This is an optimization exercise on Yosys and OpenROAD, whose aim is small area, a short achievable clock period and few clock cycles, not a production implementation.
Only simulation tests tie the RTL to the original design; equivalence was not proved.
Some runs may be left out. An edit can pass the tests and still lose a function that they never use.
Power figures rest on the tool's default switching activity, not on a simulated workload.

==> flow/config.mk <==
export PLATFORM = sky130hd
export DESIGN_NAME = MISP
export DESIGN_NICKNAME = MISP
export VERILOG_FILES = /design/flow/design.v
export SDC_FILE = /design/flow/constraint.sdc
export NUM_CORES = 4
export LEC_CHECK = 0
export CAP_MARGIN = 20
export CORE_MARGIN = 2
export CORE_UTILIZATION = 40
export SLEW_MARGIN = 20
==> flow/constraint.sdc <==
create_clock -name core_clock -period 7.0 [get_ports {clk}]
set_input_delay 1.4000 -clock core_clock [delete_from_list [all_inputs] [get_ports {clk}]]
set_output_delay 1.4000 -clock core_clock [all_outputs]
set_load 0.01 [all_outputs]
==> flow/design.v <==
module Controlunit (
    input [5:0] Opcode,
    input [5:0] Func,
    input Zero,
    output reg MemtoReg,
    output reg ALUSrc,
    output reg RegDst,
    output reg RegWrite,
    output reg Jump,
    output PCSrc,
    output reg [3:0] ALUControl
);
    reg [7:0] temp;
    reg Branch;
    reg MemWrite; 
    always @(*) begin
        temp = 8'b00000000;
        ALUControl = 4'b0000;
        MemWrite = 0;
        case (Opcode)
            6'b000000: begin  
                temp = 8'b11000000;  
                case (Func)
                    6'b100000, 6'b100001: ALUControl = 4'b0000;  
                    6'b100010, 6'b100011: ALUControl = 4'b0001;  
                    6'b100100: ALUControl = 4'b0010;  
                    6'b100101: ALUControl = 4'b0011;  
                    6'b100110: ALUControl = 4'b0100;  
                    6'b100111: ALUControl = 4'b1010;  
                    6'b101010: ALUControl = 4'b1000;  
                    6'b101011: ALUControl = 4'b1001;  
                    6'b000000: ALUControl = 4'b0101;  
                    6'b000010: ALUControl = 4'b0110;  
                    6'b000011: ALUControl = 4'b0111;  
                    6'b000100: ALUControl = 4'b1011;  
                    6'b000110: ALUControl = 4'b1100;  
                    6'b000111: ALUControl = 4'b1101;  
                    default: ALUControl = 4'b0000;
                endcase
            end
            6'b100011: begin  
                temp = 8'b10100100;  
                ALUControl = 4'b0000;
            end
            6'b101011: begin  
                temp = 8'b00101000;  
                MemWrite = 1;
                ALUControl = 4'b0000;
            end
            6'b000100: begin  
                temp = 8'b00010000;  
                ALUControl = 4'b0001;
            end
            6'b000101: begin  
                temp = 8'b00010001;  
                ALUControl = 4'b0001;
            end
            6'b001000, 6'b001001: begin  
                temp = 8'b10100000;  
                ALUControl = 4'b0000;
            end
            6'b001100: begin  
                temp = 8'b10100000;  
                ALUControl = 4'b0010;
            end
            6'b001101: begin  
                temp = 8'b10100000;  
                ALUControl = 4'b0011;
            end
            6'b001110: begin  
                temp = 8'b10100000;  
                ALUControl = 4'b0100;
            end
            6'b001010: begin  
                temp = 8'b10100000;  
                ALUControl = 4'b1000;
            end
            6'b001011: begin  
                temp = 8'b10100000;  
                ALUControl = 4'b1001;
            end
            6'b000010: begin  
                temp = 8'b00000010;  
                ALUControl = 4'b0000;
            end
            6'b001111: begin  
                temp = 8'b10100000;  
                ALUControl = 4'b1110;
            end
            default: temp = 8'b00000000;
        endcase
        {RegWrite, RegDst, ALUSrc, Branch, MemWrite, MemtoReg, Jump} = temp[7:1];
    end
    assign PCSrc = Branch & ((Opcode == 6'b000100) ? Zero : ~Zero);  
endmodule
module alu32 (
    input [31:0] a,
    input [31:0] b,
    input [3:0] f,
    input [4:0] shamt,
    output reg [31:0] y,
    output reg zero
);
    always @(*) begin
        case (f)
            4'b0000: y = a + b;
            4'b0001: y = a - b;
            4'b0010: y = a & b;
            4'b0011: y = a | b;
            4'b0100: y = a ^ b;
            4'b0101: y = b << shamt;
            4'b0110: y = b >> shamt;
            4'b0111: y = $signed($signed(b) >>> shamt);
            4'b1000: y = $signed(a) < $signed(b) ? 1 : 0;
            4'b1001: y = a < b ? 1 : 0;
            4'b1010: y = ~(a | b);
            4'b1011: y = b << a;
            4'b1100: y = b >> a;
            4'b1101: y = $signed($signed(b) >>> a);
            4'b1110: y = {b[15:0], 16'b0};
            default: y = 32'b0;
        endcase
        zero = (y == 32'b0);
    end
endmodule
module flopr_param #(
    parameter n = 32  
) (
    input clk,         
    input rst,         
    output reg [n-1:0] q,  
    input [n-1:0] d    
);
    always @(posedge clk) begin
        if (rst) begin
            q <= 0;  
        end else begin
            q <= d;  
        end
    end
endmodule
module signext (
    input [15:0] a,
    output [31:0] y
);
    assign y = {{16{a[15]}}, a};
endmodule
module sl2 (
    input [31:0] a,
    output [31:0] y
);
    assign y = a << 2;
endmodule
module registerfile32 (
    input clk,
    input we,
    input reset,
    input [4:0] ra1,
    input [4:0] ra2,
    input [4:0] wa,
    input [31:0] wd,
    output [31:0] rd1,
    output [31:0] rd2
);
    reg [31:0] register [31:0];
    integer i;
    always @(posedge clk) begin
        register[0] <= 32'd0;  
        if (reset) begin
            for (i = 0; i < 32; i = i + 1) register[i] <= 32'd0;
        end
        else if (we && wa != 0) begin
            register[wa] <= wd;
        end
    end
    assign rd1 = (we && wa != 0 && wa == ra1) ? wd : register[ra1];
    assign rd2 = (we && wa != 0 && wa == ra2) ? wd : register[ra2];
endmodule
module HazardUnit (
    input [4:0] Rs_ID, Rt_ID,       
    input [4:0] Rt_EX,              
    input MemRead_EX,               
    input Branch_ID, Jump_ID,       
    output reg Stall,               
    output reg PCWrite,             
    output reg IF_IDWrite           
);
    always @(*) begin
        if (MemRead_EX && 
            ((Rt_EX == Rs_ID) || (Rt_EX == Rt_ID)) &&
            (Rt_EX != 0)) begin
            Stall = 1'b1;
            PCWrite = 1'b0;
            IF_IDWrite = 1'b0;
        end
        else begin
            Stall = 1'b0;
            PCWrite = 1'b1;
            IF_IDWrite = 1'b1;
        end
    end
endmodule
module ForwardingUnit (
    input [4:0] Rs_EX, Rt_EX,       
    input [4:0] WriteReg_MEM,       
    input [4:0] WriteReg_WB,        
    input RegWrite_MEM,             
    input RegWrite_WB,              
    output reg [1:0] ForwardA,      
    output reg [1:0] ForwardB       
);
    always @(*) begin
        if (RegWrite_MEM && (WriteReg_MEM != 0) && 
            (WriteReg_MEM == Rs_EX)) begin
            ForwardA = 2'b10;  
        end
        else if (RegWrite_WB && (WriteReg_WB != 0) && 
                 (WriteReg_WB == Rs_EX)) begin
            ForwardA = 2'b01;  
        end
        else begin
            ForwardA = 2'b00;  
        end
        if (RegWrite_MEM && (WriteReg_MEM != 0) && 
            (WriteReg_MEM == Rt_EX)) begin
            ForwardB = 2'b10;  
        end
        else if (RegWrite_WB && (WriteReg_WB != 0) && 
                 (WriteReg_WB == Rt_EX)) begin
            ForwardB = 2'b01;  
        end
        else begin
            ForwardB = 2'b00;  
        end
    end
endmodule
module IF_ID_Register (
    input clk,
    input reset,
    input stall,           
    input flush,           
    input [31:0] PC_in,
    input [31:0] Instr_in,
    output reg [31:0] PC_out,
    output reg [31:0] Instr_out
);
    always @(posedge clk) begin
        if (reset || (flush && !stall)) begin
            PC_out <= 32'b0;
            Instr_out <= 32'b0;
        end
        else if (!stall) begin
            PC_out <= PC_in;
            Instr_out <= Instr_in;
        end
    end
endmodule
module ID_EX_Register (
    input clk,
    input reset,
    input flush,
    input RegWrite_in, MemtoReg_in, MemWrite_in,
    input ALUSrc_in, RegDst_in, Branch_in, Jump_in, Bne_in,
    input [3:0] ALUControl_in,
    input [31:0] PC_in,
    input [31:0] ReadData1_in, ReadData2_in,
    input [31:0] SignImm_in,
    input [4:0] Rs_in, Rt_in, Rd_in,
    input [4:0] Shamt_in,
    output reg RegWrite_out, MemtoReg_out, MemWrite_out,
    output reg ALUSrc_out, RegDst_out, Branch_out, Jump_out, Bne_out,
    output reg [3:0] ALUControl_out,
    output reg [31:0] PC_out,
    output reg [31:0] ReadData1_out, ReadData2_out,
    output reg [31:0] SignImm_out,
    output reg [4:0] Rs_out, Rt_out, Rd_out,
    output reg [4:0] Shamt_out
);
    always @(posedge clk) begin
        if (reset || flush) begin
            RegWrite_out <= 1'b0;
            MemtoReg_out <= 1'b0;
            MemWrite_out <= 1'b0;
            ALUSrc_out <= 1'b0;
            RegDst_out <= 1'b0;
            Branch_out <= 1'b0;
            Jump_out <= 1'b0;
            Bne_out <= 1'b0;
            ALUControl_out <= 4'b0;
            PC_out <= 32'b0;
            ReadData1_out <= 32'b0;
            ReadData2_out <= 32'b0;
            SignImm_out <= 32'b0;
            Rs_out <= 5'b0;
            Rt_out <= 5'b0;
            Rd_out <= 5'b0;
            Shamt_out <= 5'b0;
        end
        else begin
            RegWrite_out <= RegWrite_in;
            MemtoReg_out <= MemtoReg_in;
            MemWrite_out <= MemWrite_in;
            ALUSrc_out <= ALUSrc_in;
            RegDst_out <= RegDst_in;
            Branch_out <= Branch_in;
            Jump_out <= Jump_in;
            Bne_out <= Bne_in;
            ALUControl_out <= ALUControl_in;
            PC_out <= PC_in;
            ReadData1_out <= ReadData1_in;
            ReadData2_out <= ReadData2_in;
            SignImm_out <= SignImm_in;
            Rs_out <= Rs_in;
            Rt_out <= Rt_in;
            Rd_out <= Rd_in;
            Shamt_out <= Shamt_in;
        end
    end
endmodule
module EX_MEM_Register (
    input clk,
    input reset,
    input RegWrite_in, MemtoReg_in, MemWrite_in, Branch_in,
    input [31:0] BranchTarget_in,
    input [31:0] ALUResult_in,
    input [31:0] WriteData_in,
    input [4:0] WriteReg_in,
    input Zero_in,
    output reg RegWrite_out, MemtoReg_out, MemWrite_out, Branch_out,
    output reg [31:0] BranchTarget_out,
    output reg [31:0] ALUResult_out,
    output reg [31:0] WriteData_out,
    output reg [4:0] WriteReg_out,
    output reg Zero_out
);
    always @(posedge clk) begin
        if (reset) begin
            RegWrite_out <= 1'b0;
            MemtoReg_out <= 1'b0;
            MemWrite_out <= 1'b0;
            Branch_out <= 1'b0;
            BranchTarget_out <= 32'b0;
            ALUResult_out <= 32'b0;
            WriteData_out <= 32'b0;
            WriteReg_out <= 5'b0;
            Zero_out <= 1'b0;
        end
        else begin
            RegWrite_out <= RegWrite_in;
            MemtoReg_out <= MemtoReg_in;
            MemWrite_out <= MemWrite_in;
            Branch_out <= Branch_in;
            BranchTarget_out <= BranchTarget_in;
            ALUResult_out <= ALUResult_in;
            WriteData_out <= WriteData_in;
            WriteReg_out <= WriteReg_in;
            Zero_out <= Zero_in;
        end
    end
endmodule
module MEM_WB_Register (
    input clk,
    input reset,
    input RegWrite_in, MemtoReg_in,
    input [31:0] ReadData_in,
    input [31:0] ALUResult_in,
    input [4:0] WriteReg_in,
    output reg RegWrite_out, MemtoReg_out,
    output reg [31:0] ReadData_out,
    output reg [31:0] ALUResult_out,
    output reg [4:0] WriteReg_out
);
    always @(posedge clk) begin
        if (reset) begin
            RegWrite_out <= 1'b0;
            MemtoReg_out <= 1'b0;
            ReadData_out <= 32'b0;
            ALUResult_out <= 32'b0;
            WriteReg_out <= 5'b0;
        end
        else begin
            RegWrite_out <= RegWrite_in;
            MemtoReg_out <= MemtoReg_in;
            ReadData_out <= ReadData_in;
            ALUResult_out <= ALUResult_in;
            WriteReg_out <= WriteReg_in;
        end
    end
endmodule
module Datapath_Pipeline (
    input clk,
    input reset,
    output [31:0] MemAddr,       
    output [31:0] WriteData,     
    output MemRead,              
    output MemWrite,             
    input [31:0] Instr,
    output [31:0] PC,
    input [31:0] ReadData        
);
    wire [31:0] PC_IF, PCNext_IF, PCPlus4_IF, Instr_IF;
    wire PCWrite, IF_IDWrite;
    wire [31:0] PC_ID, Instr_ID;
    wire [31:0] ReadData1_ID, ReadData2_ID, SignImm_ID;
    wire [4:0] Rs_ID, Rt_ID, Rd_ID;
    wire RegWrite_ID, MemtoReg_ID, MemWrite_ID, ALUSrc_ID, RegDst_ID;
    wire Branch_ID, Jump_ID, Bne_ID;
    wire [3:0] ALUControl_ID;
    wire Stall, ID_EXFlush;
    wire [31:0] PC_EX, ReadData1_EX, ReadData2_EX, SignImm_EX;
    wire [31:0] ALUOut_EX, ALUSrcA_EX, ALUSrcB_EX, WriteData_EX;
    wire [4:0] Rs_EX, Rt_EX, Rd_EX, Shamt_EX, WriteReg_EX;
    wire RegWrite_EX, MemtoReg_EX, MemWrite_EX, ALUSrc_EX, RegDst_EX;
    wire Branch_EX, Jump_EX, Zero_EX, Bne_EX;
    wire [3:0] ALUControl_EX;
    wire [1:0] ForwardA, ForwardB;
    wire [31:0] BranchTarget_EX;
    wire [31:0] BranchTarget_MEM, ALUResult_MEM, WriteData_MEM;
    wire [4:0] WriteReg_MEM;
    wire RegWrite_MEM, MemtoReg_MEM, MemWrite_MEM, Branch_MEM, Zero_MEM;
    wire [31:0] ReadData_WB, ALUResult_WB, Result_WB;
    wire [4:0] WriteReg_WB;
    wire RegWrite_WB, MemtoReg_WB;
    assign PC = PC_IF;
    assign Instr_IF = Instr;
    flopr_param #(32) PC_reg (
        .clk(clk),
        .rst(reset),
        .d(PCNext_IF),
        .q(PC_IF)
    );
    assign PCPlus4_IF = PC_IF + 32'd4;
    wire PCSrc_actual = Branch_MEM & Zero_MEM;
    wire [31:0] jump_addr = {PCPlus4_IF[31:28], Instr_ID[25:0], 2'b00};
    assign PCNext_IF = PCSrc_actual ? BranchTarget_MEM :
                       ~PCWrite ? PC_IF :
                       Jump_ID ? jump_addr : PCPlus4_IF;
    IF_ID_Register IF_ID_reg (
        .clk(clk),
        .reset(reset),
        .stall(~IF_IDWrite),
        .flush(PCSrc_actual || Jump_ID),
        .PC_in(PCPlus4_IF),
        .Instr_in(Instr_IF),
        .PC_out(PC_ID),
        .Instr_out(Instr_ID)
    );
    assign Rs_ID = Instr_ID[25:21];
    assign Rt_ID = Instr_ID[20:16]; 
    assign Rd_ID = Instr_ID[15:11];
    Controlunit control (
        .Opcode(Instr_ID[31:26]),
        .Func(Instr_ID[5:0]),
        .Zero(1'b0),  
        .RegWrite(RegWrite_ID),
        .MemtoReg(MemtoReg_ID),
        .ALUSrc(ALUSrc_ID),
        .RegDst(RegDst_ID),
        .Jump(Jump_ID),
        .PCSrc(),
        .ALUControl(ALUControl_ID)
    );
    assign Branch_ID = (Instr_ID[31:26] == 6'b000100) || (Instr_ID[31:26] == 6'b000101);
    assign Bne_ID = (Instr_ID[31:26] == 6'b000101);
    assign MemWrite_ID = (Instr_ID[31:26] == 6'b101011);
    registerfile32 regfile (
        .clk(clk),
        .we(RegWrite_WB),
        .reset(reset),
        .ra1(Rs_ID),
        .ra2(Rt_ID),
        .wa(WriteReg_WB),
        .wd(Result_WB),
        .rd1(ReadData1_ID),
        .rd2(ReadData2_ID)
    );
    signext sign_extend (
        .a(Instr_ID[15:0]),
        .y(SignImm_ID)
    );
    HazardUnit hazard_unit (
        .Rs_ID(Rs_ID),
        .Rt_ID(Rt_ID),
        .Rt_EX(Rt_EX),
        .MemRead_EX(MemtoReg_EX),  
        .Branch_ID(Branch_ID),
        .Jump_ID(Jump_ID),
        .Stall(Stall),
        .PCWrite(PCWrite),
        .IF_IDWrite(IF_IDWrite)
    );
    assign ID_EXFlush = Stall;
    ID_EX_Register ID_EX_reg (
        .clk(clk),
        .reset(reset),
        .flush(ID_EXFlush),
        .RegWrite_in(RegWrite_ID),
        .MemtoReg_in(MemtoReg_ID),
        .MemWrite_in(MemWrite_ID),
        .ALUSrc_in(ALUSrc_ID),
        .RegDst_in(RegDst_ID),
        .Branch_in(Branch_ID),
        .Jump_in(Jump_ID),
        .Bne_in(Bne_ID),
        .ALUControl_in(ALUControl_ID),
        .PC_in(PC_ID),
        .ReadData1_in(ReadData1_ID),
        .ReadData2_in(ReadData2_ID),
        .SignImm_in(SignImm_ID),
        .Rs_in(Rs_ID),
        .Rt_in(Rt_ID),
        .Rd_in(Rd_ID),
        .Shamt_in(Instr_ID[10:6]),
        .RegWrite_out(RegWrite_EX),
        .MemtoReg_out(MemtoReg_EX),
        .MemWrite_out(MemWrite_EX),
        .ALUSrc_out(ALUSrc_EX),
        .RegDst_out(RegDst_EX),
        .Branch_out(Branch_EX),
        .Jump_out(Jump_EX),
        .Bne_out(Bne_EX),
        .ALUControl_out(ALUControl_EX),
        .PC_out(PC_EX),
        .ReadData1_out(ReadData1_EX),
        .ReadData2_out(ReadData2_EX),
        .SignImm_out(SignImm_EX),
        .Rs_out(Rs_EX),
        .Rt_out(Rt_EX),
        .Rd_out(Rd_EX),
        .Shamt_out(Shamt_EX)
    );
    assign WriteReg_EX = RegDst_EX ? Rd_EX : Rt_EX;
    ForwardingUnit forward_unit (
        .Rs_EX(Rs_EX),
        .Rt_EX(Rt_EX),
        .WriteReg_MEM(WriteReg_MEM),
        .WriteReg_WB(WriteReg_WB),
        .RegWrite_MEM(RegWrite_MEM),
        .RegWrite_WB(RegWrite_WB),
        .ForwardA(ForwardA),
        .ForwardB(ForwardB)
    );
    assign ALUSrcA_EX = (ForwardA == 2'b00) ? ReadData1_EX :
                        (ForwardA == 2'b01) ? Result_WB : ALUResult_MEM;
    assign WriteData_EX = (ForwardB == 2'b00) ? ReadData2_EX :
                          (ForwardB == 2'b01) ? Result_WB : ALUResult_MEM;
    assign ALUSrcB_EX = ALUSrc_EX ? SignImm_EX : WriteData_EX;
    alu32 alu (
        .a(ALUSrcA_EX),
        .b(ALUSrcB_EX),
        .f(ALUControl_EX),
        .shamt(Shamt_EX),
        .y(ALUOut_EX),
        .zero(Zero_EX)
    );
    wire [31:0] SignImm_shifted;
    sl2 branch_shift (
        .a(SignImm_EX),
        .y(SignImm_shifted)
    );
    assign BranchTarget_EX = PC_EX + SignImm_shifted;
    EX_MEM_Register EX_MEM_reg (
        .clk(clk),
        .reset(reset),
        .RegWrite_in(RegWrite_EX),
        .MemtoReg_in(MemtoReg_EX),
        .MemWrite_in(MemWrite_EX),
        .Branch_in(Branch_EX),
        .BranchTarget_in(BranchTarget_EX),
        .ALUResult_in(ALUOut_EX),
        .WriteData_in(WriteData_EX),
        .WriteReg_in(WriteReg_EX),
        .Zero_in(Zero_EX ^ Bne_EX),  
        .RegWrite_out(RegWrite_MEM),
        .MemtoReg_out(MemtoReg_MEM),
        .MemWrite_out(MemWrite_MEM),
        .Branch_out(Branch_MEM),
        .BranchTarget_out(BranchTarget_MEM),
        .ALUResult_out(ALUResult_MEM),
        .WriteData_out(WriteData_MEM),
        .WriteReg_out(WriteReg_MEM),
        .Zero_out(Zero_MEM)
    );
    assign MemAddr = ALUResult_MEM;
    assign WriteData = WriteData_MEM;
    assign MemRead = MemtoReg_MEM;  
    assign MemWrite = MemWrite_MEM;  
    MEM_WB_Register MEM_WB_reg (
        .clk(clk),
        .reset(reset),
        .RegWrite_in(RegWrite_MEM),
        .MemtoReg_in(MemtoReg_MEM),
        .ReadData_in(ReadData),
        .ALUResult_in(ALUResult_MEM),
        .WriteReg_in(WriteReg_MEM),
        .RegWrite_out(RegWrite_WB),
        .MemtoReg_out(MemtoReg_WB),
        .ReadData_out(ReadData_WB),
        .ALUResult_out(ALUResult_WB),
        .WriteReg_out(WriteReg_WB)
    );
    assign Result_WB = MemtoReg_WB ? ReadData_WB : ALUResult_WB;
endmodule
module MISP(
    input           clk,
    input           reset,
    output [31:0]   imem_addr,
    input  [31:0]   imem_data,
    output [31:0]   dmem_addr,
    output [31:0]   dmem_wdata,
    output          dmem_we,
    output          dmem_re,
    input  [31:0]   dmem_rdata
);
    Datapath_Pipeline datapath (
        .clk(clk),
        .reset(reset),
        .MemAddr(dmem_addr),
        .WriteData(dmem_wdata),
        .MemRead(dmem_re),
        .MemWrite(dmem_we),
        .Instr(imem_data),
        .PC(imem_addr),
        .ReadData(dmem_rdata)
    );
endmodule
==> flow/run.sh <==
#!/bin/bash
# synth_recipe.tcl (not shown) runs the flow's synth.tcl, then flattens the netlist and writes it again
# the make line also repeats each setting of config.mk as NAME=value (left out here)
make -C /OpenROAD-flow-scripts/flow DESIGN_CONFIG=/design/flow/config.mk WORK_HOME=/design/flow/orfs CLKGATE_MAP_FILE= SYNTH_SCRIPT=/design/flow/synth_recipe.tcl finish
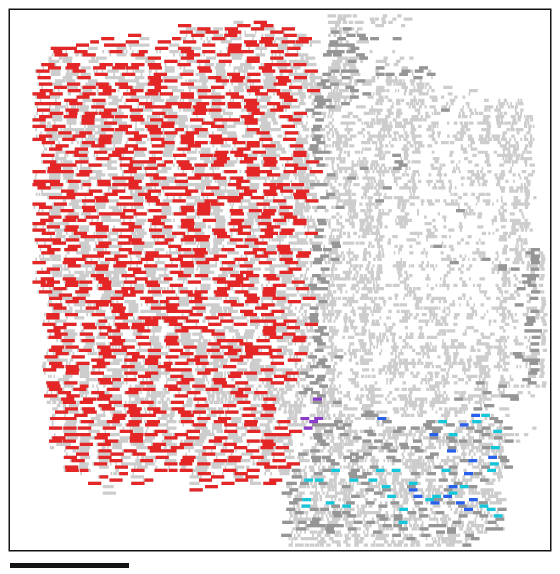
Figure 1: run 1, where the registers sit.
Bar = 100 um.
legend:
  blue:
    netlist_name: datapath.ID_EX_reg.SignImm_out
    sequential_cells: 16
    where: lower right
  cyan:
    netlist_name: datapath.ID_EX_reg.PC_out
    sequential_cells: 32
    where: lower right
  red:
    netlist_name: datapath.regfile.register
    sequential_cells: 1024
  purple:
    netlist_name: datapath.ID_EX_reg.Rs_out
    sequential_cells: 5
    where: bottom center
Final Core Density: 46.24%
Power Sequential: 9770 uW
Seq/total area: 41.85%
Register Area: 38680 um2

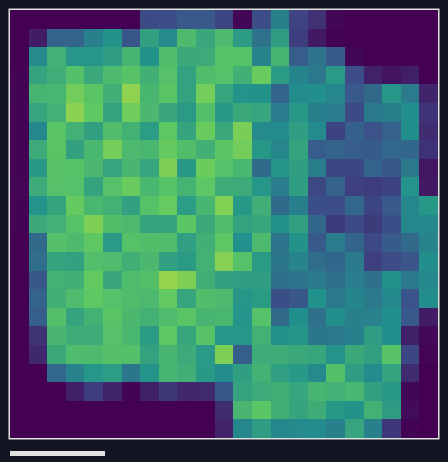
Figure 2: run 1, placement density heat map.
Bar = 100 um. The die is cut into 23 by 23 equal tiles; dark purple is low, yellow is high, 0 to 100% covered.
mean over tiles: 44%
densest ninth of the die: center
tiles over 75% full: 4.5%
fullest tile: 84%
emptiest ninth of the die: upper right
core outline area: 199900 um2
Starting Density: 40.23%

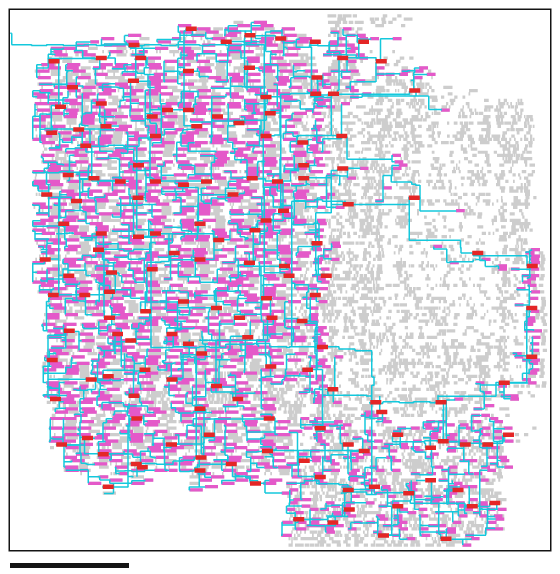
Figure 3: run 1, routed clock nets over the placement.
Bar = 100 um.
legend:
  red:
    item: cells driving clock nets
    count: 157
  magenta:
    item: flip-flops
    count: 1434
  cyan:
    item: clock wires
    length: 19000 um
routed clock nets: 158

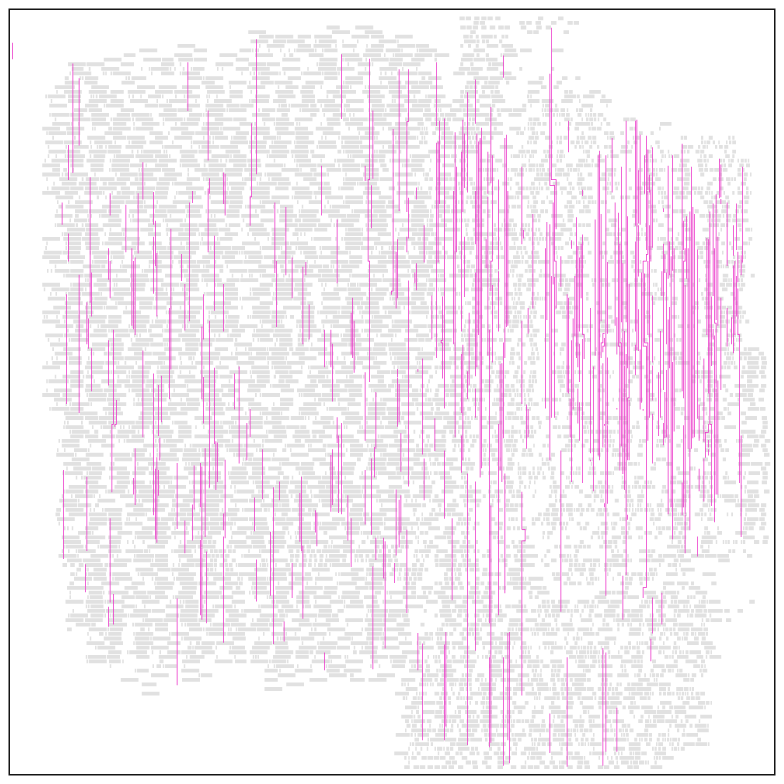
Figure 4: run 1, metal 4.
longest straight run: 260 um
wire length on this layer: 20000 um
nets with wire on the layer: 258
main direction: vertical

==> metrics.md, run 1 <==
| Metric | Value |
|---|---|
| Status | timing/DRC/antenna clean |
| Post-route ant nets | 0 |
| Fill count | 18030 |
| Comb pwr share | 20.4% |
| Via count | 62490 |
| CTS clk-pin slew, worst paths | 70 ps |
| Async set-or-reset flop fraction in the synthesized netlist | 0% |
| Post-synthesis cell area | 80410 um2 |
| Clock Latency Late Sink | 870 ps |
| # resized after CTS | 0 |
| Power Internal | 15890 uW |
| Cell Rows | 164 |
| Vias per cell | 6.292 |
| Largest net degree at the start of global routing | 123 |
| CP Capture Type | register |
| Minimum clock period | 6794 ps |
| Pwr Density | 246.2 nW/um2 |
| Final Slew Violations | 0 |
| Cell count after placement | 9635 |
| Top cells by count, synth | 1471 x nor2_1, 992 x edfxtp_1, 641 x mux4_2 |
| Ratio of cells with drive above 1 in the final layout | 22.67% |
| Final hold violations | 0 |
| Peak VDD IR | 0.2971 mV |
| Number of synthesized flops with an enable pin | 992 |
| Ys flop type | edfxtp_1 |
| Leakage | 0.03249 uW |
| Post-CTS setup buffers | 0 |
| Worst slew margin | 13.43% |
| Avg Inst Size Synth | 11.56 um2 |
| Synth Instances | 6959 |
| Synth top area share | 37.04% |
| Sequential share of power | 42.9% |
| Critical path startpoint category | register |
| Area contributors post-synth | edfxtp_1 37%, mux4_2 18%, dfxtp_1 11%, nor2_1 6.9%, mux2i_1 2.4% |
| Final Total Pwr | 22760 uW |
| Max Cap Viol | 0 |
| Longest Clk Path Bufs | 3 |
| Nets | 7346 |
| Final worst-path cycle share | 97.06% |
| Net Sw Frac | 30.19% |
| Worst EP arrival | 7540 ps |
| RePlAce Congestion | 1.063 |
| Max Fclk | 147.2 MHz |
| Final Skew | 50.27 ps |
| FF+latch count, synth | 1434 |
| Die area | 204600 um2 |
| Antenna violations before repair | 13 |
| Dominant cell type by area after synthesis | edfxtp_1 |
| Critical setup path kind | reg2reg |
| CP max-delay cell | or4_4 |
| TritonCTS Buffers | 157 |
| CP Max Fanout | 16 |
| Root Buffer | clkbuf_16 |
| Critical-path cell list | or4_4, o211a_1, and3_2, buf_4, buf_4, and3_1, a221oi_2, inv_1, ha_1, nor4_1, nor2b_1, and2_1, o211ai_1, a31oi_2, a211oi_1, o41a_1, a221oi_1, o31ai_1, a211oi_1, nand2_1, or4_1, or3_1, mux2_4 |
| Grt ovf | 0 |
| GRT Util Overall | 30.64% |
| CTS Hold Bufs | 0 |
| I/O pin cnt | 164 |
| Clk pwr share | 36.6% |
| Most frequent cell after synthesis | nor2_1 |
Testbench counts for the RTL of run 1, summed over its fixed seeds: cycles 453,325.
## run 1: power by group through the flow
stage	Combinational, uW	Clock [uW]	Sequential [uW]
4_1_cts	4530	8430	9770
5_1_grt	4850	8740	9800
3_3_place_gp	4510	0	9920
3_5_place_dp	4510	0	9940
2_1_floorplan	2590	0	9770
6_report	4650	8330	9770
## run 1: cells in the final DEF, fill, tap and decap left out, types with 162 or more instances in the layout
master	instances
edfxtp_1	992
o21ai_0	170
buf_4	447
nand2_1	363
mux4_2	641
dfxtp_1	429
a21oi_1	239
clkdlybuf4s50_1	162
mux2i_1	162
nor2_1	1467
## run 1: worst max-delay path, delay by kind of cell (launching register included)
family          cells  cell delay, ps
compound gates      9            2550
mux                 1             300
fa+ha+maj           1             320
flops               1             310
simple gates        9            2720
buf+inv             3             470
## run 1: layout make-up
class / count / area [um2] / area share (%)
Antenna cell: 10 / 25.02 / 0.02708
Clock inverter: 67 / 758.2 / 0.8204
Tap cell: 2656 / 3323 / 3.596
Timing Repair Buffer: 621 / 5219 / 5.647
Sequential cell: 1434 / 38680 / 41.85
Clock buffer: 220 / 4392 / 4.752
Inverter: 110 / 419.2 / 0.4535
Multi-Input combinational cell: 4814 / 39610 / 42.86
## run 1: sequential cells by signal, indices dropped and copies added, names as in the netlist, 4 cells and up, named ones only
register,flops
datapath.EX_MEM_reg.ALUResult_out,32
datapath.EX_MEM_reg.BranchTarget_out,32
datapath.EX_MEM_reg.WriteData_out,32
datapath.EX_MEM_reg.WriteReg_out,5
datapath.ID_EX_reg.ALUControl_out,4
datapath.ID_EX_reg.PC_out,32
datapath.ID_EX_reg.ReadData1_out,32
datapath.ID_EX_reg.ReadData2_out,32
datapath.ID_EX_reg.Rs_out,5
datapath.ID_EX_reg.Rt_out,5
datapath.ID_EX_reg.SignImm_out,16
datapath.IF_ID_reg.Instr_out,32
datapath.IF_ID_reg.PC_out,32
datapath.MEM_WB_reg.ALUResult_out,32
datapath.MEM_WB_reg.ReadData_out,32
datapath.MEM_WB_reg.WriteReg_out,5
datapath.PC_reg.q,32
datapath.regfile.register,1024
## run 1: worst paths after layout
kind / slack (ps) / end / from / cells past startpoint
worst max-delay path: 210 / datapath.EX_MEM_reg.Zero_out / datapath.EX_MEM_reg.WriteReg_out[3] / 23
worst max register to register: 210 / datapath.EX_MEM_reg.Zero_out / datapath.EX_MEM_reg.WriteReg_out[3] / 23
worst min register to register: 440 / datapath.EX_MEM_reg.Branch_out / datapath.ID_EX_reg.Branch_out / 1
worst min-delay path: 440 / datapath.EX_MEM_reg.Branch_out / datapath.ID_EX_reg.Branch_out / 1
## run 1: cell families after synthesis
family,count (synthesis),synth area share [%]
xor gates and xnor gates,97,1.056
AOI/OAI and AO/OA,1114,9.558
and+or+nand+nor,2490,13.45
DFF,1434,48.05
buffers and inverters,742,3.765
adders and majority gates,142,2.237
muxes,939,21.88
other,1,0.004663
## run 1: through the flow
stage	cell area (um2)	setup slack [ps]	hold WS (ps)	setup TNS, ps
CTS	92370	180.0	439.9	0
finish	92420	206.0	437.0	0
global route	92390	-10.07	449.9	-10.07
floorplan	80530	712.6	413.8	0
detailed placement	87220	190.7	426.4	0
global placement	87180	259.0	424.7	0
## run 1: routing by layer
metal	vias up	wire, um	GRT usage, %
met5	-	111	0
met4	12	19980	17.10
met3	879	29510	6.237
met2	3617	150300	49.97
met1	31570	117100	38.09
li1	26410	-	-
Figure 5. Cell outlines without signal wires (run 1).
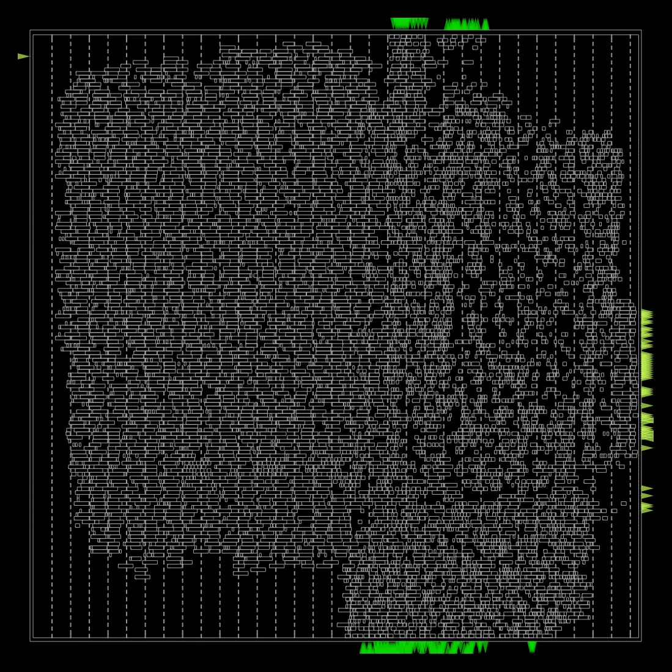

==> run 2: a larger rewrite; changed files in full <==
==> flow/design.v <==
module alu32 (
    input  [31:0] a,
    input  [31:0] b,         
    input  [31:0] bt,        
    input  [15:0] imm,
    input         sub,       
    input         r_add, r_logic, r_slt, r_sltu, r_shift, r_lui,
    input  [1:0]  lop,       
    input         sh_var, sh_left, sh_arith,
    output [31:0] sum,       
    output        eq,        
    output [31:0] y
);
    wire [31:0] bx = b ^ {32{sub}};
    wire [33:0] s34 = {1'b0, a, 1'b1} + {1'b0, bx, sub};
    assign sum = s34[32:1];
    wire borrow = ~s34[33];                  
    wire lt_s = borrow ^ a[31] ^ b[31];      
    wire [31:0] x_and = a & b;
    wire [31:0] x_or  = a | b;
    wire [31:0] x_xor = a ^ b;
    reg  [31:0] lg;
    always @(*) begin
        case (lop)
            2'd0: lg = x_and;
            2'd1: lg = x_or;
            2'd2: lg = x_xor;
            default: lg = ~x_or;
        endcase
    end
    assign eq = (a == bt);
    wire [4:0] amt = sh_var ? a[4:0] : imm[10:6];
    wire big = sh_var & (|a[31:5]);
    wire fill = sh_arith & bt[31];
    reg [31:0] sv, s0, s1, s2, s3, s4, sr;
    integer i;
    always @(*) begin
        for (i = 0; i < 32; i = i + 1) sv[i] = sh_left ? bt[31 - i] : bt[i];
        s0 = amt[0] ? {fill, sv[31:1]} : sv;
        s1 = amt[1] ? {{2{fill}}, s0[31:2]} : s0;
        s2 = amt[2] ? {{4{fill}}, s1[31:4]} : s1;
        s3 = amt[3] ? {{8{fill}}, s2[31:8]} : s2;
        s4 = amt[4] ? {{16{fill}}, s3[31:16]} : s3;
        if (big) s4 = {32{fill}};
        for (i = 0; i < 32; i = i + 1) sr[i] = sh_left ? s4[31 - i] : s4[i];
    end
    assign y = ({32{r_add}}   & sum)
             | ({32{r_logic}} & lg)
             | ({32{r_shift}} & sr)
             | {31'd0, (r_slt & lt_s) | (r_sltu & borrow)}
             | ({32{r_lui}}   & {imm, 16'd0});
endmodule
module registerfile32 (
    input         clk,
    input         reset,
    input         we,
    input  [4:0]  wa,
    input  [31:0] wd,
    input  [4:0]  ra1,
    input  [4:0]  ra2,
    output [31:0] rd1,
    output [31:0] rd2
);
    reg [31:0] r [1:31];
    wire [31:0] wdg = reset ? 32'd0 : wd;
    genvar i;
    generate
        for (i = 1; i < 32; i = i + 1) begin : g_reg
            wire en = reset | (we & (wa == i));
            always @(posedge clk)
                if (en) r[i] <= wdg;
        end
    endgenerate
    reg [31:0] o1, o2;
    integer k;
    always @(*) begin
        o1 = 32'd0;
        o2 = 32'd0;
        for (k = 1; k < 32; k = k + 1) begin
            o1 = o1 | (r[k] & {32{ra1 == k}});
            o2 = o2 | (r[k] & {32{ra2 == k}});
        end
    end
    assign rd1 = o1;
    assign rd2 = o2;
endmodule
module MISP(
    input           clk,
    input           reset,
    output [31:0]   imem_addr,
    input  [31:0]   imem_data,
    output [31:0]   dmem_addr,
    output [31:0]   dmem_wdata,
    output          dmem_we,
    output          dmem_re,
    input  [31:0]   dmem_rdata
);
    reg  [31:0] pc;
    reg         pend;        
    reg  [16:0] boff;        
    wire [31:0] ins = imem_data;
    wire [5:0]  op  = ins[31:26];
    wire [5:0]  fn  = ins[5:0];
    wire [4:0]  rs  = ins[25:21];
    wire [4:0]  rt  = ins[20:16];
    wire [4:0]  rd  = ins[15:11];
    wire [31:0] pc_inc = pend ? {{13{boff[16]}}, boff, 2'b00} : 32'd4;
    wire [31:0] pc_add = pc + pc_inc;
    wire        is_j   = (op == 6'b000010);
    wire [31:0] pc_nxt = (is_j & ~pend) ? {pc_add[31:28], ins[25:0], 2'b00} : pc_add;
    wire is_r   = (op == 6'b000000);
    wire is_ia  = (op[5:3] == 3'b001);
    wire is_lw  = (op == 6'b100011);
    wire is_sw  = (op == 6'b101011);
    wire is_beq = (op == 6'b000100);
    wire is_bne = (op == 6'b000101);
    wire [4:0] d_wa  = is_r ? rd : rt;
    wire       d_wen = (is_r | is_ia | is_lw) & (d_wa != 5'd0);
    wire       d_sub    = is_r ? (fn[5] & fn[1] & ~fn[2]) : is_ia & (op[2:1] == 2'b01);
    wire       d_radd   = is_r ? (fn[5:2] == 4'b1000) : (is_lw | is_sw | (op[3:1] == 3'b100));
    wire       d_rlogic = is_r ? (fn[5:2] == 4'b1001) : (op[3:2] == 2'b11) & ~(op[1] & op[0]);
    wire [1:0] d_lop    = is_r ? fn[1:0] : op[1:0];
    wire       d_rslt   = is_r ? (fn == 6'b101010) : (op[3:0] == 4'b1010);
    wire       d_rsltu  = is_r ? (fn == 6'b101011) : (op[3:0] == 4'b1011);
    wire       d_rshift = is_r & ~fn[5];
    wire       d_rlui   = (op[3:0] == 4'b1111);
    reg [31:0] e_a, e_b;
    reg [15:0] e_imm;
    reg [4:0]  e_wa;
    reg        e_wen, e_load, e_store, e_beq, e_bne;
    reg        e_useimm, e_sub, e_radd, e_rlogic, e_rslt, e_rsltu, e_rshift, e_rlui;
    reg [1:0]  e_lop;
    reg        e_shvar, e_shleft, e_sharith;
    wire [31:0] e_sum, e_y;
    wire        e_eq;
    alu32 alu (
        .a(e_a), .b(e_useimm ? {{16{e_imm[15]}}, e_imm} : e_b), .bt(e_b),
        .imm(e_imm), .sub(e_sub),
        .r_add(e_radd), .r_logic(e_rlogic), .r_slt(e_rslt), .r_sltu(e_rsltu),
        .r_shift(e_rshift), .r_lui(e_rlui), .lop(e_lop),
        .sh_var(e_shvar), .sh_left(e_shleft), .sh_arith(e_sharith),
        .sum(e_sum), .eq(e_eq), .y(e_y)
    );
    wire [31:0] e_res = e_load ? dmem_rdata : e_y;
    wire        e_taken = (e_beq & e_eq) | (e_bne & ~e_eq);
    wire [31:0] rd1, rd2;
    registerfile32 rf (
        .clk(clk), .reset(reset),
        .we(e_wen), .wa(e_wa), .wd(e_res),
        .ra1(rs), .ra2(rt), .rd1(rd1), .rd2(rd2)
    );
    wire [31:0] d_a = (e_wen && e_wa == rs) ? e_res : rd1;
    wire [31:0] d_b = (e_wen && e_wa == rt) ? e_res : rd2;
    always @(posedge clk) begin
        pc   <= reset ? 32'd0 : pc_nxt;
        pend <= ~reset & e_taken;
        boff <= {e_imm[15], e_imm} - 17'd1;
        e_a   <= d_a;
        e_b   <= d_b;
        e_imm <= ins[15:0];
        e_wa  <= d_wa;
        e_wen   <= ~reset & d_wen;
        e_load  <= ~reset & is_lw;
        e_store <= ~reset & is_sw;
        e_beq   <= ~reset & is_beq;
        e_bne   <= ~reset & is_bne;
        e_useimm  <= ~is_r;
        e_sub     <= d_sub;
        e_radd    <= d_radd;
        e_rlogic  <= d_rlogic;
        e_lop     <= d_lop;
        e_rslt    <= d_rslt;
        e_rsltu   <= d_rsltu;
        e_rshift  <= d_rshift;
        e_rlui    <= d_rlui;
        e_shvar   <= fn[2];
        e_shleft  <= ~fn[1];
        e_sharith <= fn[0];
    end
    assign imem_addr  = pc;
    assign dmem_addr  = e_sum;
    assign dmem_wdata = e_b;
    assign dmem_we    = e_store;
    assign dmem_re    = e_load;
endmodule
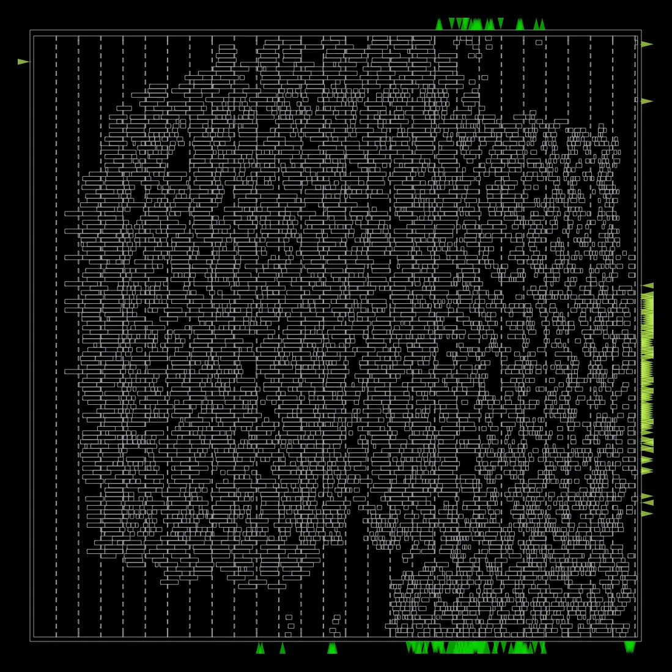
Figure 6: run 2, cell outlines without signal wires.
Final Core Density: 47.00%
num tapcells: 1876
Non-Filler Instances: 6735
FF+latch count: 1141
Cell Rows: 137

==> metrics.md, run 2 <==
| Metric | Value |
|---|---|
| Drt total wl | 291200 um |
| Minimum clock period | 6768 ps (-25.56 ps) |
| Area grow syn2layout | 16.51% |
| Critical-path cell list | clkinv_2, nor2_1, buf_4, a21oi_1, xnor2_1, ha_1, a21o_1, a21oi_1, o21ai_0, a41oi_1, nor2_1, a2111o_1, or3_1, inv_1, clkdlybuf4s50_1 |
| Slowest Stage Delay on Critical Path | 550 ps |
| Worst flop-to-flop path startpoint | e_useimm |
| Most common cell after layout, fill and taps aside | edfxtp_1 |
| CTS HTree Levels | 3 |
| Worst slew margin | 6.597% (-6.8 points) |
| Post-route ant nets | 0 (unchanged) |
| Worst EP arrival | 5370 ps (-2170 ps) |
| RSZ-0062 raised after global routing | no |
| Post-synth cell types | 86 |
| CP max-delay cell | clkdlybuf4s50_1 |
| Number of synthesized flops with an enable pin | 992 (unchanged) |
| Largest reg by FF count | rf.r |
| Post-CTS setup buffers | 0 (unchanged) |
| YS warnings | 4 |
| Peak VDD IR | 0.2086 mV (-30%) |
| R2R setup slack | 1190 ps (+980 ps) |
| Worst hold path class | reg2reg |
| Worst setup path end | dmem_addr[31] |
| Nets | 4942 (-33%) |
| PortBufs | 161 |
| Largest net degree at the start of global routing | 54 (-56%) |
| Critical setup path kind | reg2out |
| Ratio of cells with drive above 1 in the final layout | 12.75% (-9.9 points) |
| Starting Density | 40.33% (+0.10 points) |
| Setup Viol. Count Final | 0 |
| Area contributors post-synth | edfxtp_1 53%, a221oi_1 5.8%, a22o_1 5.5%, dfxtp_1 5.3%, ha_1 2.8% |
| Sequential share of power | 47.5% (+4.6 points) |
| TritonCTS Buffers | 114 (-27%) |
| Largest registers | rf.r: 992 flops, e_a: 32 flops, e_b: 32 flops |
| CTS clk-pin slew, worst paths | 80 ps (about the same) |
| Ys flop type | edfxtp_1 |
| Final Total Pwr | 18410 uW (-19%) |
| Drt wl/cell | 43.24 um |
| Final worst-path cycle share | 96.69% (-0.37 points) |
| Fill count | 12410 (-31%) |
| Grt ovf | 0 (unchanged) |
| First drt pass iteration count | 13 |
| Synth top area share | 52.93% (+16 points) |
| Comb pwr share | 18.7% (-1.7 points) |
| Clock Latency Late Sink | 770 ps (-100 ps) |
| Die Wd | 379.1 um |
| Async set-or-reset flop fraction in the synthesized netlist | 0% (unchanged) |
| Critical path startpoint category | register |
| Worst setup slack after layout | 231.5 ps (+25.56 ps) |
| Vias in the first global route | 46930 |
| First-pass GRT wire length | 388200 um |
| CTS Hold Bufs | 0 (unchanged) |
| Core outline area | 139500 um2 (-30%) |
| CP Launch Point | e_useimm |
| Power Internal | 12710 uW (-20%) |
| Psw | 5704 uW |
| Worst R2R End | rf.r[24][15] |
| Avg Inst Size Synth | 12.34 um2 (+6.8%) |
| CP Max Fanout | 17 (+1) |
| Initial DRC count | 11880 |
| RePlAce Congestion | 1.034 (-2.8%) |
| Worst r2r path cells | 14 (-39%) |
| CTS tree | done |
| Post-synthesis cell area | 56280 um2 (-30%) |
| FF+latch count, synth | 1141 (-20%) |
| Setup_tns | 0 ps (unchanged) |
| Net Sw Frac | 30.98% (+0.79 points) |
| GRT Util Overall | 39.37% (+8.7 points) |
| Pwr Density | 280.8 nW/um2 (+14%) |
| Longest Clk Path Bufs | 3 (unchanged) |
| Dominant cell type by area after synthesis | edfxtp_1 |
| Die area | 143700 um2 (-30%) |
| Worst-margin pin slew | 1390 ps |
| CTS sink count | 1141 |
| I/O pin cnt | 164 (unchanged) |
| Worst hold slack | 467.7 ps (+30.63 ps) |
| Most frequent cells in the layout | 992 x edfxtp_1, 372 x a221oi_1, 355 x a22o_1 |
| Post-DP HPWL | 182400 um |
| Synth Instances | 4560 (-34%) |
| Antenna violations before repair | 15 (+2) |
| Status | timing/DRC/antenna clean |
| Final Slew Violations | 0 (unchanged) |
| Worst EP required | 5600 ps |
| Max Cap Viol | 0 (unchanged) |
| Root Buffer | clkbuf_16 |
| Drt drc | 0 |
| Die Span Y | 379.1 um |
| Leakage | 0.02368 uW (-27%) |
| Top cells by count, synth | 992 x edfxtp_1, 372 x a221oi_1, 355 x a22o_1 |
| Place WS | 565.8 ps (+375.1 ps) |
| Cell count after placement | 6506 (-32%) |
| Vias per cell | 7.551 (+20%) |
| Max FFs per register | 992 (-3.1%) |
| Via count | 50860 (-19%) |
| Max Fclk | 147.7 MHz (+0.38%) |
| Final hold violations | 0 (unchanged) |
| CP Capture Type | output pin |
| Sequential area share after synthesis | 58.23% |
| Most frequent cell after synthesis | edfxtp_1 |
Testbench counts for the RTL of run 2, summed over its fixed seeds: cycles 408,638.
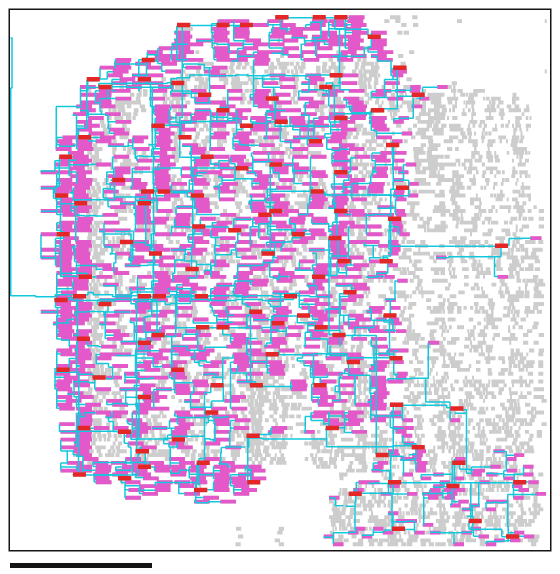
Figure 7: run 2, routed clock nets over the placement.
Bar = 100 um.
legend:
  red:
    item: cells driving clock nets
    count: 114
  cyan:
    item: clock wires
    length: 13700 um
  magenta:
    item: flip-flops
    count: 1141
routed clock nets: 115
Final Skew: 56.45 ps
Clk pwr share: 33.9%

==> run 2: changes by cell type in the layout (fill, tap and decap cells not counted), moves of 111 or more <==
cell	change
nor2_1	-1325
mux4_2	-614
a22o_1	+353
a221oi_1	+324
dfxtp_1	-286
buf_4	-211
a22oi_1	+190
a211oi_1	-140
nand2_1	-111
==> run 2: cells by family (layout without fill, tap and decap cells) <==
kind of cell | count (synthesis) | in the layout | share of synthesized area (%)
XOR/XNOR | 136 | 136 | 2.117
AO/OA/AOI/OAI | 1575 | 1575 | 21.87
other | 1 | 13 | 0.006663
adder cells (fa/ha/maj) | 127 | 127 | 2.837
flip-flops | 1141 | 1141 | 58.23
multiplexers | 157 | 157 | 3.490
AND/OR/NAND/NOR | 957 | 957 | 8.253
buffers and inverters | 466 | 753 | 3.201
==> run 2: routing by layer <==
layer | global-route usage [%] | share of wire, % | vias to the layer above | wire [um]
met5 | 0 | 0.072 | - | 209
met4 | 30.72 | 10 | 28 | 29500
met3 | 17.09 | 16 | 1760 | 47140
met2 | 56.46 | 41 | 5524 | 118900
met1 | 46.05 | 33 | 24440 | 95500
li1 | - | - | 19100 | -
==> run 2: timing repair <==
| action | 4_1_cts | 5_1_grt |
|---|---|---|
| pin swaps | 0 | 0 |
| setup endpoints to repair | 2 | 3 |
| gates resized for setup | 2 | 2 |
==> run 2: how the worst min path moves through the flow <==
stage | start | end | slack [ps] | cells past startpoint
final | e_bne | pend | 470 | 2
after global routing | e_bne | pend | 540 | 2
after floorplan | e_bne | pend | 440 | 2
after global placement | e_bne | pend | 450 | 2
after detailed placement | e_bne | pend | 460 | 2
after CTS | e_bne | pend | 470 | 2
==> run 2: critical path, delay by kind of cell, from the launching register on <==
| family | cells | cell delay, ps |
|---|---|---|
| flops | 1 | 500 |
| xor+xnor | 1 | 190 |
| simple gates | 3 | 740 |
| compound gates | 6 | 1530 |
| fa+ha+maj | 1 | 370 |
| buf+inv | 4 | 1240 |
==> run 2: area by class of cell <==
cell class                 instances  area (um2)  area share (%)
sequential                      1141       32780           49.99
inverter                         127       478.0          0.7289
tap                             1876        2347           3.580
antenna                           11       27.53         0.04198
timing repair buffer             411        3637           5.547
clock buffer                     143        3148           4.801
clock inverter                    72       604.3          0.9216
multi-input combinational       2954       22550           34.39
==> run 2: through the flow <==
stage	util, %	area, um2
after floorplan	-	56280
after global placement	44.20	61670
after detailed placement	44.21	61690
after CTS	46.91	65450
after global routing	46.98	65550
final	47.00	65570
==> run 2: power groups by stage <==
stage                     registers [uW]  clock network (uW)  logic (uW)
after floorplan                     8600                   0        1680
after global placement              8840                   0        3250
after detailed placement            8840                   0        3250
after CTS                           8700                6210        3260
after global routing                8760                6470        3520
final                               8740                6230        3430
Figure 8. Placement density heat map (run 2).
Bar = 100 um. The die is cut into 38 by 38 equal tiles; dark purple is low, yellow is high, 0 to 100% covered.
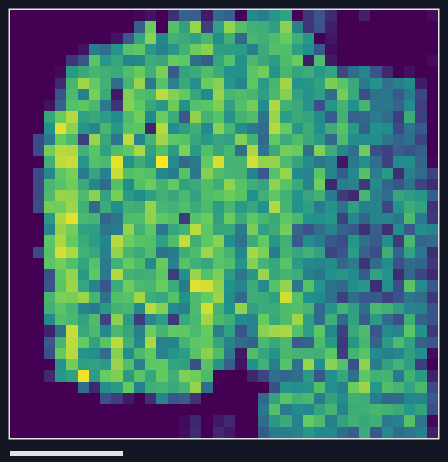

--- run 3 (changed files replaced; the others as in run 2) ---
==> flow/design.v <==
module alu32 (
    input  [31:0] a,
    input  [31:0] b,         
    input  [31:0] bt,        
    input  [15:0] imm,
    input         sub,       
    input         r_add, r_logic, r_slt, r_sltu, r_shift, r_lui,
    input  [1:0]  lop,       
    input         sh_var, sh_left, sh_arith,
    output [31:0] sum,       
    output        eq,        
    output [31:0] y
);
    wire [31:0] bx = b ^ {32{sub}};
    wire [33:0] s34 = {1'b0, a, 1'b1} + {1'b0, bx, sub};
    assign sum = s34[32:1];
    wire borrow = ~s34[33];                  
    wire lt_s = borrow ^ a[31] ^ b[31];      
    wire [31:0] x_and = a & b;
    wire [31:0] x_or  = a | b;
    wire [31:0] x_xor = a ^ b;
    reg  [31:0] lg;
    always @(*) begin
        case (lop)
            2'd0: lg = x_and;
            2'd1: lg = x_or;
            2'd2: lg = x_xor;
            default: lg = ~x_or;
        endcase
    end
    assign eq = (a == bt);
    wire [4:0] amt = sh_var ? a[4:0] : imm[10:6];
    wire big = sh_var & (|a[31:5]);
    wire fill = sh_arith & bt[31];
    reg [31:0] sv, s0, s1, s2, s3, s4, sr;
    integer i;
    always @(*) begin
        for (i = 0; i < 32; i = i + 1) sv[i] = sh_left ? bt[31 - i] : bt[i];
        s0 = amt[0] ? {fill, sv[31:1]} : sv;
        s1 = amt[1] ? {{2{fill}}, s0[31:2]} : s0;
        s2 = amt[2] ? {{4{fill}}, s1[31:4]} : s1;
        s3 = amt[3] ? {{8{fill}}, s2[31:8]} : s2;
        s4 = amt[4] ? {{16{fill}}, s3[31:16]} : s3;
        if (big) s4 = {32{fill}};
        for (i = 0; i < 32; i = i + 1) sr[i] = sh_left ? s4[31 - i] : s4[i];
    end
    assign y = ({32{r_add}}   & sum)
             | ({32{r_logic}} & lg)
             | ({32{r_shift}} & sr)
             | {31'd0, (r_slt & lt_s) | (r_sltu & borrow)}
             | ({32{r_lui}}   & {imm, 16'd0});
endmodule
module rf_aoi222 (input a1, a2, b1, b2, c1, c2, output y);
    assign y = ~((a1 & a2) | (b1 & b2) | (c1 & c2));
endmodule
module rf_nand2 (input a, b, output y);
    assign y = ~(a & b);
endmodule
module rf_nand3 (input a, b, c, output y);
    assign y = ~(a & b & c);
endmodule
module rf_nand4 (input a, b, c, d, output y);
    assign y = ~(a & b & c & d);
endmodule
module rf_or3 (input a, b, c, output y);
    assign y = a | b | c;
endmodule
module rf_rbit (input [30:0] d, input [30:0] s, output y);
    wire [10:0] t;
    genvar g;
    generate
        for (g = 0; g < 10; g = g + 1) begin : g_aoi
            rf_aoi222 u (.a1(d[3*g]), .a2(s[3*g]), .b1(d[3*g+1]), .b2(s[3*g+1]),
                         .c1(d[3*g+2]), .c2(s[3*g+2]), .y(t[g]));
        end
    endgenerate
    rf_nand2 u_n2 (.a(d[30]), .b(s[30]), .y(t[10]));
    wire u0, u1, u2;
    rf_nand4 u_a (.a(t[0]), .b(t[1]), .c(t[2]), .d(t[3]), .y(u0));
    rf_nand4 u_b (.a(t[4]), .b(t[5]), .c(t[6]), .d(t[7]), .y(u1));
    rf_nand3 u_c (.a(t[8]), .b(t[9]), .c(t[10]), .y(u2));
    rf_or3   u_o (.a(u0), .b(u1), .c(u2), .y(y));
endmodule
module registerfile32 (
    input         clk,
    input         reset,
    input         we,
    input  [4:0]  wa,
    input  [31:0] wd,
    input  [4:0]  ra1,
    input  [4:0]  ra2,
    output [31:0] rd1,
    output [31:0] rd2
);
    reg [31:0] r [1:31];
    wire [31:0] wdg = reset ? 32'd0 : wd;
    wire [30:0] s1, s2;
    genvar i, j;
    generate
        for (i = 1; i < 32; i = i + 1) begin : g_reg
            wire en = reset | (we & (wa == i));
            always @(posedge clk)
                if (en) r[i] <= wdg;
            assign s1[i-1] = (ra1 == i);
            assign s2[i-1] = (ra2 == i);
        end
        for (j = 0; j < 32; j = j + 1) begin : g_bit
            wire [30:0] d;
            for (i = 1; i < 32; i = i + 1) begin : g_d
                assign d[i-1] = r[i][j];
            end
            rf_rbit u1 (.d(d), .s(s1), .y(rd1[j]));
            rf_rbit u2 (.d(d), .s(s2), .y(rd2[j]));
        end
    endgenerate
endmodule
module MISP(
    input           clk,
    input           reset,
    output [31:0]   imem_addr,
    input  [31:0]   imem_data,
    output [31:0]   dmem_addr,
    output [31:0]   dmem_wdata,
    output          dmem_we,
    output          dmem_re,
    input  [31:0]   dmem_rdata
);
    reg  [31:0] pc;
    reg         pend;        
    reg  [16:0] boff;        
    wire        stall;       
    wire [31:0] ins = imem_data;
    wire [5:0]  op  = ins[31:26];
    wire [5:0]  fn  = ins[5:0];
    wire [4:0]  rs  = ins[25:21];
    wire [4:0]  rt  = ins[20:16];
    wire [4:0]  rd  = ins[15:11];
    wire [31:0] pc_inc = pend ? {{13{boff[16]}}, boff, 2'b00} : 32'd4;
    wire [31:0] pc_add = pc + pc_inc;
    wire        is_j   = (op == 6'b000010);
    wire [31:0] pc_nxt = stall ? pc :
                         (is_j & ~pend) ? {pc_add[31:28], ins[25:0], 2'b00} : pc_add;
    wire is_r   = (op == 6'b000000);
    wire is_ia  = (op[5:3] == 3'b001);
    wire is_lw  = (op == 6'b100011);
    wire is_sw  = (op == 6'b101011);
    wire is_beq = (op == 6'b000100);
    wire is_bne = (op == 6'b000101);
    wire [4:0] d_wa  = is_r ? rd : rt;
    wire       d_wen = (is_r | is_ia | is_lw) & (d_wa != 5'd0);
    wire       d_sub    = is_r ? (fn[5] & fn[1] & ~fn[2]) : is_ia & (op[2:1] == 2'b01);
    wire       d_radd   = is_r ? (fn[5:2] == 4'b1000) : (is_lw | is_sw | (op[3:1] == 3'b100));
    wire       d_rlogic = is_r ? (fn[5:2] == 4'b1001) : (op[3:2] == 2'b11) & ~(op[1] & op[0]);
    wire [1:0] d_lop    = is_r ? fn[1:0] : op[1:0];
    wire       d_rslt   = is_r ? (fn == 6'b101010) : is_ia & (op[2:0] == 3'b010);
    wire       d_rsltu  = is_r ? (fn == 6'b101011) : is_ia & (op[2:0] == 3'b011);
    wire       d_rshift = is_r & ~fn[5];
    wire       d_rlui   = (op[3:0] == 4'b1111);
    wire       uses_rt  = is_r | is_sw | is_beq | is_bne;
    reg [31:0] e_a, e_b;
    reg [15:0] e_imm;
    reg [4:0]  e_wa;
    reg        e_wen, e_load, e_store, e_beq, e_bne;
    reg        e_useimm, e_sub, e_radd, e_rlogic, e_rslt, e_rsltu, e_rshift, e_rlui;
    reg [1:0]  e_lop;
    reg        e_shvar, e_shleft, e_sharith;
    wire [31:0] e_sum, e_y;
    wire        e_eq;
    alu32 alu (
        .a(e_a), .b(e_useimm ? {{16{e_imm[15]}}, e_imm} : e_b), .bt(e_b),
        .imm(e_imm), .sub(e_sub),
        .r_add(e_radd), .r_logic(e_rlogic), .r_slt(e_rslt), .r_sltu(e_rsltu),
        .r_shift(e_rshift), .r_lui(e_rlui), .lop(e_lop),
        .sh_var(e_shvar), .sh_left(e_shleft), .sh_arith(e_sharith),
        .sum(e_sum), .eq(e_eq), .y(e_y)
    );
    wire        e_taken = (e_beq & e_eq) | (e_bne & ~e_eq);
    assign stall = e_load & e_wen & ~is_j & ((e_wa == rs) | (uses_rt & (e_wa == rt)));
    reg [31:0] m_val, m_wd;
    reg [4:0]  m_wa;
    reg        m_wen, m_load, m_store;
    wire [31:0] m_res = m_load ? dmem_rdata : m_val;
    wire [31:0] rd1, rd2;
    registerfile32 rf (
        .clk(clk), .reset(reset),
        .we(m_wen), .wa(m_wa), .wd(m_res),
        .ra1(rs), .ra2(rt), .rd1(rd1), .rd2(rd2)
    );
    wire [31:0] d_a = (e_wen && e_wa == rs) ? e_y : (m_wen && m_wa == rs) ? m_res : rd1;
    wire [31:0] d_b = (e_wen && e_wa == rt) ? e_y : (m_wen && m_wa == rt) ? m_res : rd2;
    wire        bub = reset | stall;
    always @(posedge clk) begin
        pc   <= reset ? 32'd0 : pc_nxt;
        pend <= ~reset & (stall ? pend : e_taken);
        if (~pend) boff <= {e_imm[15], e_imm} - 17'd1;
        m_val   <= e_y;
        m_wd    <= e_b;
        m_wa    <= e_wa;
        m_wen   <= ~reset & e_wen;
        m_load  <= ~reset & e_load;
        m_store <= ~reset & e_store;
        e_a   <= d_a;
        e_b   <= d_b;
        e_imm <= ins[15:0];
        e_wa  <= d_wa;
        e_wen   <= ~bub & d_wen;
        e_load  <= ~bub & is_lw;
        e_store <= ~bub & is_sw;
        e_beq   <= ~bub & is_beq;
        e_bne   <= ~bub & is_bne;
        e_useimm  <= ~is_r;
        e_sub     <= d_sub;
        e_radd    <= d_radd;
        e_rlogic  <= d_rlogic;
        e_lop     <= d_lop;
        e_rslt    <= d_rslt;
        e_rsltu   <= d_rsltu;
        e_rshift  <= d_rshift;
        e_rlui    <= d_rlui;
        e_shvar   <= fn[2];
        e_shleft  <= ~fn[1];
        e_sharith <= fn[0];
    end
    assign imem_addr  = pc;
    assign dmem_addr  = m_val;
    assign dmem_wdata = m_wd;
    assign dmem_we    = m_store;
    assign dmem_re    = m_load;
endmodule
==> flow/config.mk <==
export PLATFORM = sky130hd
export DESIGN_NAME = MISP
export DESIGN_NICKNAME = MISP
export VERILOG_FILES = /design/flow/design.v
export SDC_FILE = /design/flow/constraint.sdc
export NUM_CORES = 4
export LEC_CHECK = 0
export CAP_MARGIN = 20
export CORE_MARGIN = 2
export CORE_UTILIZATION = 40
export SETUP_SLACK_MARGIN = 3.0
export SLEW_MARGIN = 20
export SYNTH_HIERARCHICAL = 1
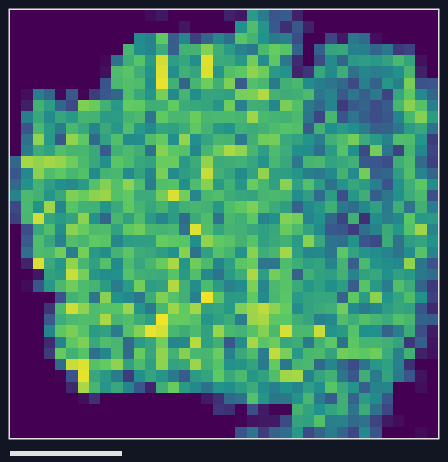
Figure 9: run 3, placement density heat map.
Bar = 100 um. The die is cut into 38 by 38 equal tiles; dark purple is low, yellow is high, 0 to 100% covered.
nearly empty tiles: 18%
tiles over 75% full: 11%
densest ninth of the die: center
mean over tiles: 45%
fullest tile: 98%
Starting Density: 40.22%
Final Core Density: 47.88%
core outline area: 141400 um2

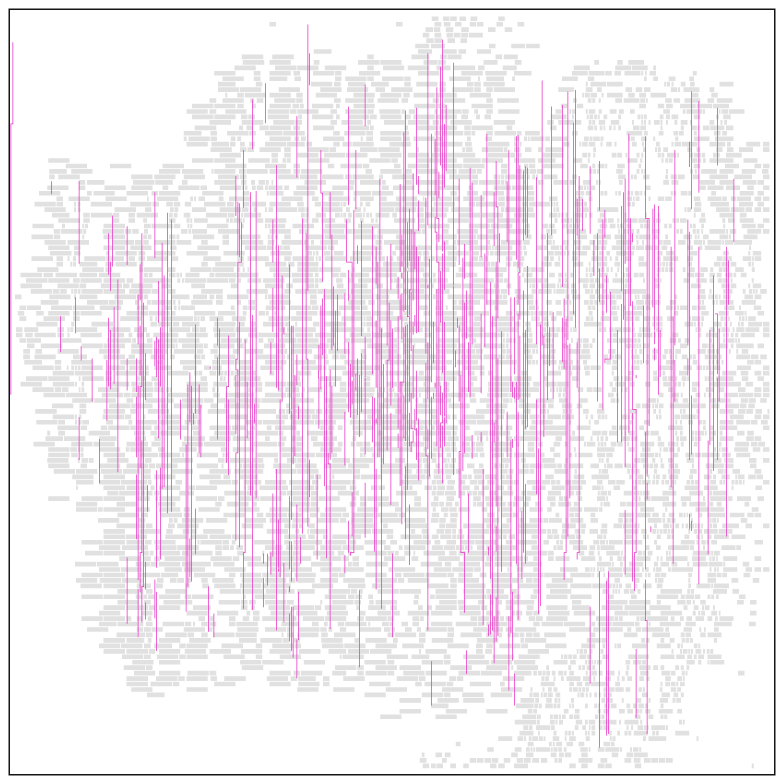
Figure 10: run 3, metal 4.
main direction: vertical
nets with wire on the layer: 273
share of all routed wire: 8.0%
longest straight run: 188 um

==> metrics.md, run 3 <==
| Metric | Value |
|---|---|
| Critical setup path kind | in2reg |
| Root Buffer | clkbuf_16 |
| CTS Hold Bufs | 0 (unchanged) |
| Synth Instances | 4300 (-5.7%) |
| Critical path startpoint category | primary input |
| YS warnings | 10 (+6) |
| Max Cap Viol | 0 (unchanged) |
| Final Slew Violations | 0 (unchanged) |
| Met1 Wirelength | 86510 um (-9.4%) |
| Worst-margin pin slew | 1306 ps (-84.58 ps) |
| Minimum clock period | 4069 ps (-2699 ps) |
| Cell Rows | 138 (+0.73%) |
| Comb pwr share | 15.7% (-3.0 points) |
| CP Max Fanout | 18 (+1) |
| Die Span Y | 381.1 um (+0.52%) |
| Post-route ant nets | 0 (unchanged) |
| Uppermost layer routed | met5 |
| Area grow syn2layout | 19.05% |
| CTS tree | done |
| Grt ovf | 0 (unchanged) |
| GRT Util Overall | 32.52% (-6.8 points) |
| TritonCTS Buffers | 133 (+17%) |
| Hold depth | 0 (-2) |
| Most frequent cells in the layout | 1009 x edfxtp_1, 650 x a222oi_1, 319 x nand2_1 |
| Max Fclk | 245.7 MHz (+66%) |
| Avg Inst Size Synth | 13.23 um2 (+7.2%) |
| Antenna violations before repair | 13 (-2) |
| CTS clk-pin slew, worst paths | 60 ps (-20 ps) |
| Post-synthesis cell area | 56880 um2 (+1.1%) |
| Pwr Density | 285.9 nW/um2 (+1.8%) |
| RePlAce Congestion | 0.9982 (-3.4%) |
| CTS sink count | 1213 (+6.3%) |
| Peak VDD IR | 0.2009 mV (-3.7%) |
| Worst slew margin | 12.86% (+6.3 points) |
| Worst EP arrival | 4780 ps (-590 ps) |
| Drt drc | 0 (unchanged) |
| Worst flop-to-flop path startpoint | e_useimm |
| Ratio of cells with drive above 1 in the final layout | 15.95% (+3.2 points) |
| Leakage | 0.02444 uW (+3.2%) |
| CTS HTree Levels | 4 (+1) |
| Drt wl/cell | 36.90 um (-15%) |
| Power Internal | 13770 uW (+8.4%) |
| Worst R2R End | e_b[25] |
| Sequential share of power | 47.3% (-0.2 points) |
| Final Skew | 29.74 ps (-26.71 ps) |
| Die area | 145200 um2 (+1.1%) |
| Routed length on met3 | 37310 um (-21%) |
| I/O pin cnt | 164 (unchanged) |
| PortBufs | 161 (unchanged) |
| Largest net degree at the start of global routing | 86 (+59%) |
| Vias per cell | 7.111 (-5.8%) |
| Most common cell after layout, fill and taps aside | edfxtp_1 |
| Final Total Pwr | 19360 uW (+5.2%) |
| Status | timing/DRC/antenna clean |
| Setup Viol. Count Final | 0 (unchanged) |
| Min-delay src | e_wa[4] |
| CP Capture Type | register |
| Longest Clk Path Bufs | 3 (unchanged) |
| Worst r2r path cells | 16 (+2) |
| Largest reg by FF count | rf.r |
| Max FFs per register | 992 (unchanged) |
| Die Wd | 381.1 um (+0.52%) |
| Worst EP required | 7710 ps (+2110 ps) |
| Setup_tns | 0 ps (unchanged) |
| Net Sw Frac | 28.86% (-2.1 points) |
| R2R setup slack | 2980 ps (+1790 ps) |
| Via count | 47530 (-6.5%) |
| Post-DP HPWL | 151800 um (-17%) |
| Vias in the first global route | 43840 (-6.6%) |
| Met2 wire length | 103000 um (-13%) |
| First drt pass iteration count | 14 (+1) |
| Final hold violations | 0 (unchanged) |
| First-pass GRT wire length | 335700 um (-14%) |
Testbench counts for the RTL of run 3, summed over its fixed seeds: cycles 410,342.
## run 3: changes by cell type in the layout (fill, tap and decap cells not counted), moves of 67 or more
cell / change
a21oi_1: -71
a22o_1: -353
a221oi_1: -368
a22oi_1: -180
a222oi_1: +585
nand2_1: +67
o21ai_0: +81
## run 3: metrics by stage
step / setup WS (ps) / cell area, um2 / std cells / hold slack [ps]
finish: 2931 / 67710 / 6684 / 405.7
global route: 2917 / 67680 / 6673 / 417.5
CTS: 2980 / 67010 / 6635 / 408.9
detailed placement: 1779 / 62170 / 6370 / 393.1
global placement: 1800 / 62140 / 6369 / 399.0
floorplan: 3004 / 56930 / 4301 / 373.2
## run 3: layout make-up
| cell class | count | area [um2] |
|---|---|---|
| tap | 1890 | 2365 |
| clock buffer | 174 | 3649 |
| multi-input combinational | 2802 | 22470 |
| clock inverter | 70 | 798.3 |
| sequential | 1213 | 34430 |
| antenna | 11 | 27.53 |
| timing repair buffer | 380 | 3430 |
| inverter | 144 | 543.0 |
| fill | 12290 | 73700 |
## run 3: repair_timing
item | in CTS | in global routing
setup endpoints to repair | 92 | 62
pin swaps | 11 | 36
gates cloned | 5 | 4
buffers inserted | 16 | 31
gates resized for setup | 69 | 72
## run 3: critical path, cell delays in order
cell and delay (ps):
dlygate4sd2_1 490, buf_6 290, or3b_4 530, nor2_4 720
buf_4 430, a222oi_1 160, nand4_1 280, or3_1 180
mux2i_1 70, o21ai_0 180
## run 3: power by group through the flow
stage / clock network, uW / registers (uW) / logic [uW]
after floorplan: 0 / 9050 / 1500
after CTS: 7190 / 9120 / 2830
after global placement: 0 / 9240 / 2740
after detailed placement: 0 / 9260 / 2760
final: 7150 / 9170 / 3040
after global routing: 7480 / 9200 / 3160
## run 3: worst max-delay path by stage
stage,from,to,slack [ps],cells past startpoint
3_5_place_dp,imem_data[23],e_a[27],1780,9
3_3_place_gp,imem_data[16],e_b[29],1800,10
6_report,imem_data[21],e_a[29],2930,10
5_1_grt,e_useimm,e_a[0],2920,16
4_1_cts,e_useimm,e_a[0],2980,16
2_1_floorplan,imem_data[19],e_b[11],3000,8
## run 3: metal layers
metal | global-route usage, % | vias to the layer above
li1 | - | 19090
met3 | 11.49 | 889
met2 | 46.91 | 4299
met1 | 41.03 | 23250
met5 | 0 | -
met4 | 21.75 | 6
Figure 11. Critical path on the layout (run 3).
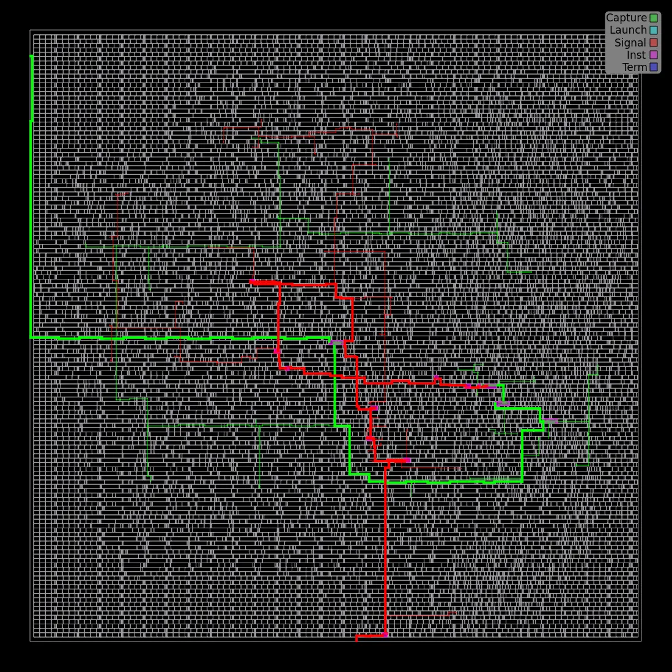

==> run 4: a larger rewrite; changed files in full <==
==> flow/design.v <==
module alu32 (
    input  [31:0] a,
    input  [31:0] b,
    input         sub,       
    input         r_add, r_logic, r_slt, r_sltu, r_shift,
    input  [1:0]  lop,       
    input         sh_left, sh_arith,
    output        eq,        
    output [31:0] y
);
    wire [31:0] bx = b ^ {32{sub}};
    wire [33:0] s34 = {1'b0, a, 1'b1} + {1'b0, bx, sub};
    wire [31:0] sum = s34[32:1];
    wire borrow = ~s34[33];                  
    wire lt_s = borrow ^ a[31] ^ b[31];      
    wire [31:0] x_and = a & b;
    wire [31:0] x_or  = a | b;
    wire [31:0] x_xor = a ^ b;
    reg  [31:0] lg;
    always @(*) begin
        case (lop)
            2'd0: lg = x_and;
            2'd1: lg = x_or;
            2'd2: lg = x_xor;
            default: lg = ~x_or;
        endcase
    end
    assign eq = (a == b);
    wire fill = sh_arith & b[31];
    wire big = |a[31:5];
    reg [31:0] x [0:5];
    integer k, i, s;
    always @(*) begin
        x[0] = b;
        for (k = 0; k < 5; k = k + 1) begin
            s = 1 << k;
            for (i = 0; i < 32; i = i + 1) begin
                if (!a[k])
                    x[k+1][i] = x[k][i];
                else if (sh_left)
                    x[k+1][i] = (i >= s) ? x[k][i-s] : 1'b0;
                else
                    x[k+1][i] = (i + s < 32) ? x[k][i+s] : fill;
            end
        end
    end
    wire [31:0] sh = big ? {32{fill}} : x[5];
    assign y = ({32{r_add}}   & sum)
             | ({32{r_logic}} & lg)
             | ({32{r_shift}} & sh)
             | {31'd0, (r_slt & lt_s) | (r_sltu & borrow)};
endmodule
module rf_aoi222 (input a1, a2, b1, b2, c1, c2, output y);
    assign y = ~((a1 & a2) | (b1 & b2) | (c1 & c2));
endmodule
module rf_nand2 (input a, b, output y);
    assign y = ~(a & b);
endmodule
module rf_nand3 (input a, b, c, output y);
    assign y = ~(a & b & c);
endmodule
module rf_nand4 (input a, b, c, d, output y);
    assign y = ~(a & b & c & d);
endmodule
module rf_or3 (input a, b, c, output y);
    assign y = a | b | c;
endmodule
module rf_rbit (input [30:0] d, input [30:0] s, output y);
    wire [10:0] t;
    genvar g;
    generate
        for (g = 0; g < 10; g = g + 1) begin : g_aoi
            rf_aoi222 u (.a1(d[3*g]), .a2(s[3*g]), .b1(d[3*g+1]), .b2(s[3*g+1]),
                         .c1(d[3*g+2]), .c2(s[3*g+2]), .y(t[g]));
        end
    endgenerate
    rf_nand2 u_n2 (.a(d[30]), .b(s[30]), .y(t[10]));
    wire u0, u1, u2;
    rf_nand4 u_a (.a(t[0]), .b(t[1]), .c(t[2]), .d(t[3]), .y(u0));
    rf_nand4 u_b (.a(t[4]), .b(t[5]), .c(t[6]), .d(t[7]), .y(u1));
    rf_nand3 u_c (.a(t[8]), .b(t[9]), .c(t[10]), .y(u2));
    rf_or3   u_o (.a(u0), .b(u1), .c(u2), .y(y));
endmodule
module registerfile32 (
    input         clk,
    input         reset,
    input         we,
    input  [4:0]  wa,
    input  [31:0] wd,
    input  [4:0]  ra1,
    input  [4:0]  ra2,
    output [31:0] rd1,
    output [31:0] rd2
);
    reg [31:0] r [1:31];
    wire [31:0] wdg = reset ? 32'd0 : wd;
    wire [30:0] s1, s2;
    genvar i, j;
    generate
        for (i = 1; i < 32; i = i + 1) begin : g_reg
            wire en = reset | (we & (wa == i));
            always @(posedge clk)
                if (en) r[i] <= wdg;
            assign s1[i-1] = (ra1 == i);
            assign s2[i-1] = (ra2 == i);
        end
        for (j = 0; j < 32; j = j + 1) begin : g_bit
            wire [30:0] d;
            for (i = 1; i < 32; i = i + 1) begin : g_d
                assign d[i-1] = r[i][j];
            end
            rf_rbit u1 (.d(d), .s(s1), .y(rd1[j]));
            rf_rbit u2 (.d(d), .s(s2), .y(rd2[j]));
        end
    endgenerate
endmodule
module MISP(
    input           clk,
    input           reset,
    output [31:0]   imem_addr,
    input  [31:0]   imem_data,
    output [31:0]   dmem_addr,
    output [31:0]   dmem_wdata,
    output          dmem_we,
    output          dmem_re,
    input  [31:0]   dmem_rdata
);
    reg  [9:0]  pc;
    reg         pend;        
    reg  [9:0]  boff;        
    wire        stall;       
    wire [31:0] ins = imem_data;
    wire [5:0]  op  = ins[31:26];
    wire [5:0]  fn  = ins[5:0];
    wire [4:0]  rs  = ins[25:21];
    wire [4:0]  rt  = ins[20:16];
    wire [4:0]  rd  = ins[15:11];
    wire [15:0] imm = ins[15:0];
    wire [9:0]  pc_add = pc + (pend ? boff : 10'd1);
    wire        is_j   = (op == 6'b000010);
    wire [9:0]  pc_nxt = stall ? pc : (is_j & ~pend) ? ins[9:0] : pc_add;
    wire is_r   = (op == 6'b000000);
    wire is_ia  = (op[5:3] == 3'b001);
    wire is_lw  = (op == 6'b100011);
    wire is_sw  = (op == 6'b101011);
    wire is_beq = (op == 6'b000100);
    wire is_bne = (op == 6'b000101);
    wire is_lui = (op == 6'b001111);
    wire is_csh = is_r & (fn[5:2] == 4'b0000);       
    wire [4:0] d_wa  = is_r ? rd : rt;
    wire       d_wen = (is_r | is_ia | is_lw) & (d_wa != 5'd0);
    wire       d_sub    = is_r ? (fn[5] & fn[1] & ~fn[2]) : is_ia & (op[2:1] == 2'b01);
    wire       d_radd   = is_r ? (fn[5:2] == 4'b1000) : (is_lw | is_sw | is_lui | (is_ia & (op[2:1] == 2'b00)));
    wire       d_rlogic = is_r ? (fn[5:2] == 4'b1001) : is_ia & (op[2:1] != 2'b01) & (op[2] & ~(op[1] & op[0]));
    wire [1:0] d_lop    = is_r ? fn[1:0] : op[1:0];
    wire       d_rslt   = is_r ? (fn == 6'b101010) : is_ia & (op[2:0] == 3'b010);
    wire       d_rsltu  = is_r ? (fn == 6'b101011) : is_ia & (op[2:0] == 3'b011);
    wire       d_rshift = is_r & ~fn[5];
    wire       uses_rt  = is_r | is_sw | is_beq | is_bne;
    wire       use_imm  = ~(is_r | is_beq | is_bne);
    reg [31:0] e_a, e_b, e_aux;      
    reg [4:0]  e_wa;
    reg        e_wen, e_load, e_store, e_beq, e_bne;
    reg        e_sub, e_radd, e_rlogic, e_rslt, e_rsltu, e_rshift;
    reg [1:0]  e_lop;
    reg        e_shleft, e_sharith;
    wire [31:0] e_y;
    wire        e_eq;
    alu32 alu (
        .a(e_a), .b(e_b), .sub(e_sub),
        .r_add(e_radd), .r_logic(e_rlogic), .r_slt(e_rslt), .r_sltu(e_rsltu),
        .r_shift(e_rshift), .lop(e_lop),
        .sh_left(e_shleft), .sh_arith(e_sharith),
        .eq(e_eq), .y(e_y)
    );
    wire        e_taken = (e_beq & e_eq) | (e_bne & ~e_eq);
    assign stall = e_load & e_wen & ~is_j & ((e_wa == rs) | (uses_rt & (e_wa == rt)));
    reg [31:0] m_val, m_wd;
    reg [4:0]  m_wa;
    reg        m_wen, m_load, m_store;
    wire [31:0] m_res = m_load ? dmem_rdata : m_val;
    wire [31:0] rd1, rd2;
    registerfile32 rf (
        .clk(clk), .reset(reset),
        .we(m_wen), .wa(m_wa), .wd(m_res),
        .ra1(rs), .ra2(rt), .rd1(rd1), .rd2(rd2)
    );
    wire a_e  = e_wen & (e_wa == rs);
    wire a_m  = ~a_e & m_wen & (m_wa == rs);
    wire a_rf = ~a_e & ~a_m;
    wire b_e  = e_wen & (e_wa == rt);
    wire b_m  = ~b_e & m_wen & (m_wa == rt);
    wire b_rf = ~b_e & ~b_m;
    wire a_reg = ~(is_csh | is_lui);     
    wire [31:0] d_rs = ({32{a_e}} & e_y) | ({32{a_m}} & m_res) | ({32{a_rf}} & rd1);
    wire [31:0] d_rt = ({32{b_e}} & e_y) | ({32{b_m}} & m_res) | ({32{b_rf}} & rd2);
    wire [31:0] immx = is_lui ? {imm, 16'd0} : {{16{imm[15]}}, imm};
    wire [31:0] d_a   = a_reg ? d_rs : {27'd0, ins[10:6] & {5{is_csh}}};
    wire [31:0] d_b   = use_imm ? immx : d_rt;
    wire [31:0] d_aux = is_sw ? d_rt : {16'd0, imm};
    wire        bub = reset | stall;
    always @(posedge clk) begin
        pc   <= reset ? 10'd0 : pc_nxt;
        pend <= ~reset & (stall ? pend : e_taken);
        if (~pend) boff <= e_aux[9:0] - 10'd1;
        m_val   <= e_y;
        m_wd    <= e_aux;
        m_wa    <= e_wa;
        m_wen   <= ~reset & e_wen;
        m_load  <= ~reset & e_load;
        m_store <= ~reset & e_store;
        e_a   <= d_a;
        e_b   <= d_b;
        e_aux <= d_aux;
        e_wa  <= d_wa;
        e_wen   <= ~bub & d_wen;
        e_load  <= ~bub & is_lw;
        e_store <= ~bub & is_sw;
        e_beq   <= ~bub & is_beq;
        e_bne   <= ~bub & is_bne;
        e_sub     <= d_sub;
        e_radd    <= d_radd;
        e_rlogic  <= d_rlogic;
        e_lop     <= d_lop;
        e_rslt    <= d_rslt;
        e_rsltu   <= d_rsltu;
        e_rshift  <= d_rshift;
        e_shleft  <= ~fn[1];
        e_sharith <= fn[0];
    end
    assign imem_addr  = {20'd0, pc, 2'b00};
    assign dmem_addr  = m_val;
    assign dmem_wdata = m_wd;
    assign dmem_we    = m_store;
    assign dmem_re    = m_load;
endmodule
==> flow/config.mk <==
export PLATFORM = sky130hd
export DESIGN_NAME = MISP
export DESIGN_NICKNAME = MISP
export VERILOG_FILES = /design/flow/design.v
export SDC_FILE = /design/flow/constraint.sdc
export NUM_CORES = 4
export LEC_CHECK = 0
export CAP_MARGIN = 20
export CORE_MARGIN = 2
export CORE_UTILIZATION = 40
export PLACE_DENSITY = 0.5
export SETUP_SLACK_MARGIN = 3.6
export SLEW_MARGIN = 20
export SYNTH_HIERARCHICAL = 1
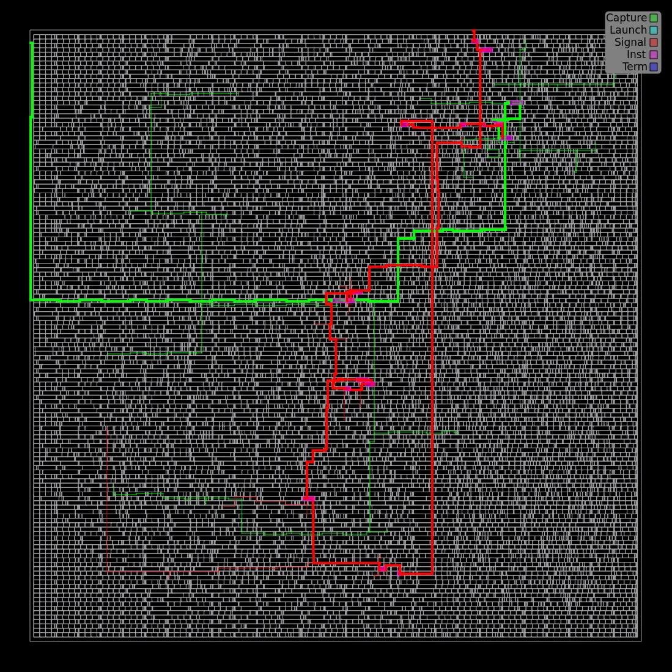
Figure 12: run 4, critical path on the layout.
minimum clock period: 3858 ps
Non-Filler Instances: 6806
worst setup slack after layout: 3142 ps
Final Core Density: 50.71%
setup_tns: 0 ps

==> metrics.md, run 4 <==
| Metric | Value |
|---|---|
| Final worst-path cycle share | 55.12% |
| Final Skew | 35.87 ps (+6.134 ps) |
| TritonCTS Buffers | 135 (+1.5%) |
| RePlAce Congestion | 0.9851 (-1.3%) |
| Critical path startpoint category | primary input |
| Dominant cell type by area after synthesis | edfxtp_1 |
| Area of the multi-input gates | 23110 um2 (+2.8%) |
| CP max-delay cell | nand4_1 |
| Post-route ant nets | 0 (unchanged) |
| Drt drc | 0 (unchanged) |
| CP Capture Type | register |
| Max FFs per register | 992 (unchanged) |
| Number of synthesized flops with an enable pin | 1002 |
| Worst hold slack | 333.0 ps (-72.74 ps) |
| Area contributors post-synth | edfxtp_1 54%, a222oi_1 11%, dfxtp_1 7.1%, ha_1 2.4%, mux2i_1 2.1% |
| Register Area | 34120 um2 (-0.89%) |
| Avg Inst Size Synth | 13.17 um2 (-0.41%) |
| Grt ovf | 0 (unchanged) |
| Starting Density | 40.25% (about the same) |
| Leakage | 0.02552 uW (+4.4%) |
| Drt wl/cell | 40.33 um (+9.3%) |
| Die Wd | 378.2 um (-0.75%) |
| Area grow syn2layout | 25.98% |
| Vias per cell | 7.019 (-1.3%) |
| R2R setup slack | 3150 ps (+170 ps) |
| Sequential area share after synthesis | 60.82% |
| Worst EP required | 7680 ps (-30 ps) |
| Synth top area share | 53.71% |
| Largest reg by FF count | rf.r |
| Ratio of cells with drive above 1 in the final layout | 23.43% (+7.5 points) |
| Ys flop type | edfxtp_1 |
| Top cells by count, synth | 1002 x edfxtp_1, 643 x a222oi_1, 293 x nand2_1 |
| Peak VDD IR | 0.2012 mV (+0.13%) |
| CTS HTree Levels | 4 (unchanged) |
| CTS clk-pin slew, worst paths | 60 ps (about the same) |
| Post-synthesis cell area | 56020 um2 (-1.5%) |
| Cell Rows | 137 (-0.72%) |
| Max Cap Viol | 0 (unchanged) |
| Async set-or-reset flop fraction in the synthesized netlist | 0% |
| Status | timing/DRC/antenna clean |
| Root Buffer | clkbuf_16 |
| Largest net degree at the start of global routing | 68 (-21%) |
| Place WS | 1363 ps (-415.9 ps) |
| Die Span Y | 378.2 um (-0.75%) |
| GRT Util Overall | 37.21% (+4.7 points) |
| Most common cell after layout, fill and taps aside | edfxtp_1 |
| YS warnings | 11 (+1) |
| CTS sink count | 1201 (-0.99%) |
| Die area | 143100 um2 (-1.5%) |
| Final Slew Violations | 0 (unchanged) |
| Final hold violations | 0 (unchanged) |
| Core outline area | 139200 um2 (-1.6%) |
| Initial DRC count | 9860 |
| First-pass GRT wire length | 368100 um (+9.7%) |
| Synth Instances | 4253 (-1.1%) |
| Max Fclk | 259.2 MHz (+5.5%) |
| Vias in the first global route | 44470 (+1.4%) |
| Antenna violations before repair | 21 (+8) |
| Critical setup path kind | in2reg |
| PortBufs | 141 (-12%) |
| Post-synth cell types | 87 |
| Nets | 4992 |
| Slowest Stage Delay on Critical Path | 680 ps (-40 ps) |
| Critical-path cell list | buf_6, buf_12, nand2b_4, buf_12, buf_6, nor3_4, buf_12, buf_12, a222oi_1, nand4_1, or3_4, mux2i_1, o21ai_1, mux2_2 |
| Clock Latency Late Sink | 810 ps |
| CP Max Fanout | 8 (-10) |
| FF+latch count, synth | 1201 |
| Pwr Density | 264.9 nW/um2 (-7.4%) |
| Worst slew margin | 23.80% (+11 points) |
| I/O pin cnt | 164 (unchanged) |
| CTS tree | done |
| CP most frequent cell | buf_12 |
| Fill count | 12070 (-1.8%) |
| Worst hold path class | reg2reg |
| Post-DP HPWL | 175000 um (+15%) |
| Most frequent cells in the layout | 1002 x edfxtp_1, 643 x a222oi_1, 315 x buf_4 |
| Worst-margin pin slew | 1141 ps (-165.2 ps) |
| Longest Clk Path Bufs | 3 (unchanged) |
| Setup Viol. Count Final | 0 (unchanged) |
| Most frequent cell after synthesis | edfxtp_1 |
| RSZ-0062 raised after global routing | yes |
| Worst EP arrival | 4540 ps (-240 ps) |
| First drt pass iteration count | 12 (-2) |
Testbench counts for the RTL of run 4, summed over its fixed seeds: cycles 410,342.
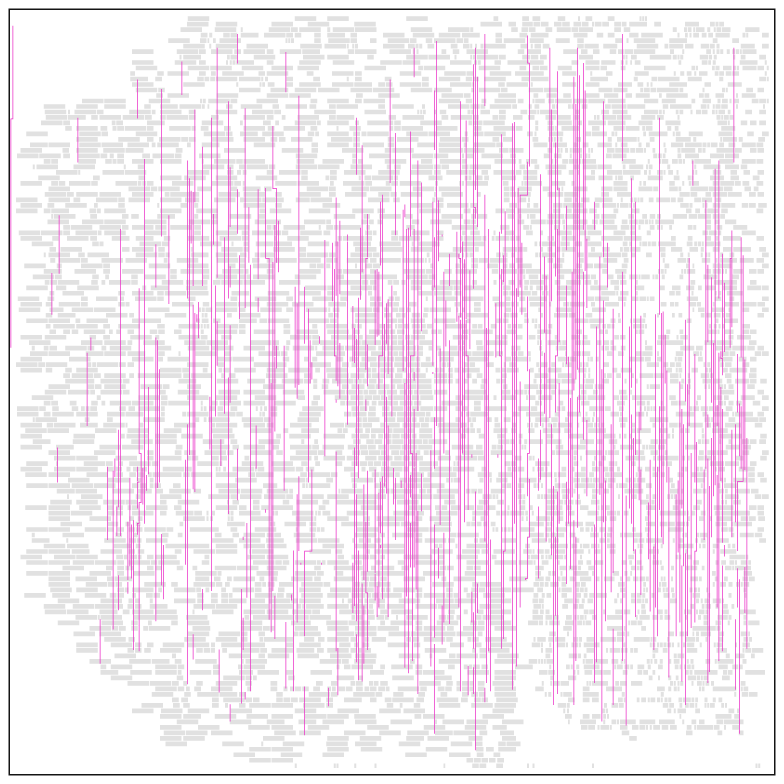
Figure 13: run 4, metal 4.
wire length on this layer: 23.2 mm
nets with wire on the layer: 299
drt total wl: 274500 um
via count: 47770

[run 4: path summary, 6_finish.rpt]
kind | start | depth (start not counted) | to
setup / recovery | imem_data[19] | 14 | e_aux[6]
hold reg to reg | e_aux[30] | 0 | m_wd[30]
hold / removal | e_aux[30] | 0 | m_wd[30]
setup reg to reg | e_sub | 15 | e_b[27]
[run 4: kinds of logic after synthesis]
kind of cell | Yosys count | synth area share [%]
buf+inv | 318 | 2.481
other cells | 1 | 0.006694
simple gates | 1021 | 9.175
compound gates | 1302 | 19.17
flops | 1201 | 60.82
fa+ha+maj | 108 | 2.425
xor+xnor | 87 | 1.360
mux | 215 | 4.567
[run 4: metal layers]
layer | wire [um] | global-route usage, %
met1 | 96510 | 44.95
met2 | 122600 | 57.75
met3 | 32020 | 10.12
met4 | 23240 | 25.97
met5 | 99 | 0
[run 4: metrics by stage]
| stage | instances | total power, uW | area [um2] | utilization (%) |
|---|---|---|---|---|
| detailed placement | 6280 | 11380 | 61400 | 44.11 |
| finish | 6806 | 18690 | 70580 | 50.71 |
| global route | 6802 | 19160 | 70570 | 50.70 |
| global placement | 6277 | 11390 | 61320 | 44.06 |
| CTS | 6729 | 18500 | 69290 | 49.78 |
| floorplan | 4274 | 10080 | 56500 | - |
[run 4: worst max-delay path: cells and delay by family]
| family | cells | cell delay, ps |
|---|---|---|
| AOI/OAI and AO/OA | 2 | 390 |
| buffers and inverters | 6 | 750 |
| muxes | 2 | 460 |
| and+or+nand+nor | 4 | 1500 |
[run 4: where the power goes]
part	switching, uW	internal (uW)
Clock	3020	3810
Sequential	378	8230
Combinational	2100	1150
[run 4: layout make-up]
| cell class | count | share of cell area, % |
|---|---|---|
| Inverter | 119 | 0.6488 |
| Multi-Input combinational cell | 2767 | 32.74 |
| Clock buffer | 179 | 5.152 |
| Antenna cell | 5 | 0.01773 |
| Clock inverter | 65 | 0.7924 |
| Timing Repair Buffer | 594 | 8.981 |
| Sequential cell | 1201 | 48.34 |
| Tap cell | 1876 | 3.326 |
[run 4: what timing repair did]
action	4_1_cts	5_1_grt
endpoints found under the setup margin	144	116
resized for setup	401	127
buffers inserted	181	67
pin swaps	168	110
hold endpoints to repair	0	0
hold buffers	0	0
gates cloned	24	5
[run 4: per-module statistics from Yosys (local to each module, per instance), excerpt]
module,cells inside,times used,flip-flops and latches
rf_nand4,1,128,0
rf_or3,1,64,0
MISP,839,1,209
rf_aoi222,1,640,0
registerfile32,1173,1,992
alu32,1281,1,0
rf_nand3,1,64,0
rf_nand2,1,64,0
Figure 14. Where the registers sit (run 4).
Bar = 100 um.
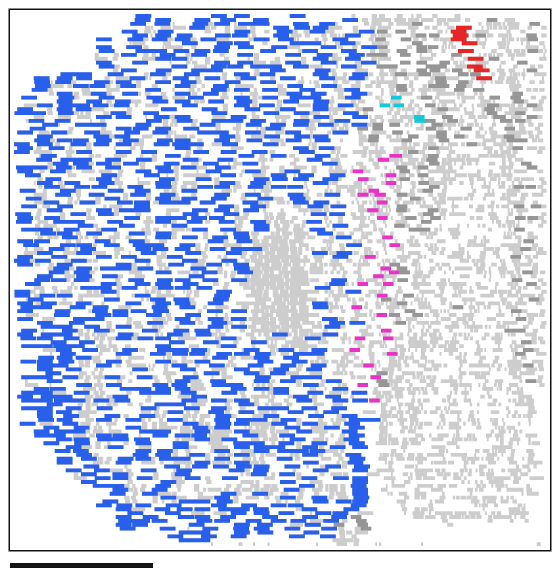

==> run 4 -> run 5 <==
--- a/flow/config.mk
+++ b/flow/config.mk
@@ -9,6 +9,6 @@
 export CORE_MARGIN = 2
 export CORE_UTILIZATION = 40
 export PLACE_DENSITY = 0.5
-export SETUP_SLACK_MARGIN = 3.6
+export SETUP_SLACK_MARGIN = 4.0
 export SLEW_MARGIN = 20
 export SYNTH_HIERARCHICAL = 1
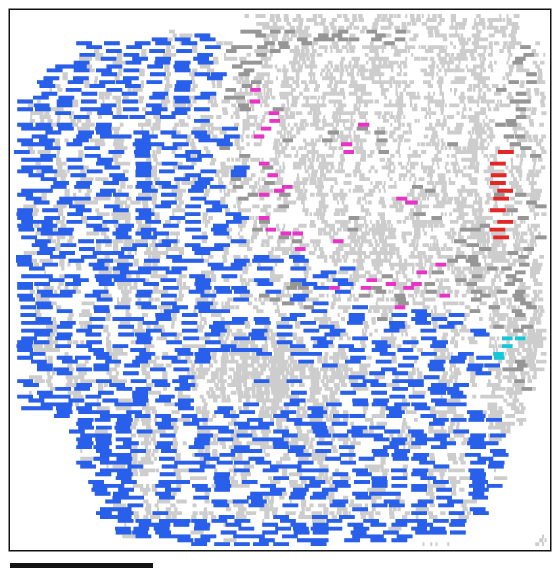
Figure 15: run 5, where the registers sit.
Bar = 100 um.
legend:
  magenta:
    netlist_name: e_a
    sequential_cells: 32
  cyan:
    netlist_name: e_wa
    sequential_cells: 5
  blue:
    netlist_name: rf.r
    sequential_cells: 992
    where: spread over the die
  red:
    netlist_name: boff
    sequential_cells: 10
not colored: 162
Register Area: 34150 um2
Final Core Density: 51.46%

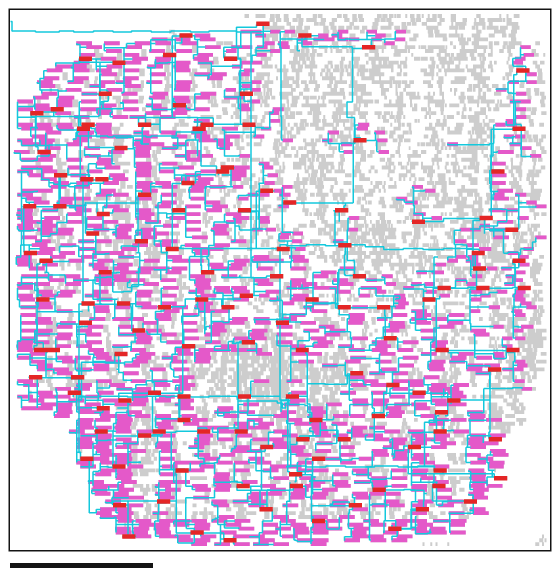
Figure 16: run 5, routed clock nets over the placement.
Bar = 100 um.
legend:
  red:
    item: cells driving clock nets
    count: 134
  magenta:
    item: flip-flops
    count: 1201
  cyan:
    item: clock wires
    length: 14900 um
routed clock nets: 135
flops lie: spread over the die

==> metrics.md, run 5 <==
| Metric | Value |
|---|---|
| Final hold violations | 0 (unchanged) |
| Critical path startpoint category | register |
| Min-delay src | e_aux[12] |
| Cell Rows | 137 (unchanged) |
| Worst-margin pin slew | 1179 ps (+38.03 ps) |
| Critical setup path kind | reg2reg |
| RePlAce Congestion | 1.002 (+1.8%) |
| CP Capture Type | register |
| WHS Endpoint | m_wd[12] |
| Grt ovf | 0 (unchanged) |
| CTS HTree Levels | 4 (unchanged) |
| Worst r2r path cells | 15 (unchanged) |
| Final worst-path cycle share | 54.19% (-0.93 points) |
| First-pass GRT wire length | 365200 um (-0.80%) |
| CP max-delay cell | mux2i_2 |
| YS warnings | 11 (unchanged) |
| Synth Instances | 4253 (unchanged) |
| Drt wl/cell | 39.57 um (-1.9%) |
| Dominant cell type by area after synthesis | edfxtp_1 |
| Hold depth | 0 (unchanged) |
| Initial DRC count | 10590 (+7.4%) |
| Vias in the first global route | 44320 (-0.33%) |
| FF+latch count, synth | 1201 (unchanged) |
| Most frequent cell after synthesis | edfxtp_1 |
| Fill count | 12010 (-0.47%) |
| Sequential area share after synthesis | 60.82% (unchanged) |
| Setup Viol. Count Final | 0 (unchanged) |
| Die Span Y | 378.2 um (unchanged) |
| Setup_tns | 0 ps (unchanged) |
| TritonCTS Buffers | 134 (-0.74%) |
| Worst slew margin | 21.17% (-2.6 points) |
| Nets | 5063 (+1.4%) |
| Met1 Wirelength | 100800 um (+4.5%) |
| Starting Density | 40.25% (unchanged) |
| Longest Clk Path Bufs | 3 (unchanged) |
| Via count | 48410 (+1.3%) |
| Max FFs per register | 992 (unchanged) |
| Async set-or-reset flop fraction in the synthesized netlist | 0% (unchanged) |
| Status | timing/DRC/antenna clean |
| Post-synthesis cell area | 56020 um2 (unchanged) |
| CP Max Fanout | 14 (+6) |
| Post-DP HPWL | 169100 um (-3.4%) |
| RSZ-0062 raised after global routing | yes |
| Cell count after placement | 6263 (-0.27%) |
| Non-Filler Instances | 6890 (+1.2%) |
| Worst EP required | 7650 ps (-30 ps) |
| Final Slew Violations | 0 (unchanged) |
| GRT Util Overall | 36.89% (-0.32 points) |
| PortBufs | 141 (unchanged) |
| Worst R2R End | e_aux[0] |
| Most frequent cells in the layout | 1002 x edfxtp_1, 643 x a222oi_1, 330 x buf_4 |
| CP most frequent cell | o211ai_1 |
| Post-synth cell types | 87 (unchanged) |
| Final Skew | 23.37 ps (-12.50 ps) |
| CTS sink count | 1201 (unchanged) |
| Uppermost layer routed | met5 |
| Die area | 143100 um2 (unchanged) |
| Area grow syn2layout | 27.84% |
| Pwr Density | 262.6 nW/um2 (-0.87%) |
| Leakage | 0.02626 uW (+2.9%) |
| Top cells by count, synth | 1002 x edfxtp_1, 643 x a222oi_1, 293 x nand2_1 |
| CTS tree | done |
| Routed length on met3 | 36590 um (+14%) |
| Max Cap Viol | 0 (unchanged) |
| First drt pass iteration count | 13 (+1) |
[run 5: where the power goes]
group	switching (uW)	internal, uW	total, uW
combinational	2060	1210	3270
clock	2960	3970	6930
sequential	375	8230	8610
total	5390	13400	18800
[run 5: kinds of logic after synthesis]
logic type                 after synthesis  share of synthesized area [%]
other                                    1                       0.006694
DFF                                   1201                          60.82
adders and majority gates              108                          2.425
buffers and inverters                  318                          2.481
and+or+nand+nor                       1021                          9.175
xor gates and xnor gates                87                          1.360
AOI/OAI and AO/OA                     1302                          19.17
muxes                                  215                          4.567
[run 5: repair_timing]
item,in CTS,in global routing
gates resized for setup,590,155
hold endpoints to repair,0,0
cloned,27,3
endpoints found under the setup margin,222,136
buffers inserted,249,87
pin swaps,243,132
[run 5: modules after synthesis (local to each module, per instance), a selection]
module / cell area, um2 / cells inside / copies in the design / flip-flops and latches
registerfile32: 30850 / 1173 / 1 / 992
alu32: 8516 / 1281 / 1 / 0
MISP: 8494 / 839 / 1 / 209
rf_aoi222: 10.01 / 1 / 640 / 0
rf_nand4: 6.256 / 1 / 128 / 0
rf_or3: 6.256 / 1 / 64 / 0
rf_nand3: 5.005 / 1 / 64 / 0
rf_nand2: 3.754 / 1 / 64 / 0
[run 5: area by class of cell]
type                    instances  area, um2  share of cell area [%]
repair buffers                665       7058                   9.854
diodes                         25      62.56                 0.08735
inverters                     119      451.7                  0.6306
clock buffers                 176       3593                   5.017
clock inverters                60      656.9                  0.9171
multi-input cells            2768      23300                   32.53
flip-flops and latches       1201      34150                   47.68
well taps                    1876       2347                   3.277
[run 5: worst max-delay path by stage]
stage	to	slack, ps	start
after floorplan	e_b[30]	3680	imem_data[16]
after global placement	e_aux[3]	1200	imem_data[19]
after detailed placement	e_aux[3]	1160	imem_data[19]
after CTS	e_aux[0]	3210	e_sub
after global routing	e_b[31]	3150	e_sub
final	e_aux[0]	3210	e_sub
[run 5: per-stage QoR]
| stage | cell area (um2) | hold slack [ps] | power [uW] | worst slack, ps |
|---|---|---|---|---|
| 2_1_floorplan | 56790 | 309.6 | 10090 | 3679 |
| 3_5_place_dp | 61270 | 312.8 | 11260 | 1164 |
| 6_report | 71620 | 326.2 | 18810 | 3207 |
| 5_1_grt | 71590 | 328.4 | 19300 | 3147 |
| 4_1_cts | 70110 | 325.9 | 18560 | 3212 |
| 3_3_place_gp | 61230 | 313.0 | 11260 | 1197 |
[run 5: worst max-delay path: cells and delay by family, from the launching register on]
kind                     cells  cell delay, ps
adder cells (fa/ha/maj)      1             380
buffers and inverters        1             160
AND/OR/NAND/NOR              2             290
flip-flops                   1             360
multiplexers                 2             730
AO/OA/AOI/OAI                8            1500
XOR/XNOR                     1             200
[run 5: layer usage]
metal | track usage (%) | vias up
li1 | - | 19500
met1 | 48.30 | 24260
met2 | 53.04 | 3904
met3 | 11.03 | 733
met4 | 23.84 | 10
met5 | 0 | -
Figure 17. Metal 4 (run 5).
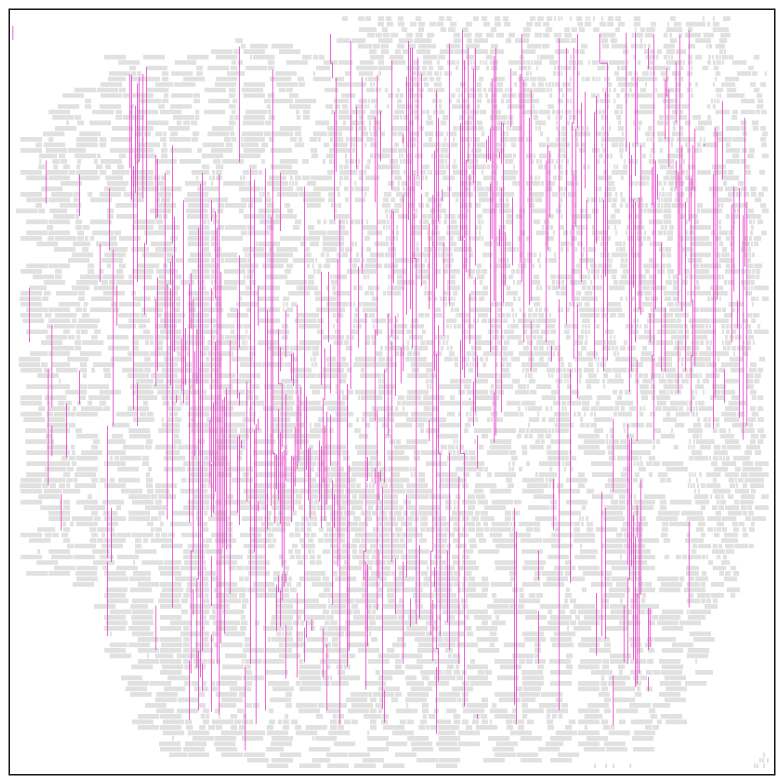

==> run 5 -> run 6 <==
--- a/flow/design.v
+++ b/flow/design.v
@@ -1,3 +1,12 @@
+module ao21x32 (input [31:0] a, input [31:0] b, input [31:0] c, output [31:0] y);
+    assign y = (a & b) | c;
+endmodule
+module add32 (input [31:0] a, input [31:0] b, input sub, output [31:0] sum, output borrow);
+    wire [31:0] bx = b ^ {32{sub}};
+    wire [33:0] s34 = {1'b0, a, 1'b1} + {1'b0, bx, sub};
+    assign sum = s34[32:1];
+    assign borrow = ~s34[33];
+endmodule
 module alu32 (
     input  [31:0] a,
     input  [31:0] b,
@@ -8,10 +17,9 @@
     output        eq,        
     output [31:0] y
 );
-    wire [31:0] bx = b ^ {32{sub}};
-    wire [33:0] s34 = {1'b0, a, 1'b1} + {1'b0, bx, sub};
-    wire [31:0] sum = s34[32:1];
-    wire borrow = ~s34[33];                  
+    wire [31:0] sum;
+    wire borrow;                             
+    add32 u_add (.a(a), .b(b), .sub(sub), .sum(sum), .borrow(borrow));
     wire lt_s = borrow ^ a[31] ^ b[31];      
     wire [31:0] x_and = a & b;
     wire [31:0] x_or  = a | b;
@@ -45,10 +53,10 @@
         end
     end
     wire [31:0] sh = big ? {32{fill}} : x[5];
-    assign y = ({32{r_add}}   & sum)
-             | ({32{r_logic}} & lg)
-             | ({32{r_shift}} & sh)
-             | {31'd0, (r_slt & lt_s) | (r_sltu & borrow)};
+    wire [31:0] other = ({32{r_logic}} & lg) | ({32{r_shift}} & sh);
+    wire [31:0] y_hi;
+    ao21x32 u_y (.a(sum), .b({32{r_add}}), .c(other), .y(y_hi));
+    assign y = {y_hi[31:1], y_hi[0] | (r_slt & lt_s) | (r_sltu & borrow)};
 endmodule
 module rf_aoi222 (input a1, a2, b1, b2, c1, c2, output y);
     assign y = ~((a1 & a2) | (b1 & b2) | (c1 & c2));
@@ -192,12 +200,19 @@
     wire b_m  = ~b_e & m_wen & (m_wa == rt);
     wire b_rf = ~b_e & ~b_m;
     wire a_reg = ~(is_csh | is_lui);     
-    wire [31:0] d_rs = ({32{a_e}} & e_y) | ({32{a_m}} & m_res) | ({32{a_rf}} & rd1);
-    wire [31:0] d_rt = ({32{b_e}} & e_y) | ({32{b_m}} & m_res) | ({32{b_rf}} & rd2);
     wire [31:0] immx = is_lui ? {imm, 16'd0} : {{16{imm[15]}}, imm};
-    wire [31:0] d_a   = a_reg ? d_rs : {27'd0, ins[10:6] & {5{is_csh}}};
-    wire [31:0] d_b   = use_imm ? immx : d_rt;
-    wire [31:0] d_aux = is_sw ? d_rt : {16'd0, imm};
+    wire        a_es = a_reg & a_e;
+    wire        b_es = ~use_imm & b_e;
+    wire        x_es = is_sw & b_e;
+    wire [31:0] m_rs = ({32{a_m}} & m_res) | ({32{a_rf}} & rd1);
+    wire [31:0] m_rt = ({32{b_m}} & m_res) | ({32{b_rf}} & rd2);
+    wire [31:0] a_rest = a_reg ? m_rs : {27'd0, ins[10:6] & {5{is_csh}}};
+    wire [31:0] b_rest = use_imm ? immx : m_rt;
+    wire [31:0] x_rest = is_sw ? m_rt : {16'd0, imm};
+    wire [31:0] d_a, d_b, d_aux;
+    ao21x32 u_ba (.a(e_y), .b({32{a_es}}), .c(a_rest), .y(d_a));
+    ao21x32 u_bb (.a(e_y), .b({32{b_es}}), .c(b_rest), .y(d_b));
+    ao21x32 u_bx (.a(e_y), .b({32{x_es}}), .c(x_rest), .y(d_aux));
     wire        bub = reset | stall;
     always @(posedge clk) begin
         pc   <= reset ? 10'd0 : pc_nxt;
--- a/flow/config.mk
+++ b/flow/config.mk
@@ -9,6 +9,6 @@
 export CORE_MARGIN = 2
 export CORE_UTILIZATION = 40
 export PLACE_DENSITY = 0.5
-export SETUP_SLACK_MARGIN = 4.0
+export SETUP_SLACK_MARGIN = 3.6
 export SLEW_MARGIN = 20
 export SYNTH_HIERARCHICAL = 1
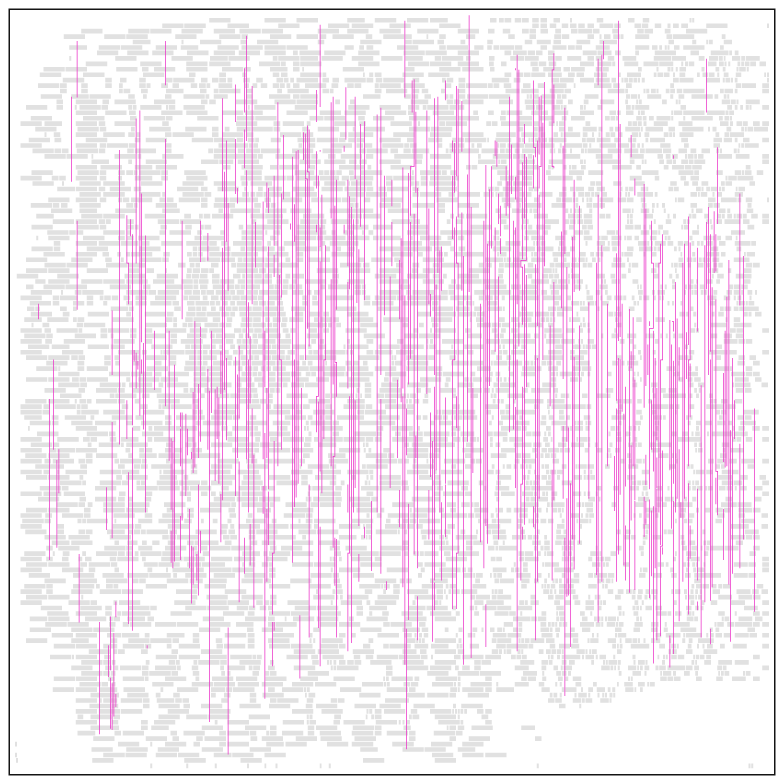
Figure 18: run 6, metal 4.
share of all routed wire: 8.6%
nets with wire on the layer: 309
main direction: vertical
longest straight run: 225 um
wire length on this layer: 25.0 mm

==> metrics.md, run 6 <==
| Metric | Value |
|---|---|
| Worst hold path class | reg2reg |
| Post-route ant nets | 0 |
| Synth top area share | 52.68% |
| Die Wd | 381.9 um |
| Main combinational cell family by area after synthesis | compound AO/OA/AOI/OAI gates |
| CTS sink count | 1201 (unchanged) |
| Max Cap Viol | 0 (unchanged) |
| Dominant cell type by area after synthesis | edfxtp_1 |
| Ratio of cells with drive above 1 in the final layout | 21.33% |
| Max FFs per register | 992 (unchanged) |
| Top cells by count, synth | 1002 x edfxtp_1, 641 x a222oi_1, 243 x nand2_1 |
| Post-synth cell types | 99 (+14%) |
| Worst slew margin | 18.43% (-2.7 points) |
| Final Slew Violations | 0 (unchanged) |
| Most frequent cell after synthesis | edfxtp_1 |
| TritonCTS Buffers | 136 (+1.5%) |
| Drt drc | 0 |
| Nets | 5079 (+0.32%) |
| Final worst-path cycle share | 52.26% (-1.9 points) |
| Adder-Cell Fraction of Synth Area | 2.357% (-0.068 points) |
| Final Total Pwr | 18980 uW (+0.91%) |
| Largest net degree at the start of global routing | 71 |
| PortBufs | 141 (unchanged) |
| CTS HTree Levels | 4 (unchanged) |
| Final hold violations | 0 (unchanged) |
| Most frequent cells in the layout | 1002 x edfxtp_1, 641 x a222oi_1, 301 x buf_4 |
| Register Area | 34130 um2 (about the same) |
| Post-synthesis xor/xnor area fraction | 1.411% (+0.051 points) |
| Setup_tns | 0 ps (unchanged) |
| Post-synthesis cell area | 57110 um2 (+1.9%) |
| Post-DP HPWL | 182900 um (+8.2%) |
| I/O pin cnt | 164 |
| Longest Clk Path Bufs | 3 (unchanged) |
| Clock Latency Late Sink | 810 ps |
| Starting Density | 40.34% (+0.086 points) |
| Root Buffer | clkbuf_16 |
| Setup Viol. Count Final | 0 (unchanged) |
| Avg Inst Size Synth | 13.03 um2 |
| CP Capture Type | register |
| Synth Area in Compound Gates | 20.63% (+1.5 points) |
| Vias in the first global route | 45500 (+2.7%) |
| Antenna violations before repair | 29 |
| Core outline area | 141600 um2 |
| Most common cell after layout, fill and taps aside | edfxtp_1 |
| Number of synthesized flops with an enable pin | 1002 |
| Die area | 145800 um2 (+1.9%) |
| Area of the multi-input gates | 23930 um2 (+2.7%) |
| Area grow syn2layout | 24.15% |
| GRT Util Overall | 37.92% (+1.0 points) |
| Worst-margin pin slew | 1224 ps (+45.00 ps) |
| CP Max Fanout | 6 (-8) |
| Minimum clock period | 3658 ps |
| Critical setup path kind | in2reg |
| Sequential area share after synthesis | 59.66% (-1.2 points) |
| First-pass GRT wire length | 384400 um (+5.3%) |
| Area contributors post-synth | edfxtp_1 53%, a222oi_1 11%, dfxtp_1 7.0%, mux2i_1 2.5%, ha_1 2.3% |
| Max Fclk | 273.4 MHz |
| YS warnings | 11 (unchanged) |
| Initial DRC count | 10880 (+2.7%) |
| Via count | 49460 (+2.2%) |
| Async set-or-reset flop fraction in the synthesized netlist | 0% (unchanged) |
| CTS clk-pin slew, worst paths | 50 ps |
| Fill count | 12420 (+3.4%) |
| Largest reg by FF count | rf.r |
| Worst EP required | 7650 ps (about the same) |
| RePlAce Congestion | 1.024 (+2.2%) |
| Simple-Gate Fraction of Synth Area | 9.226% (+0.051 points) |
| Drt total wl | 289500 um |
| Mux contribution to synthesized area | 4.114% (-0.45 points) |
| Critical path startpoint category | primary input |
| Synth Instances | 4384 (+3.1%) |
| Cell Rows | 138 (+0.73%) |
| Pwr Density | 267.6 nW/um2 (+1.9%) |
| Vias per cell | 7.153 |
| Worst EP arrival | 4310 ps |
| Grt ovf | 0 (unchanged) |
| Die Span Y | 381.9 um (+0.96%) |
| Drt wl/cell | 41.87 um (+5.8%) |
| Final Skew | 29.97 ps (+6.601 ps) |
| Ys flop type | edfxtp_1 |
| First drt pass iteration count | 12 (-1) |
| RSZ-0062 raised after global routing | yes |
| Status | timing/DRC/antenna clean |
| FF+latch count, synth | 1201 (unchanged) |
| Peak VDD IR | 0.2104 mV |
| CTS Hold Bufs | 0 |
| CTS tree | done |
| Leakage | 0.02625 uW (about the same) |
Testbench counts for the RTL of run 6, summed over its fixed seeds: cycles 410,342.
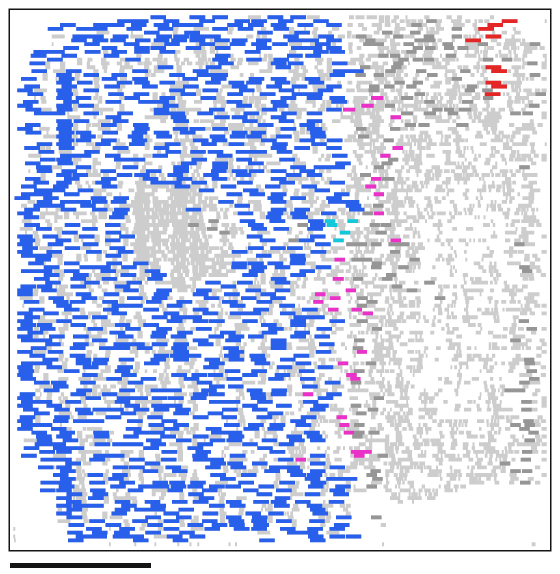
Figure 19: run 6, where the registers sit.
Bar = 100 um.
legend:
  blue:
    netlist_name: rf.r
    sequential_cells: 992
  red:
    netlist_name: boff
    sequential_cells: 10
    where: upper right
  magenta:
    netlist_name: e_a
    sequential_cells: 32
  cyan:
    netlist_name: e_wa
    sequential_cells: 5
    where: center
not colored: 162

## run 6: routing by layer
layer | global-route usage, % | share of wire [%] | vias up
met3 | 9.195 | 11 | 864
met1 | 46.40 | 35 | 24830
met2 | 59.26 | 45 | 3851
met5 | 0 | 0.022 | -
met4 | 25.89 | 8.6 | 10
li1 | - | - | 19910
## run 6: through the flow
stage / hold WS (ps) / utilization, % / cells / area, um2 / setup slack, ps
global route: 330.7 / 50.06 / 6906 / 70880 / 3378
CTS: 327.3 / 48.84 / 6784 / 69140 / 3386
global placement: 311.3 / 43.77 / 6392 / 61980 / 1387
finish: 324.6 / 50.08 / 6915 / 70900 / 3342
floorplan: 309.6 / - / 4405 / 57530 / 3607
detailed placement: 315.4 / 43.82 / 6394 / 62040 / 1337
## run 6: cell type report
| cell class | instances | share of cell area, % |
|---|---|---|
| antenna | 13 | 0.04588 |
| clock buffer | 169 | 5.031 |
| clock inverter | 75 | 0.9476 |
| inverter | 99 | 0.5329 |
| multi-input combinational | 2920 | 33.75 |
| sequential | 1201 | 48.13 |
| tap | 1890 | 3.335 |
| timing repair buffer | 548 | 8.229 |
## run 6: worst max-delay path, stage by stage
cell,delay (ps)
buf_6,70
buf_8,130
nand2b_4,180
buf_6,140
nor2_4,50
buf_12,140
a222oi_1,390
nand4_1,640
or3_1,600
mux2i_1,190
nor2_1,90
a21o_1,230
## run 6: final timing paths
check | from | endpoint | slack (ps) | cells past startpoint
setup / recovery | imem_data[18] | e_aux[20] | 3340 | 12
hold / removal | e_aux[21] | m_wd[21] | 320 | 0
setup reg to reg | e_sub | e_b[0] | 3440 | 12
hold reg to reg | e_aux[21] | m_wd[21] | 320 | 0
## run 6: per-module statistics from Yosys (local to each module, per instance), a selection
module / area, um2 / flip-flops and latches / cells
rf_nand2: 3.754 / 0 / 1
rf_or3: 6.256 / 0 / 1
ao21x32: 240.2 / 0 / 32
alu32: 7177 / 0 / 1065
MISP: 7799 / 209 / 747
rf_aoi222: 10.01 / 0 / 1
rf_nand4: 6.256 / 0 / 1
rf_nand3: 5.005 / 0 / 1
add32: 2161 / 0 / 311
registerfile32: 30850 / 992 / 1173
## run 6: cells by family after synthesis
family | Yosys count
other | 1
AND/OR/NAND/NOR | 1040
AO/OA/AOI/OAI | 1433
XOR/XNOR | 92
buffers and inverters | 303
multiplexers | 207
flip-flops | 1201
adder cells (fa/ha/maj) | 107
## run 6: repair_timing
item,in CTS,in global routing
endpoints found under the setup margin,142,103
pin swaps,129,114
setup buffers,116,106
gates resized for setup,352,160
cloned,30,12
## run 6: where the power goes
group / internal (uW) / switching (uW) / total [uW]
clock: 3820 / 3150 / 6960
combinational: 1110 / 2310 / 3420
sequential: 8230 / 369 / 8600

==> layout pictures side by side <==
Routed clock nets over the placement.
Bar = 100 um.
picture 1
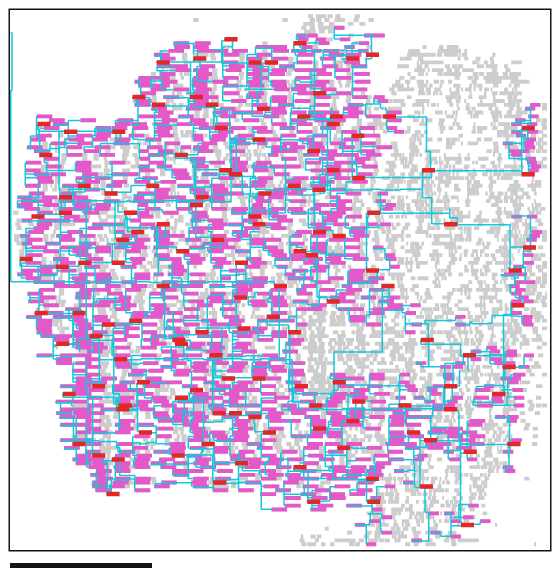
picture 2
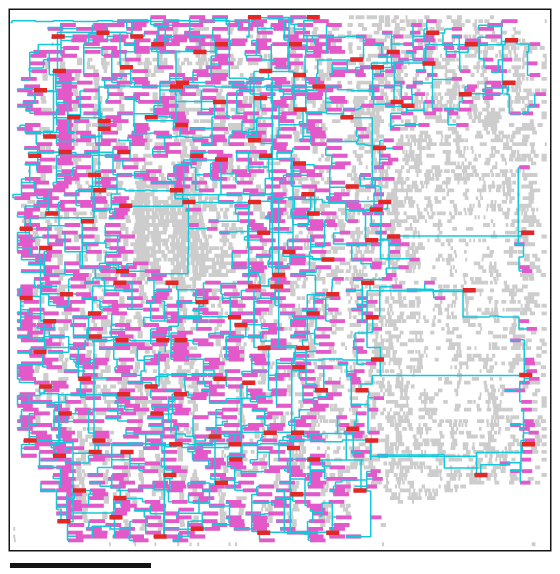
Run 6 is picture 2.
Run 3 is picture 1.

Key to picture 1:
legend:
  red:
    item: cells driving clock nets
    count: 133
  cyan:
    item: clock wires
    length: 14800 um
  magenta:
    item: flip-flops
    count: 1213
routed clock nets: 134
flops lie: spread over the die

==> separate check: timing with driven ports <==
The flow's constraints put no driver on any port. The routed layouts listed below were extracted and timed again, unchanged, in two steps.
Step 1, drivers: a clkbuf_16 drives clk and a buf_2 each remaining input, both assumed.
Step 2 adds t to the input delays and takes it off the output delays; t is the mean of the earliest and latest rising clock arrival at the registers after step 1. Input paths then give back, and output paths get back, about the clock's delay inside the block.
Slacks: ideal / step 1 / step 2; pairs: ideal / step 1.
run | t (ns) | setup WS [ns] | clock arrival spread, ns | worst register clock-pin slew, ns | cell pins on the clock port's net
run 1 | 0.935 | 0.206 / 0.206 / 0.206 | 0.067 / 0.067 | 0.07 / 0.07 | 1
run 2 | 0.825 | 0.232 / 0.153 / 0.978 | 0.056 / 0.056 | 0.08 / 0.08 | 1
run 3 | 0.865 | 2.931 / 2.976 / 2.111 | 0.034 / 0.034 | 0.07 / 0.07 | 1
run 4 | 0.863 | 3.142 / 3.147 / 2.314 | 0.037 / 0.037 | 0.06 / 0.06 | 1
run 5 | 0.852 | 3.207 / 3.207 / 2.473 | 0.027 / 0.028 | 0.06 / 0.06 | 1
run 6 | 0.877 | 3.342 / 3.187 / 2.310 | 0.031 / 0.031 | 0.07 / 0.07 | 1
After both steps setup and hold are still met in every run listed. For run 6, which loses most, drivers alone change the setup slack by -0.155 ns; drivers and shift together by -1.032 ns.
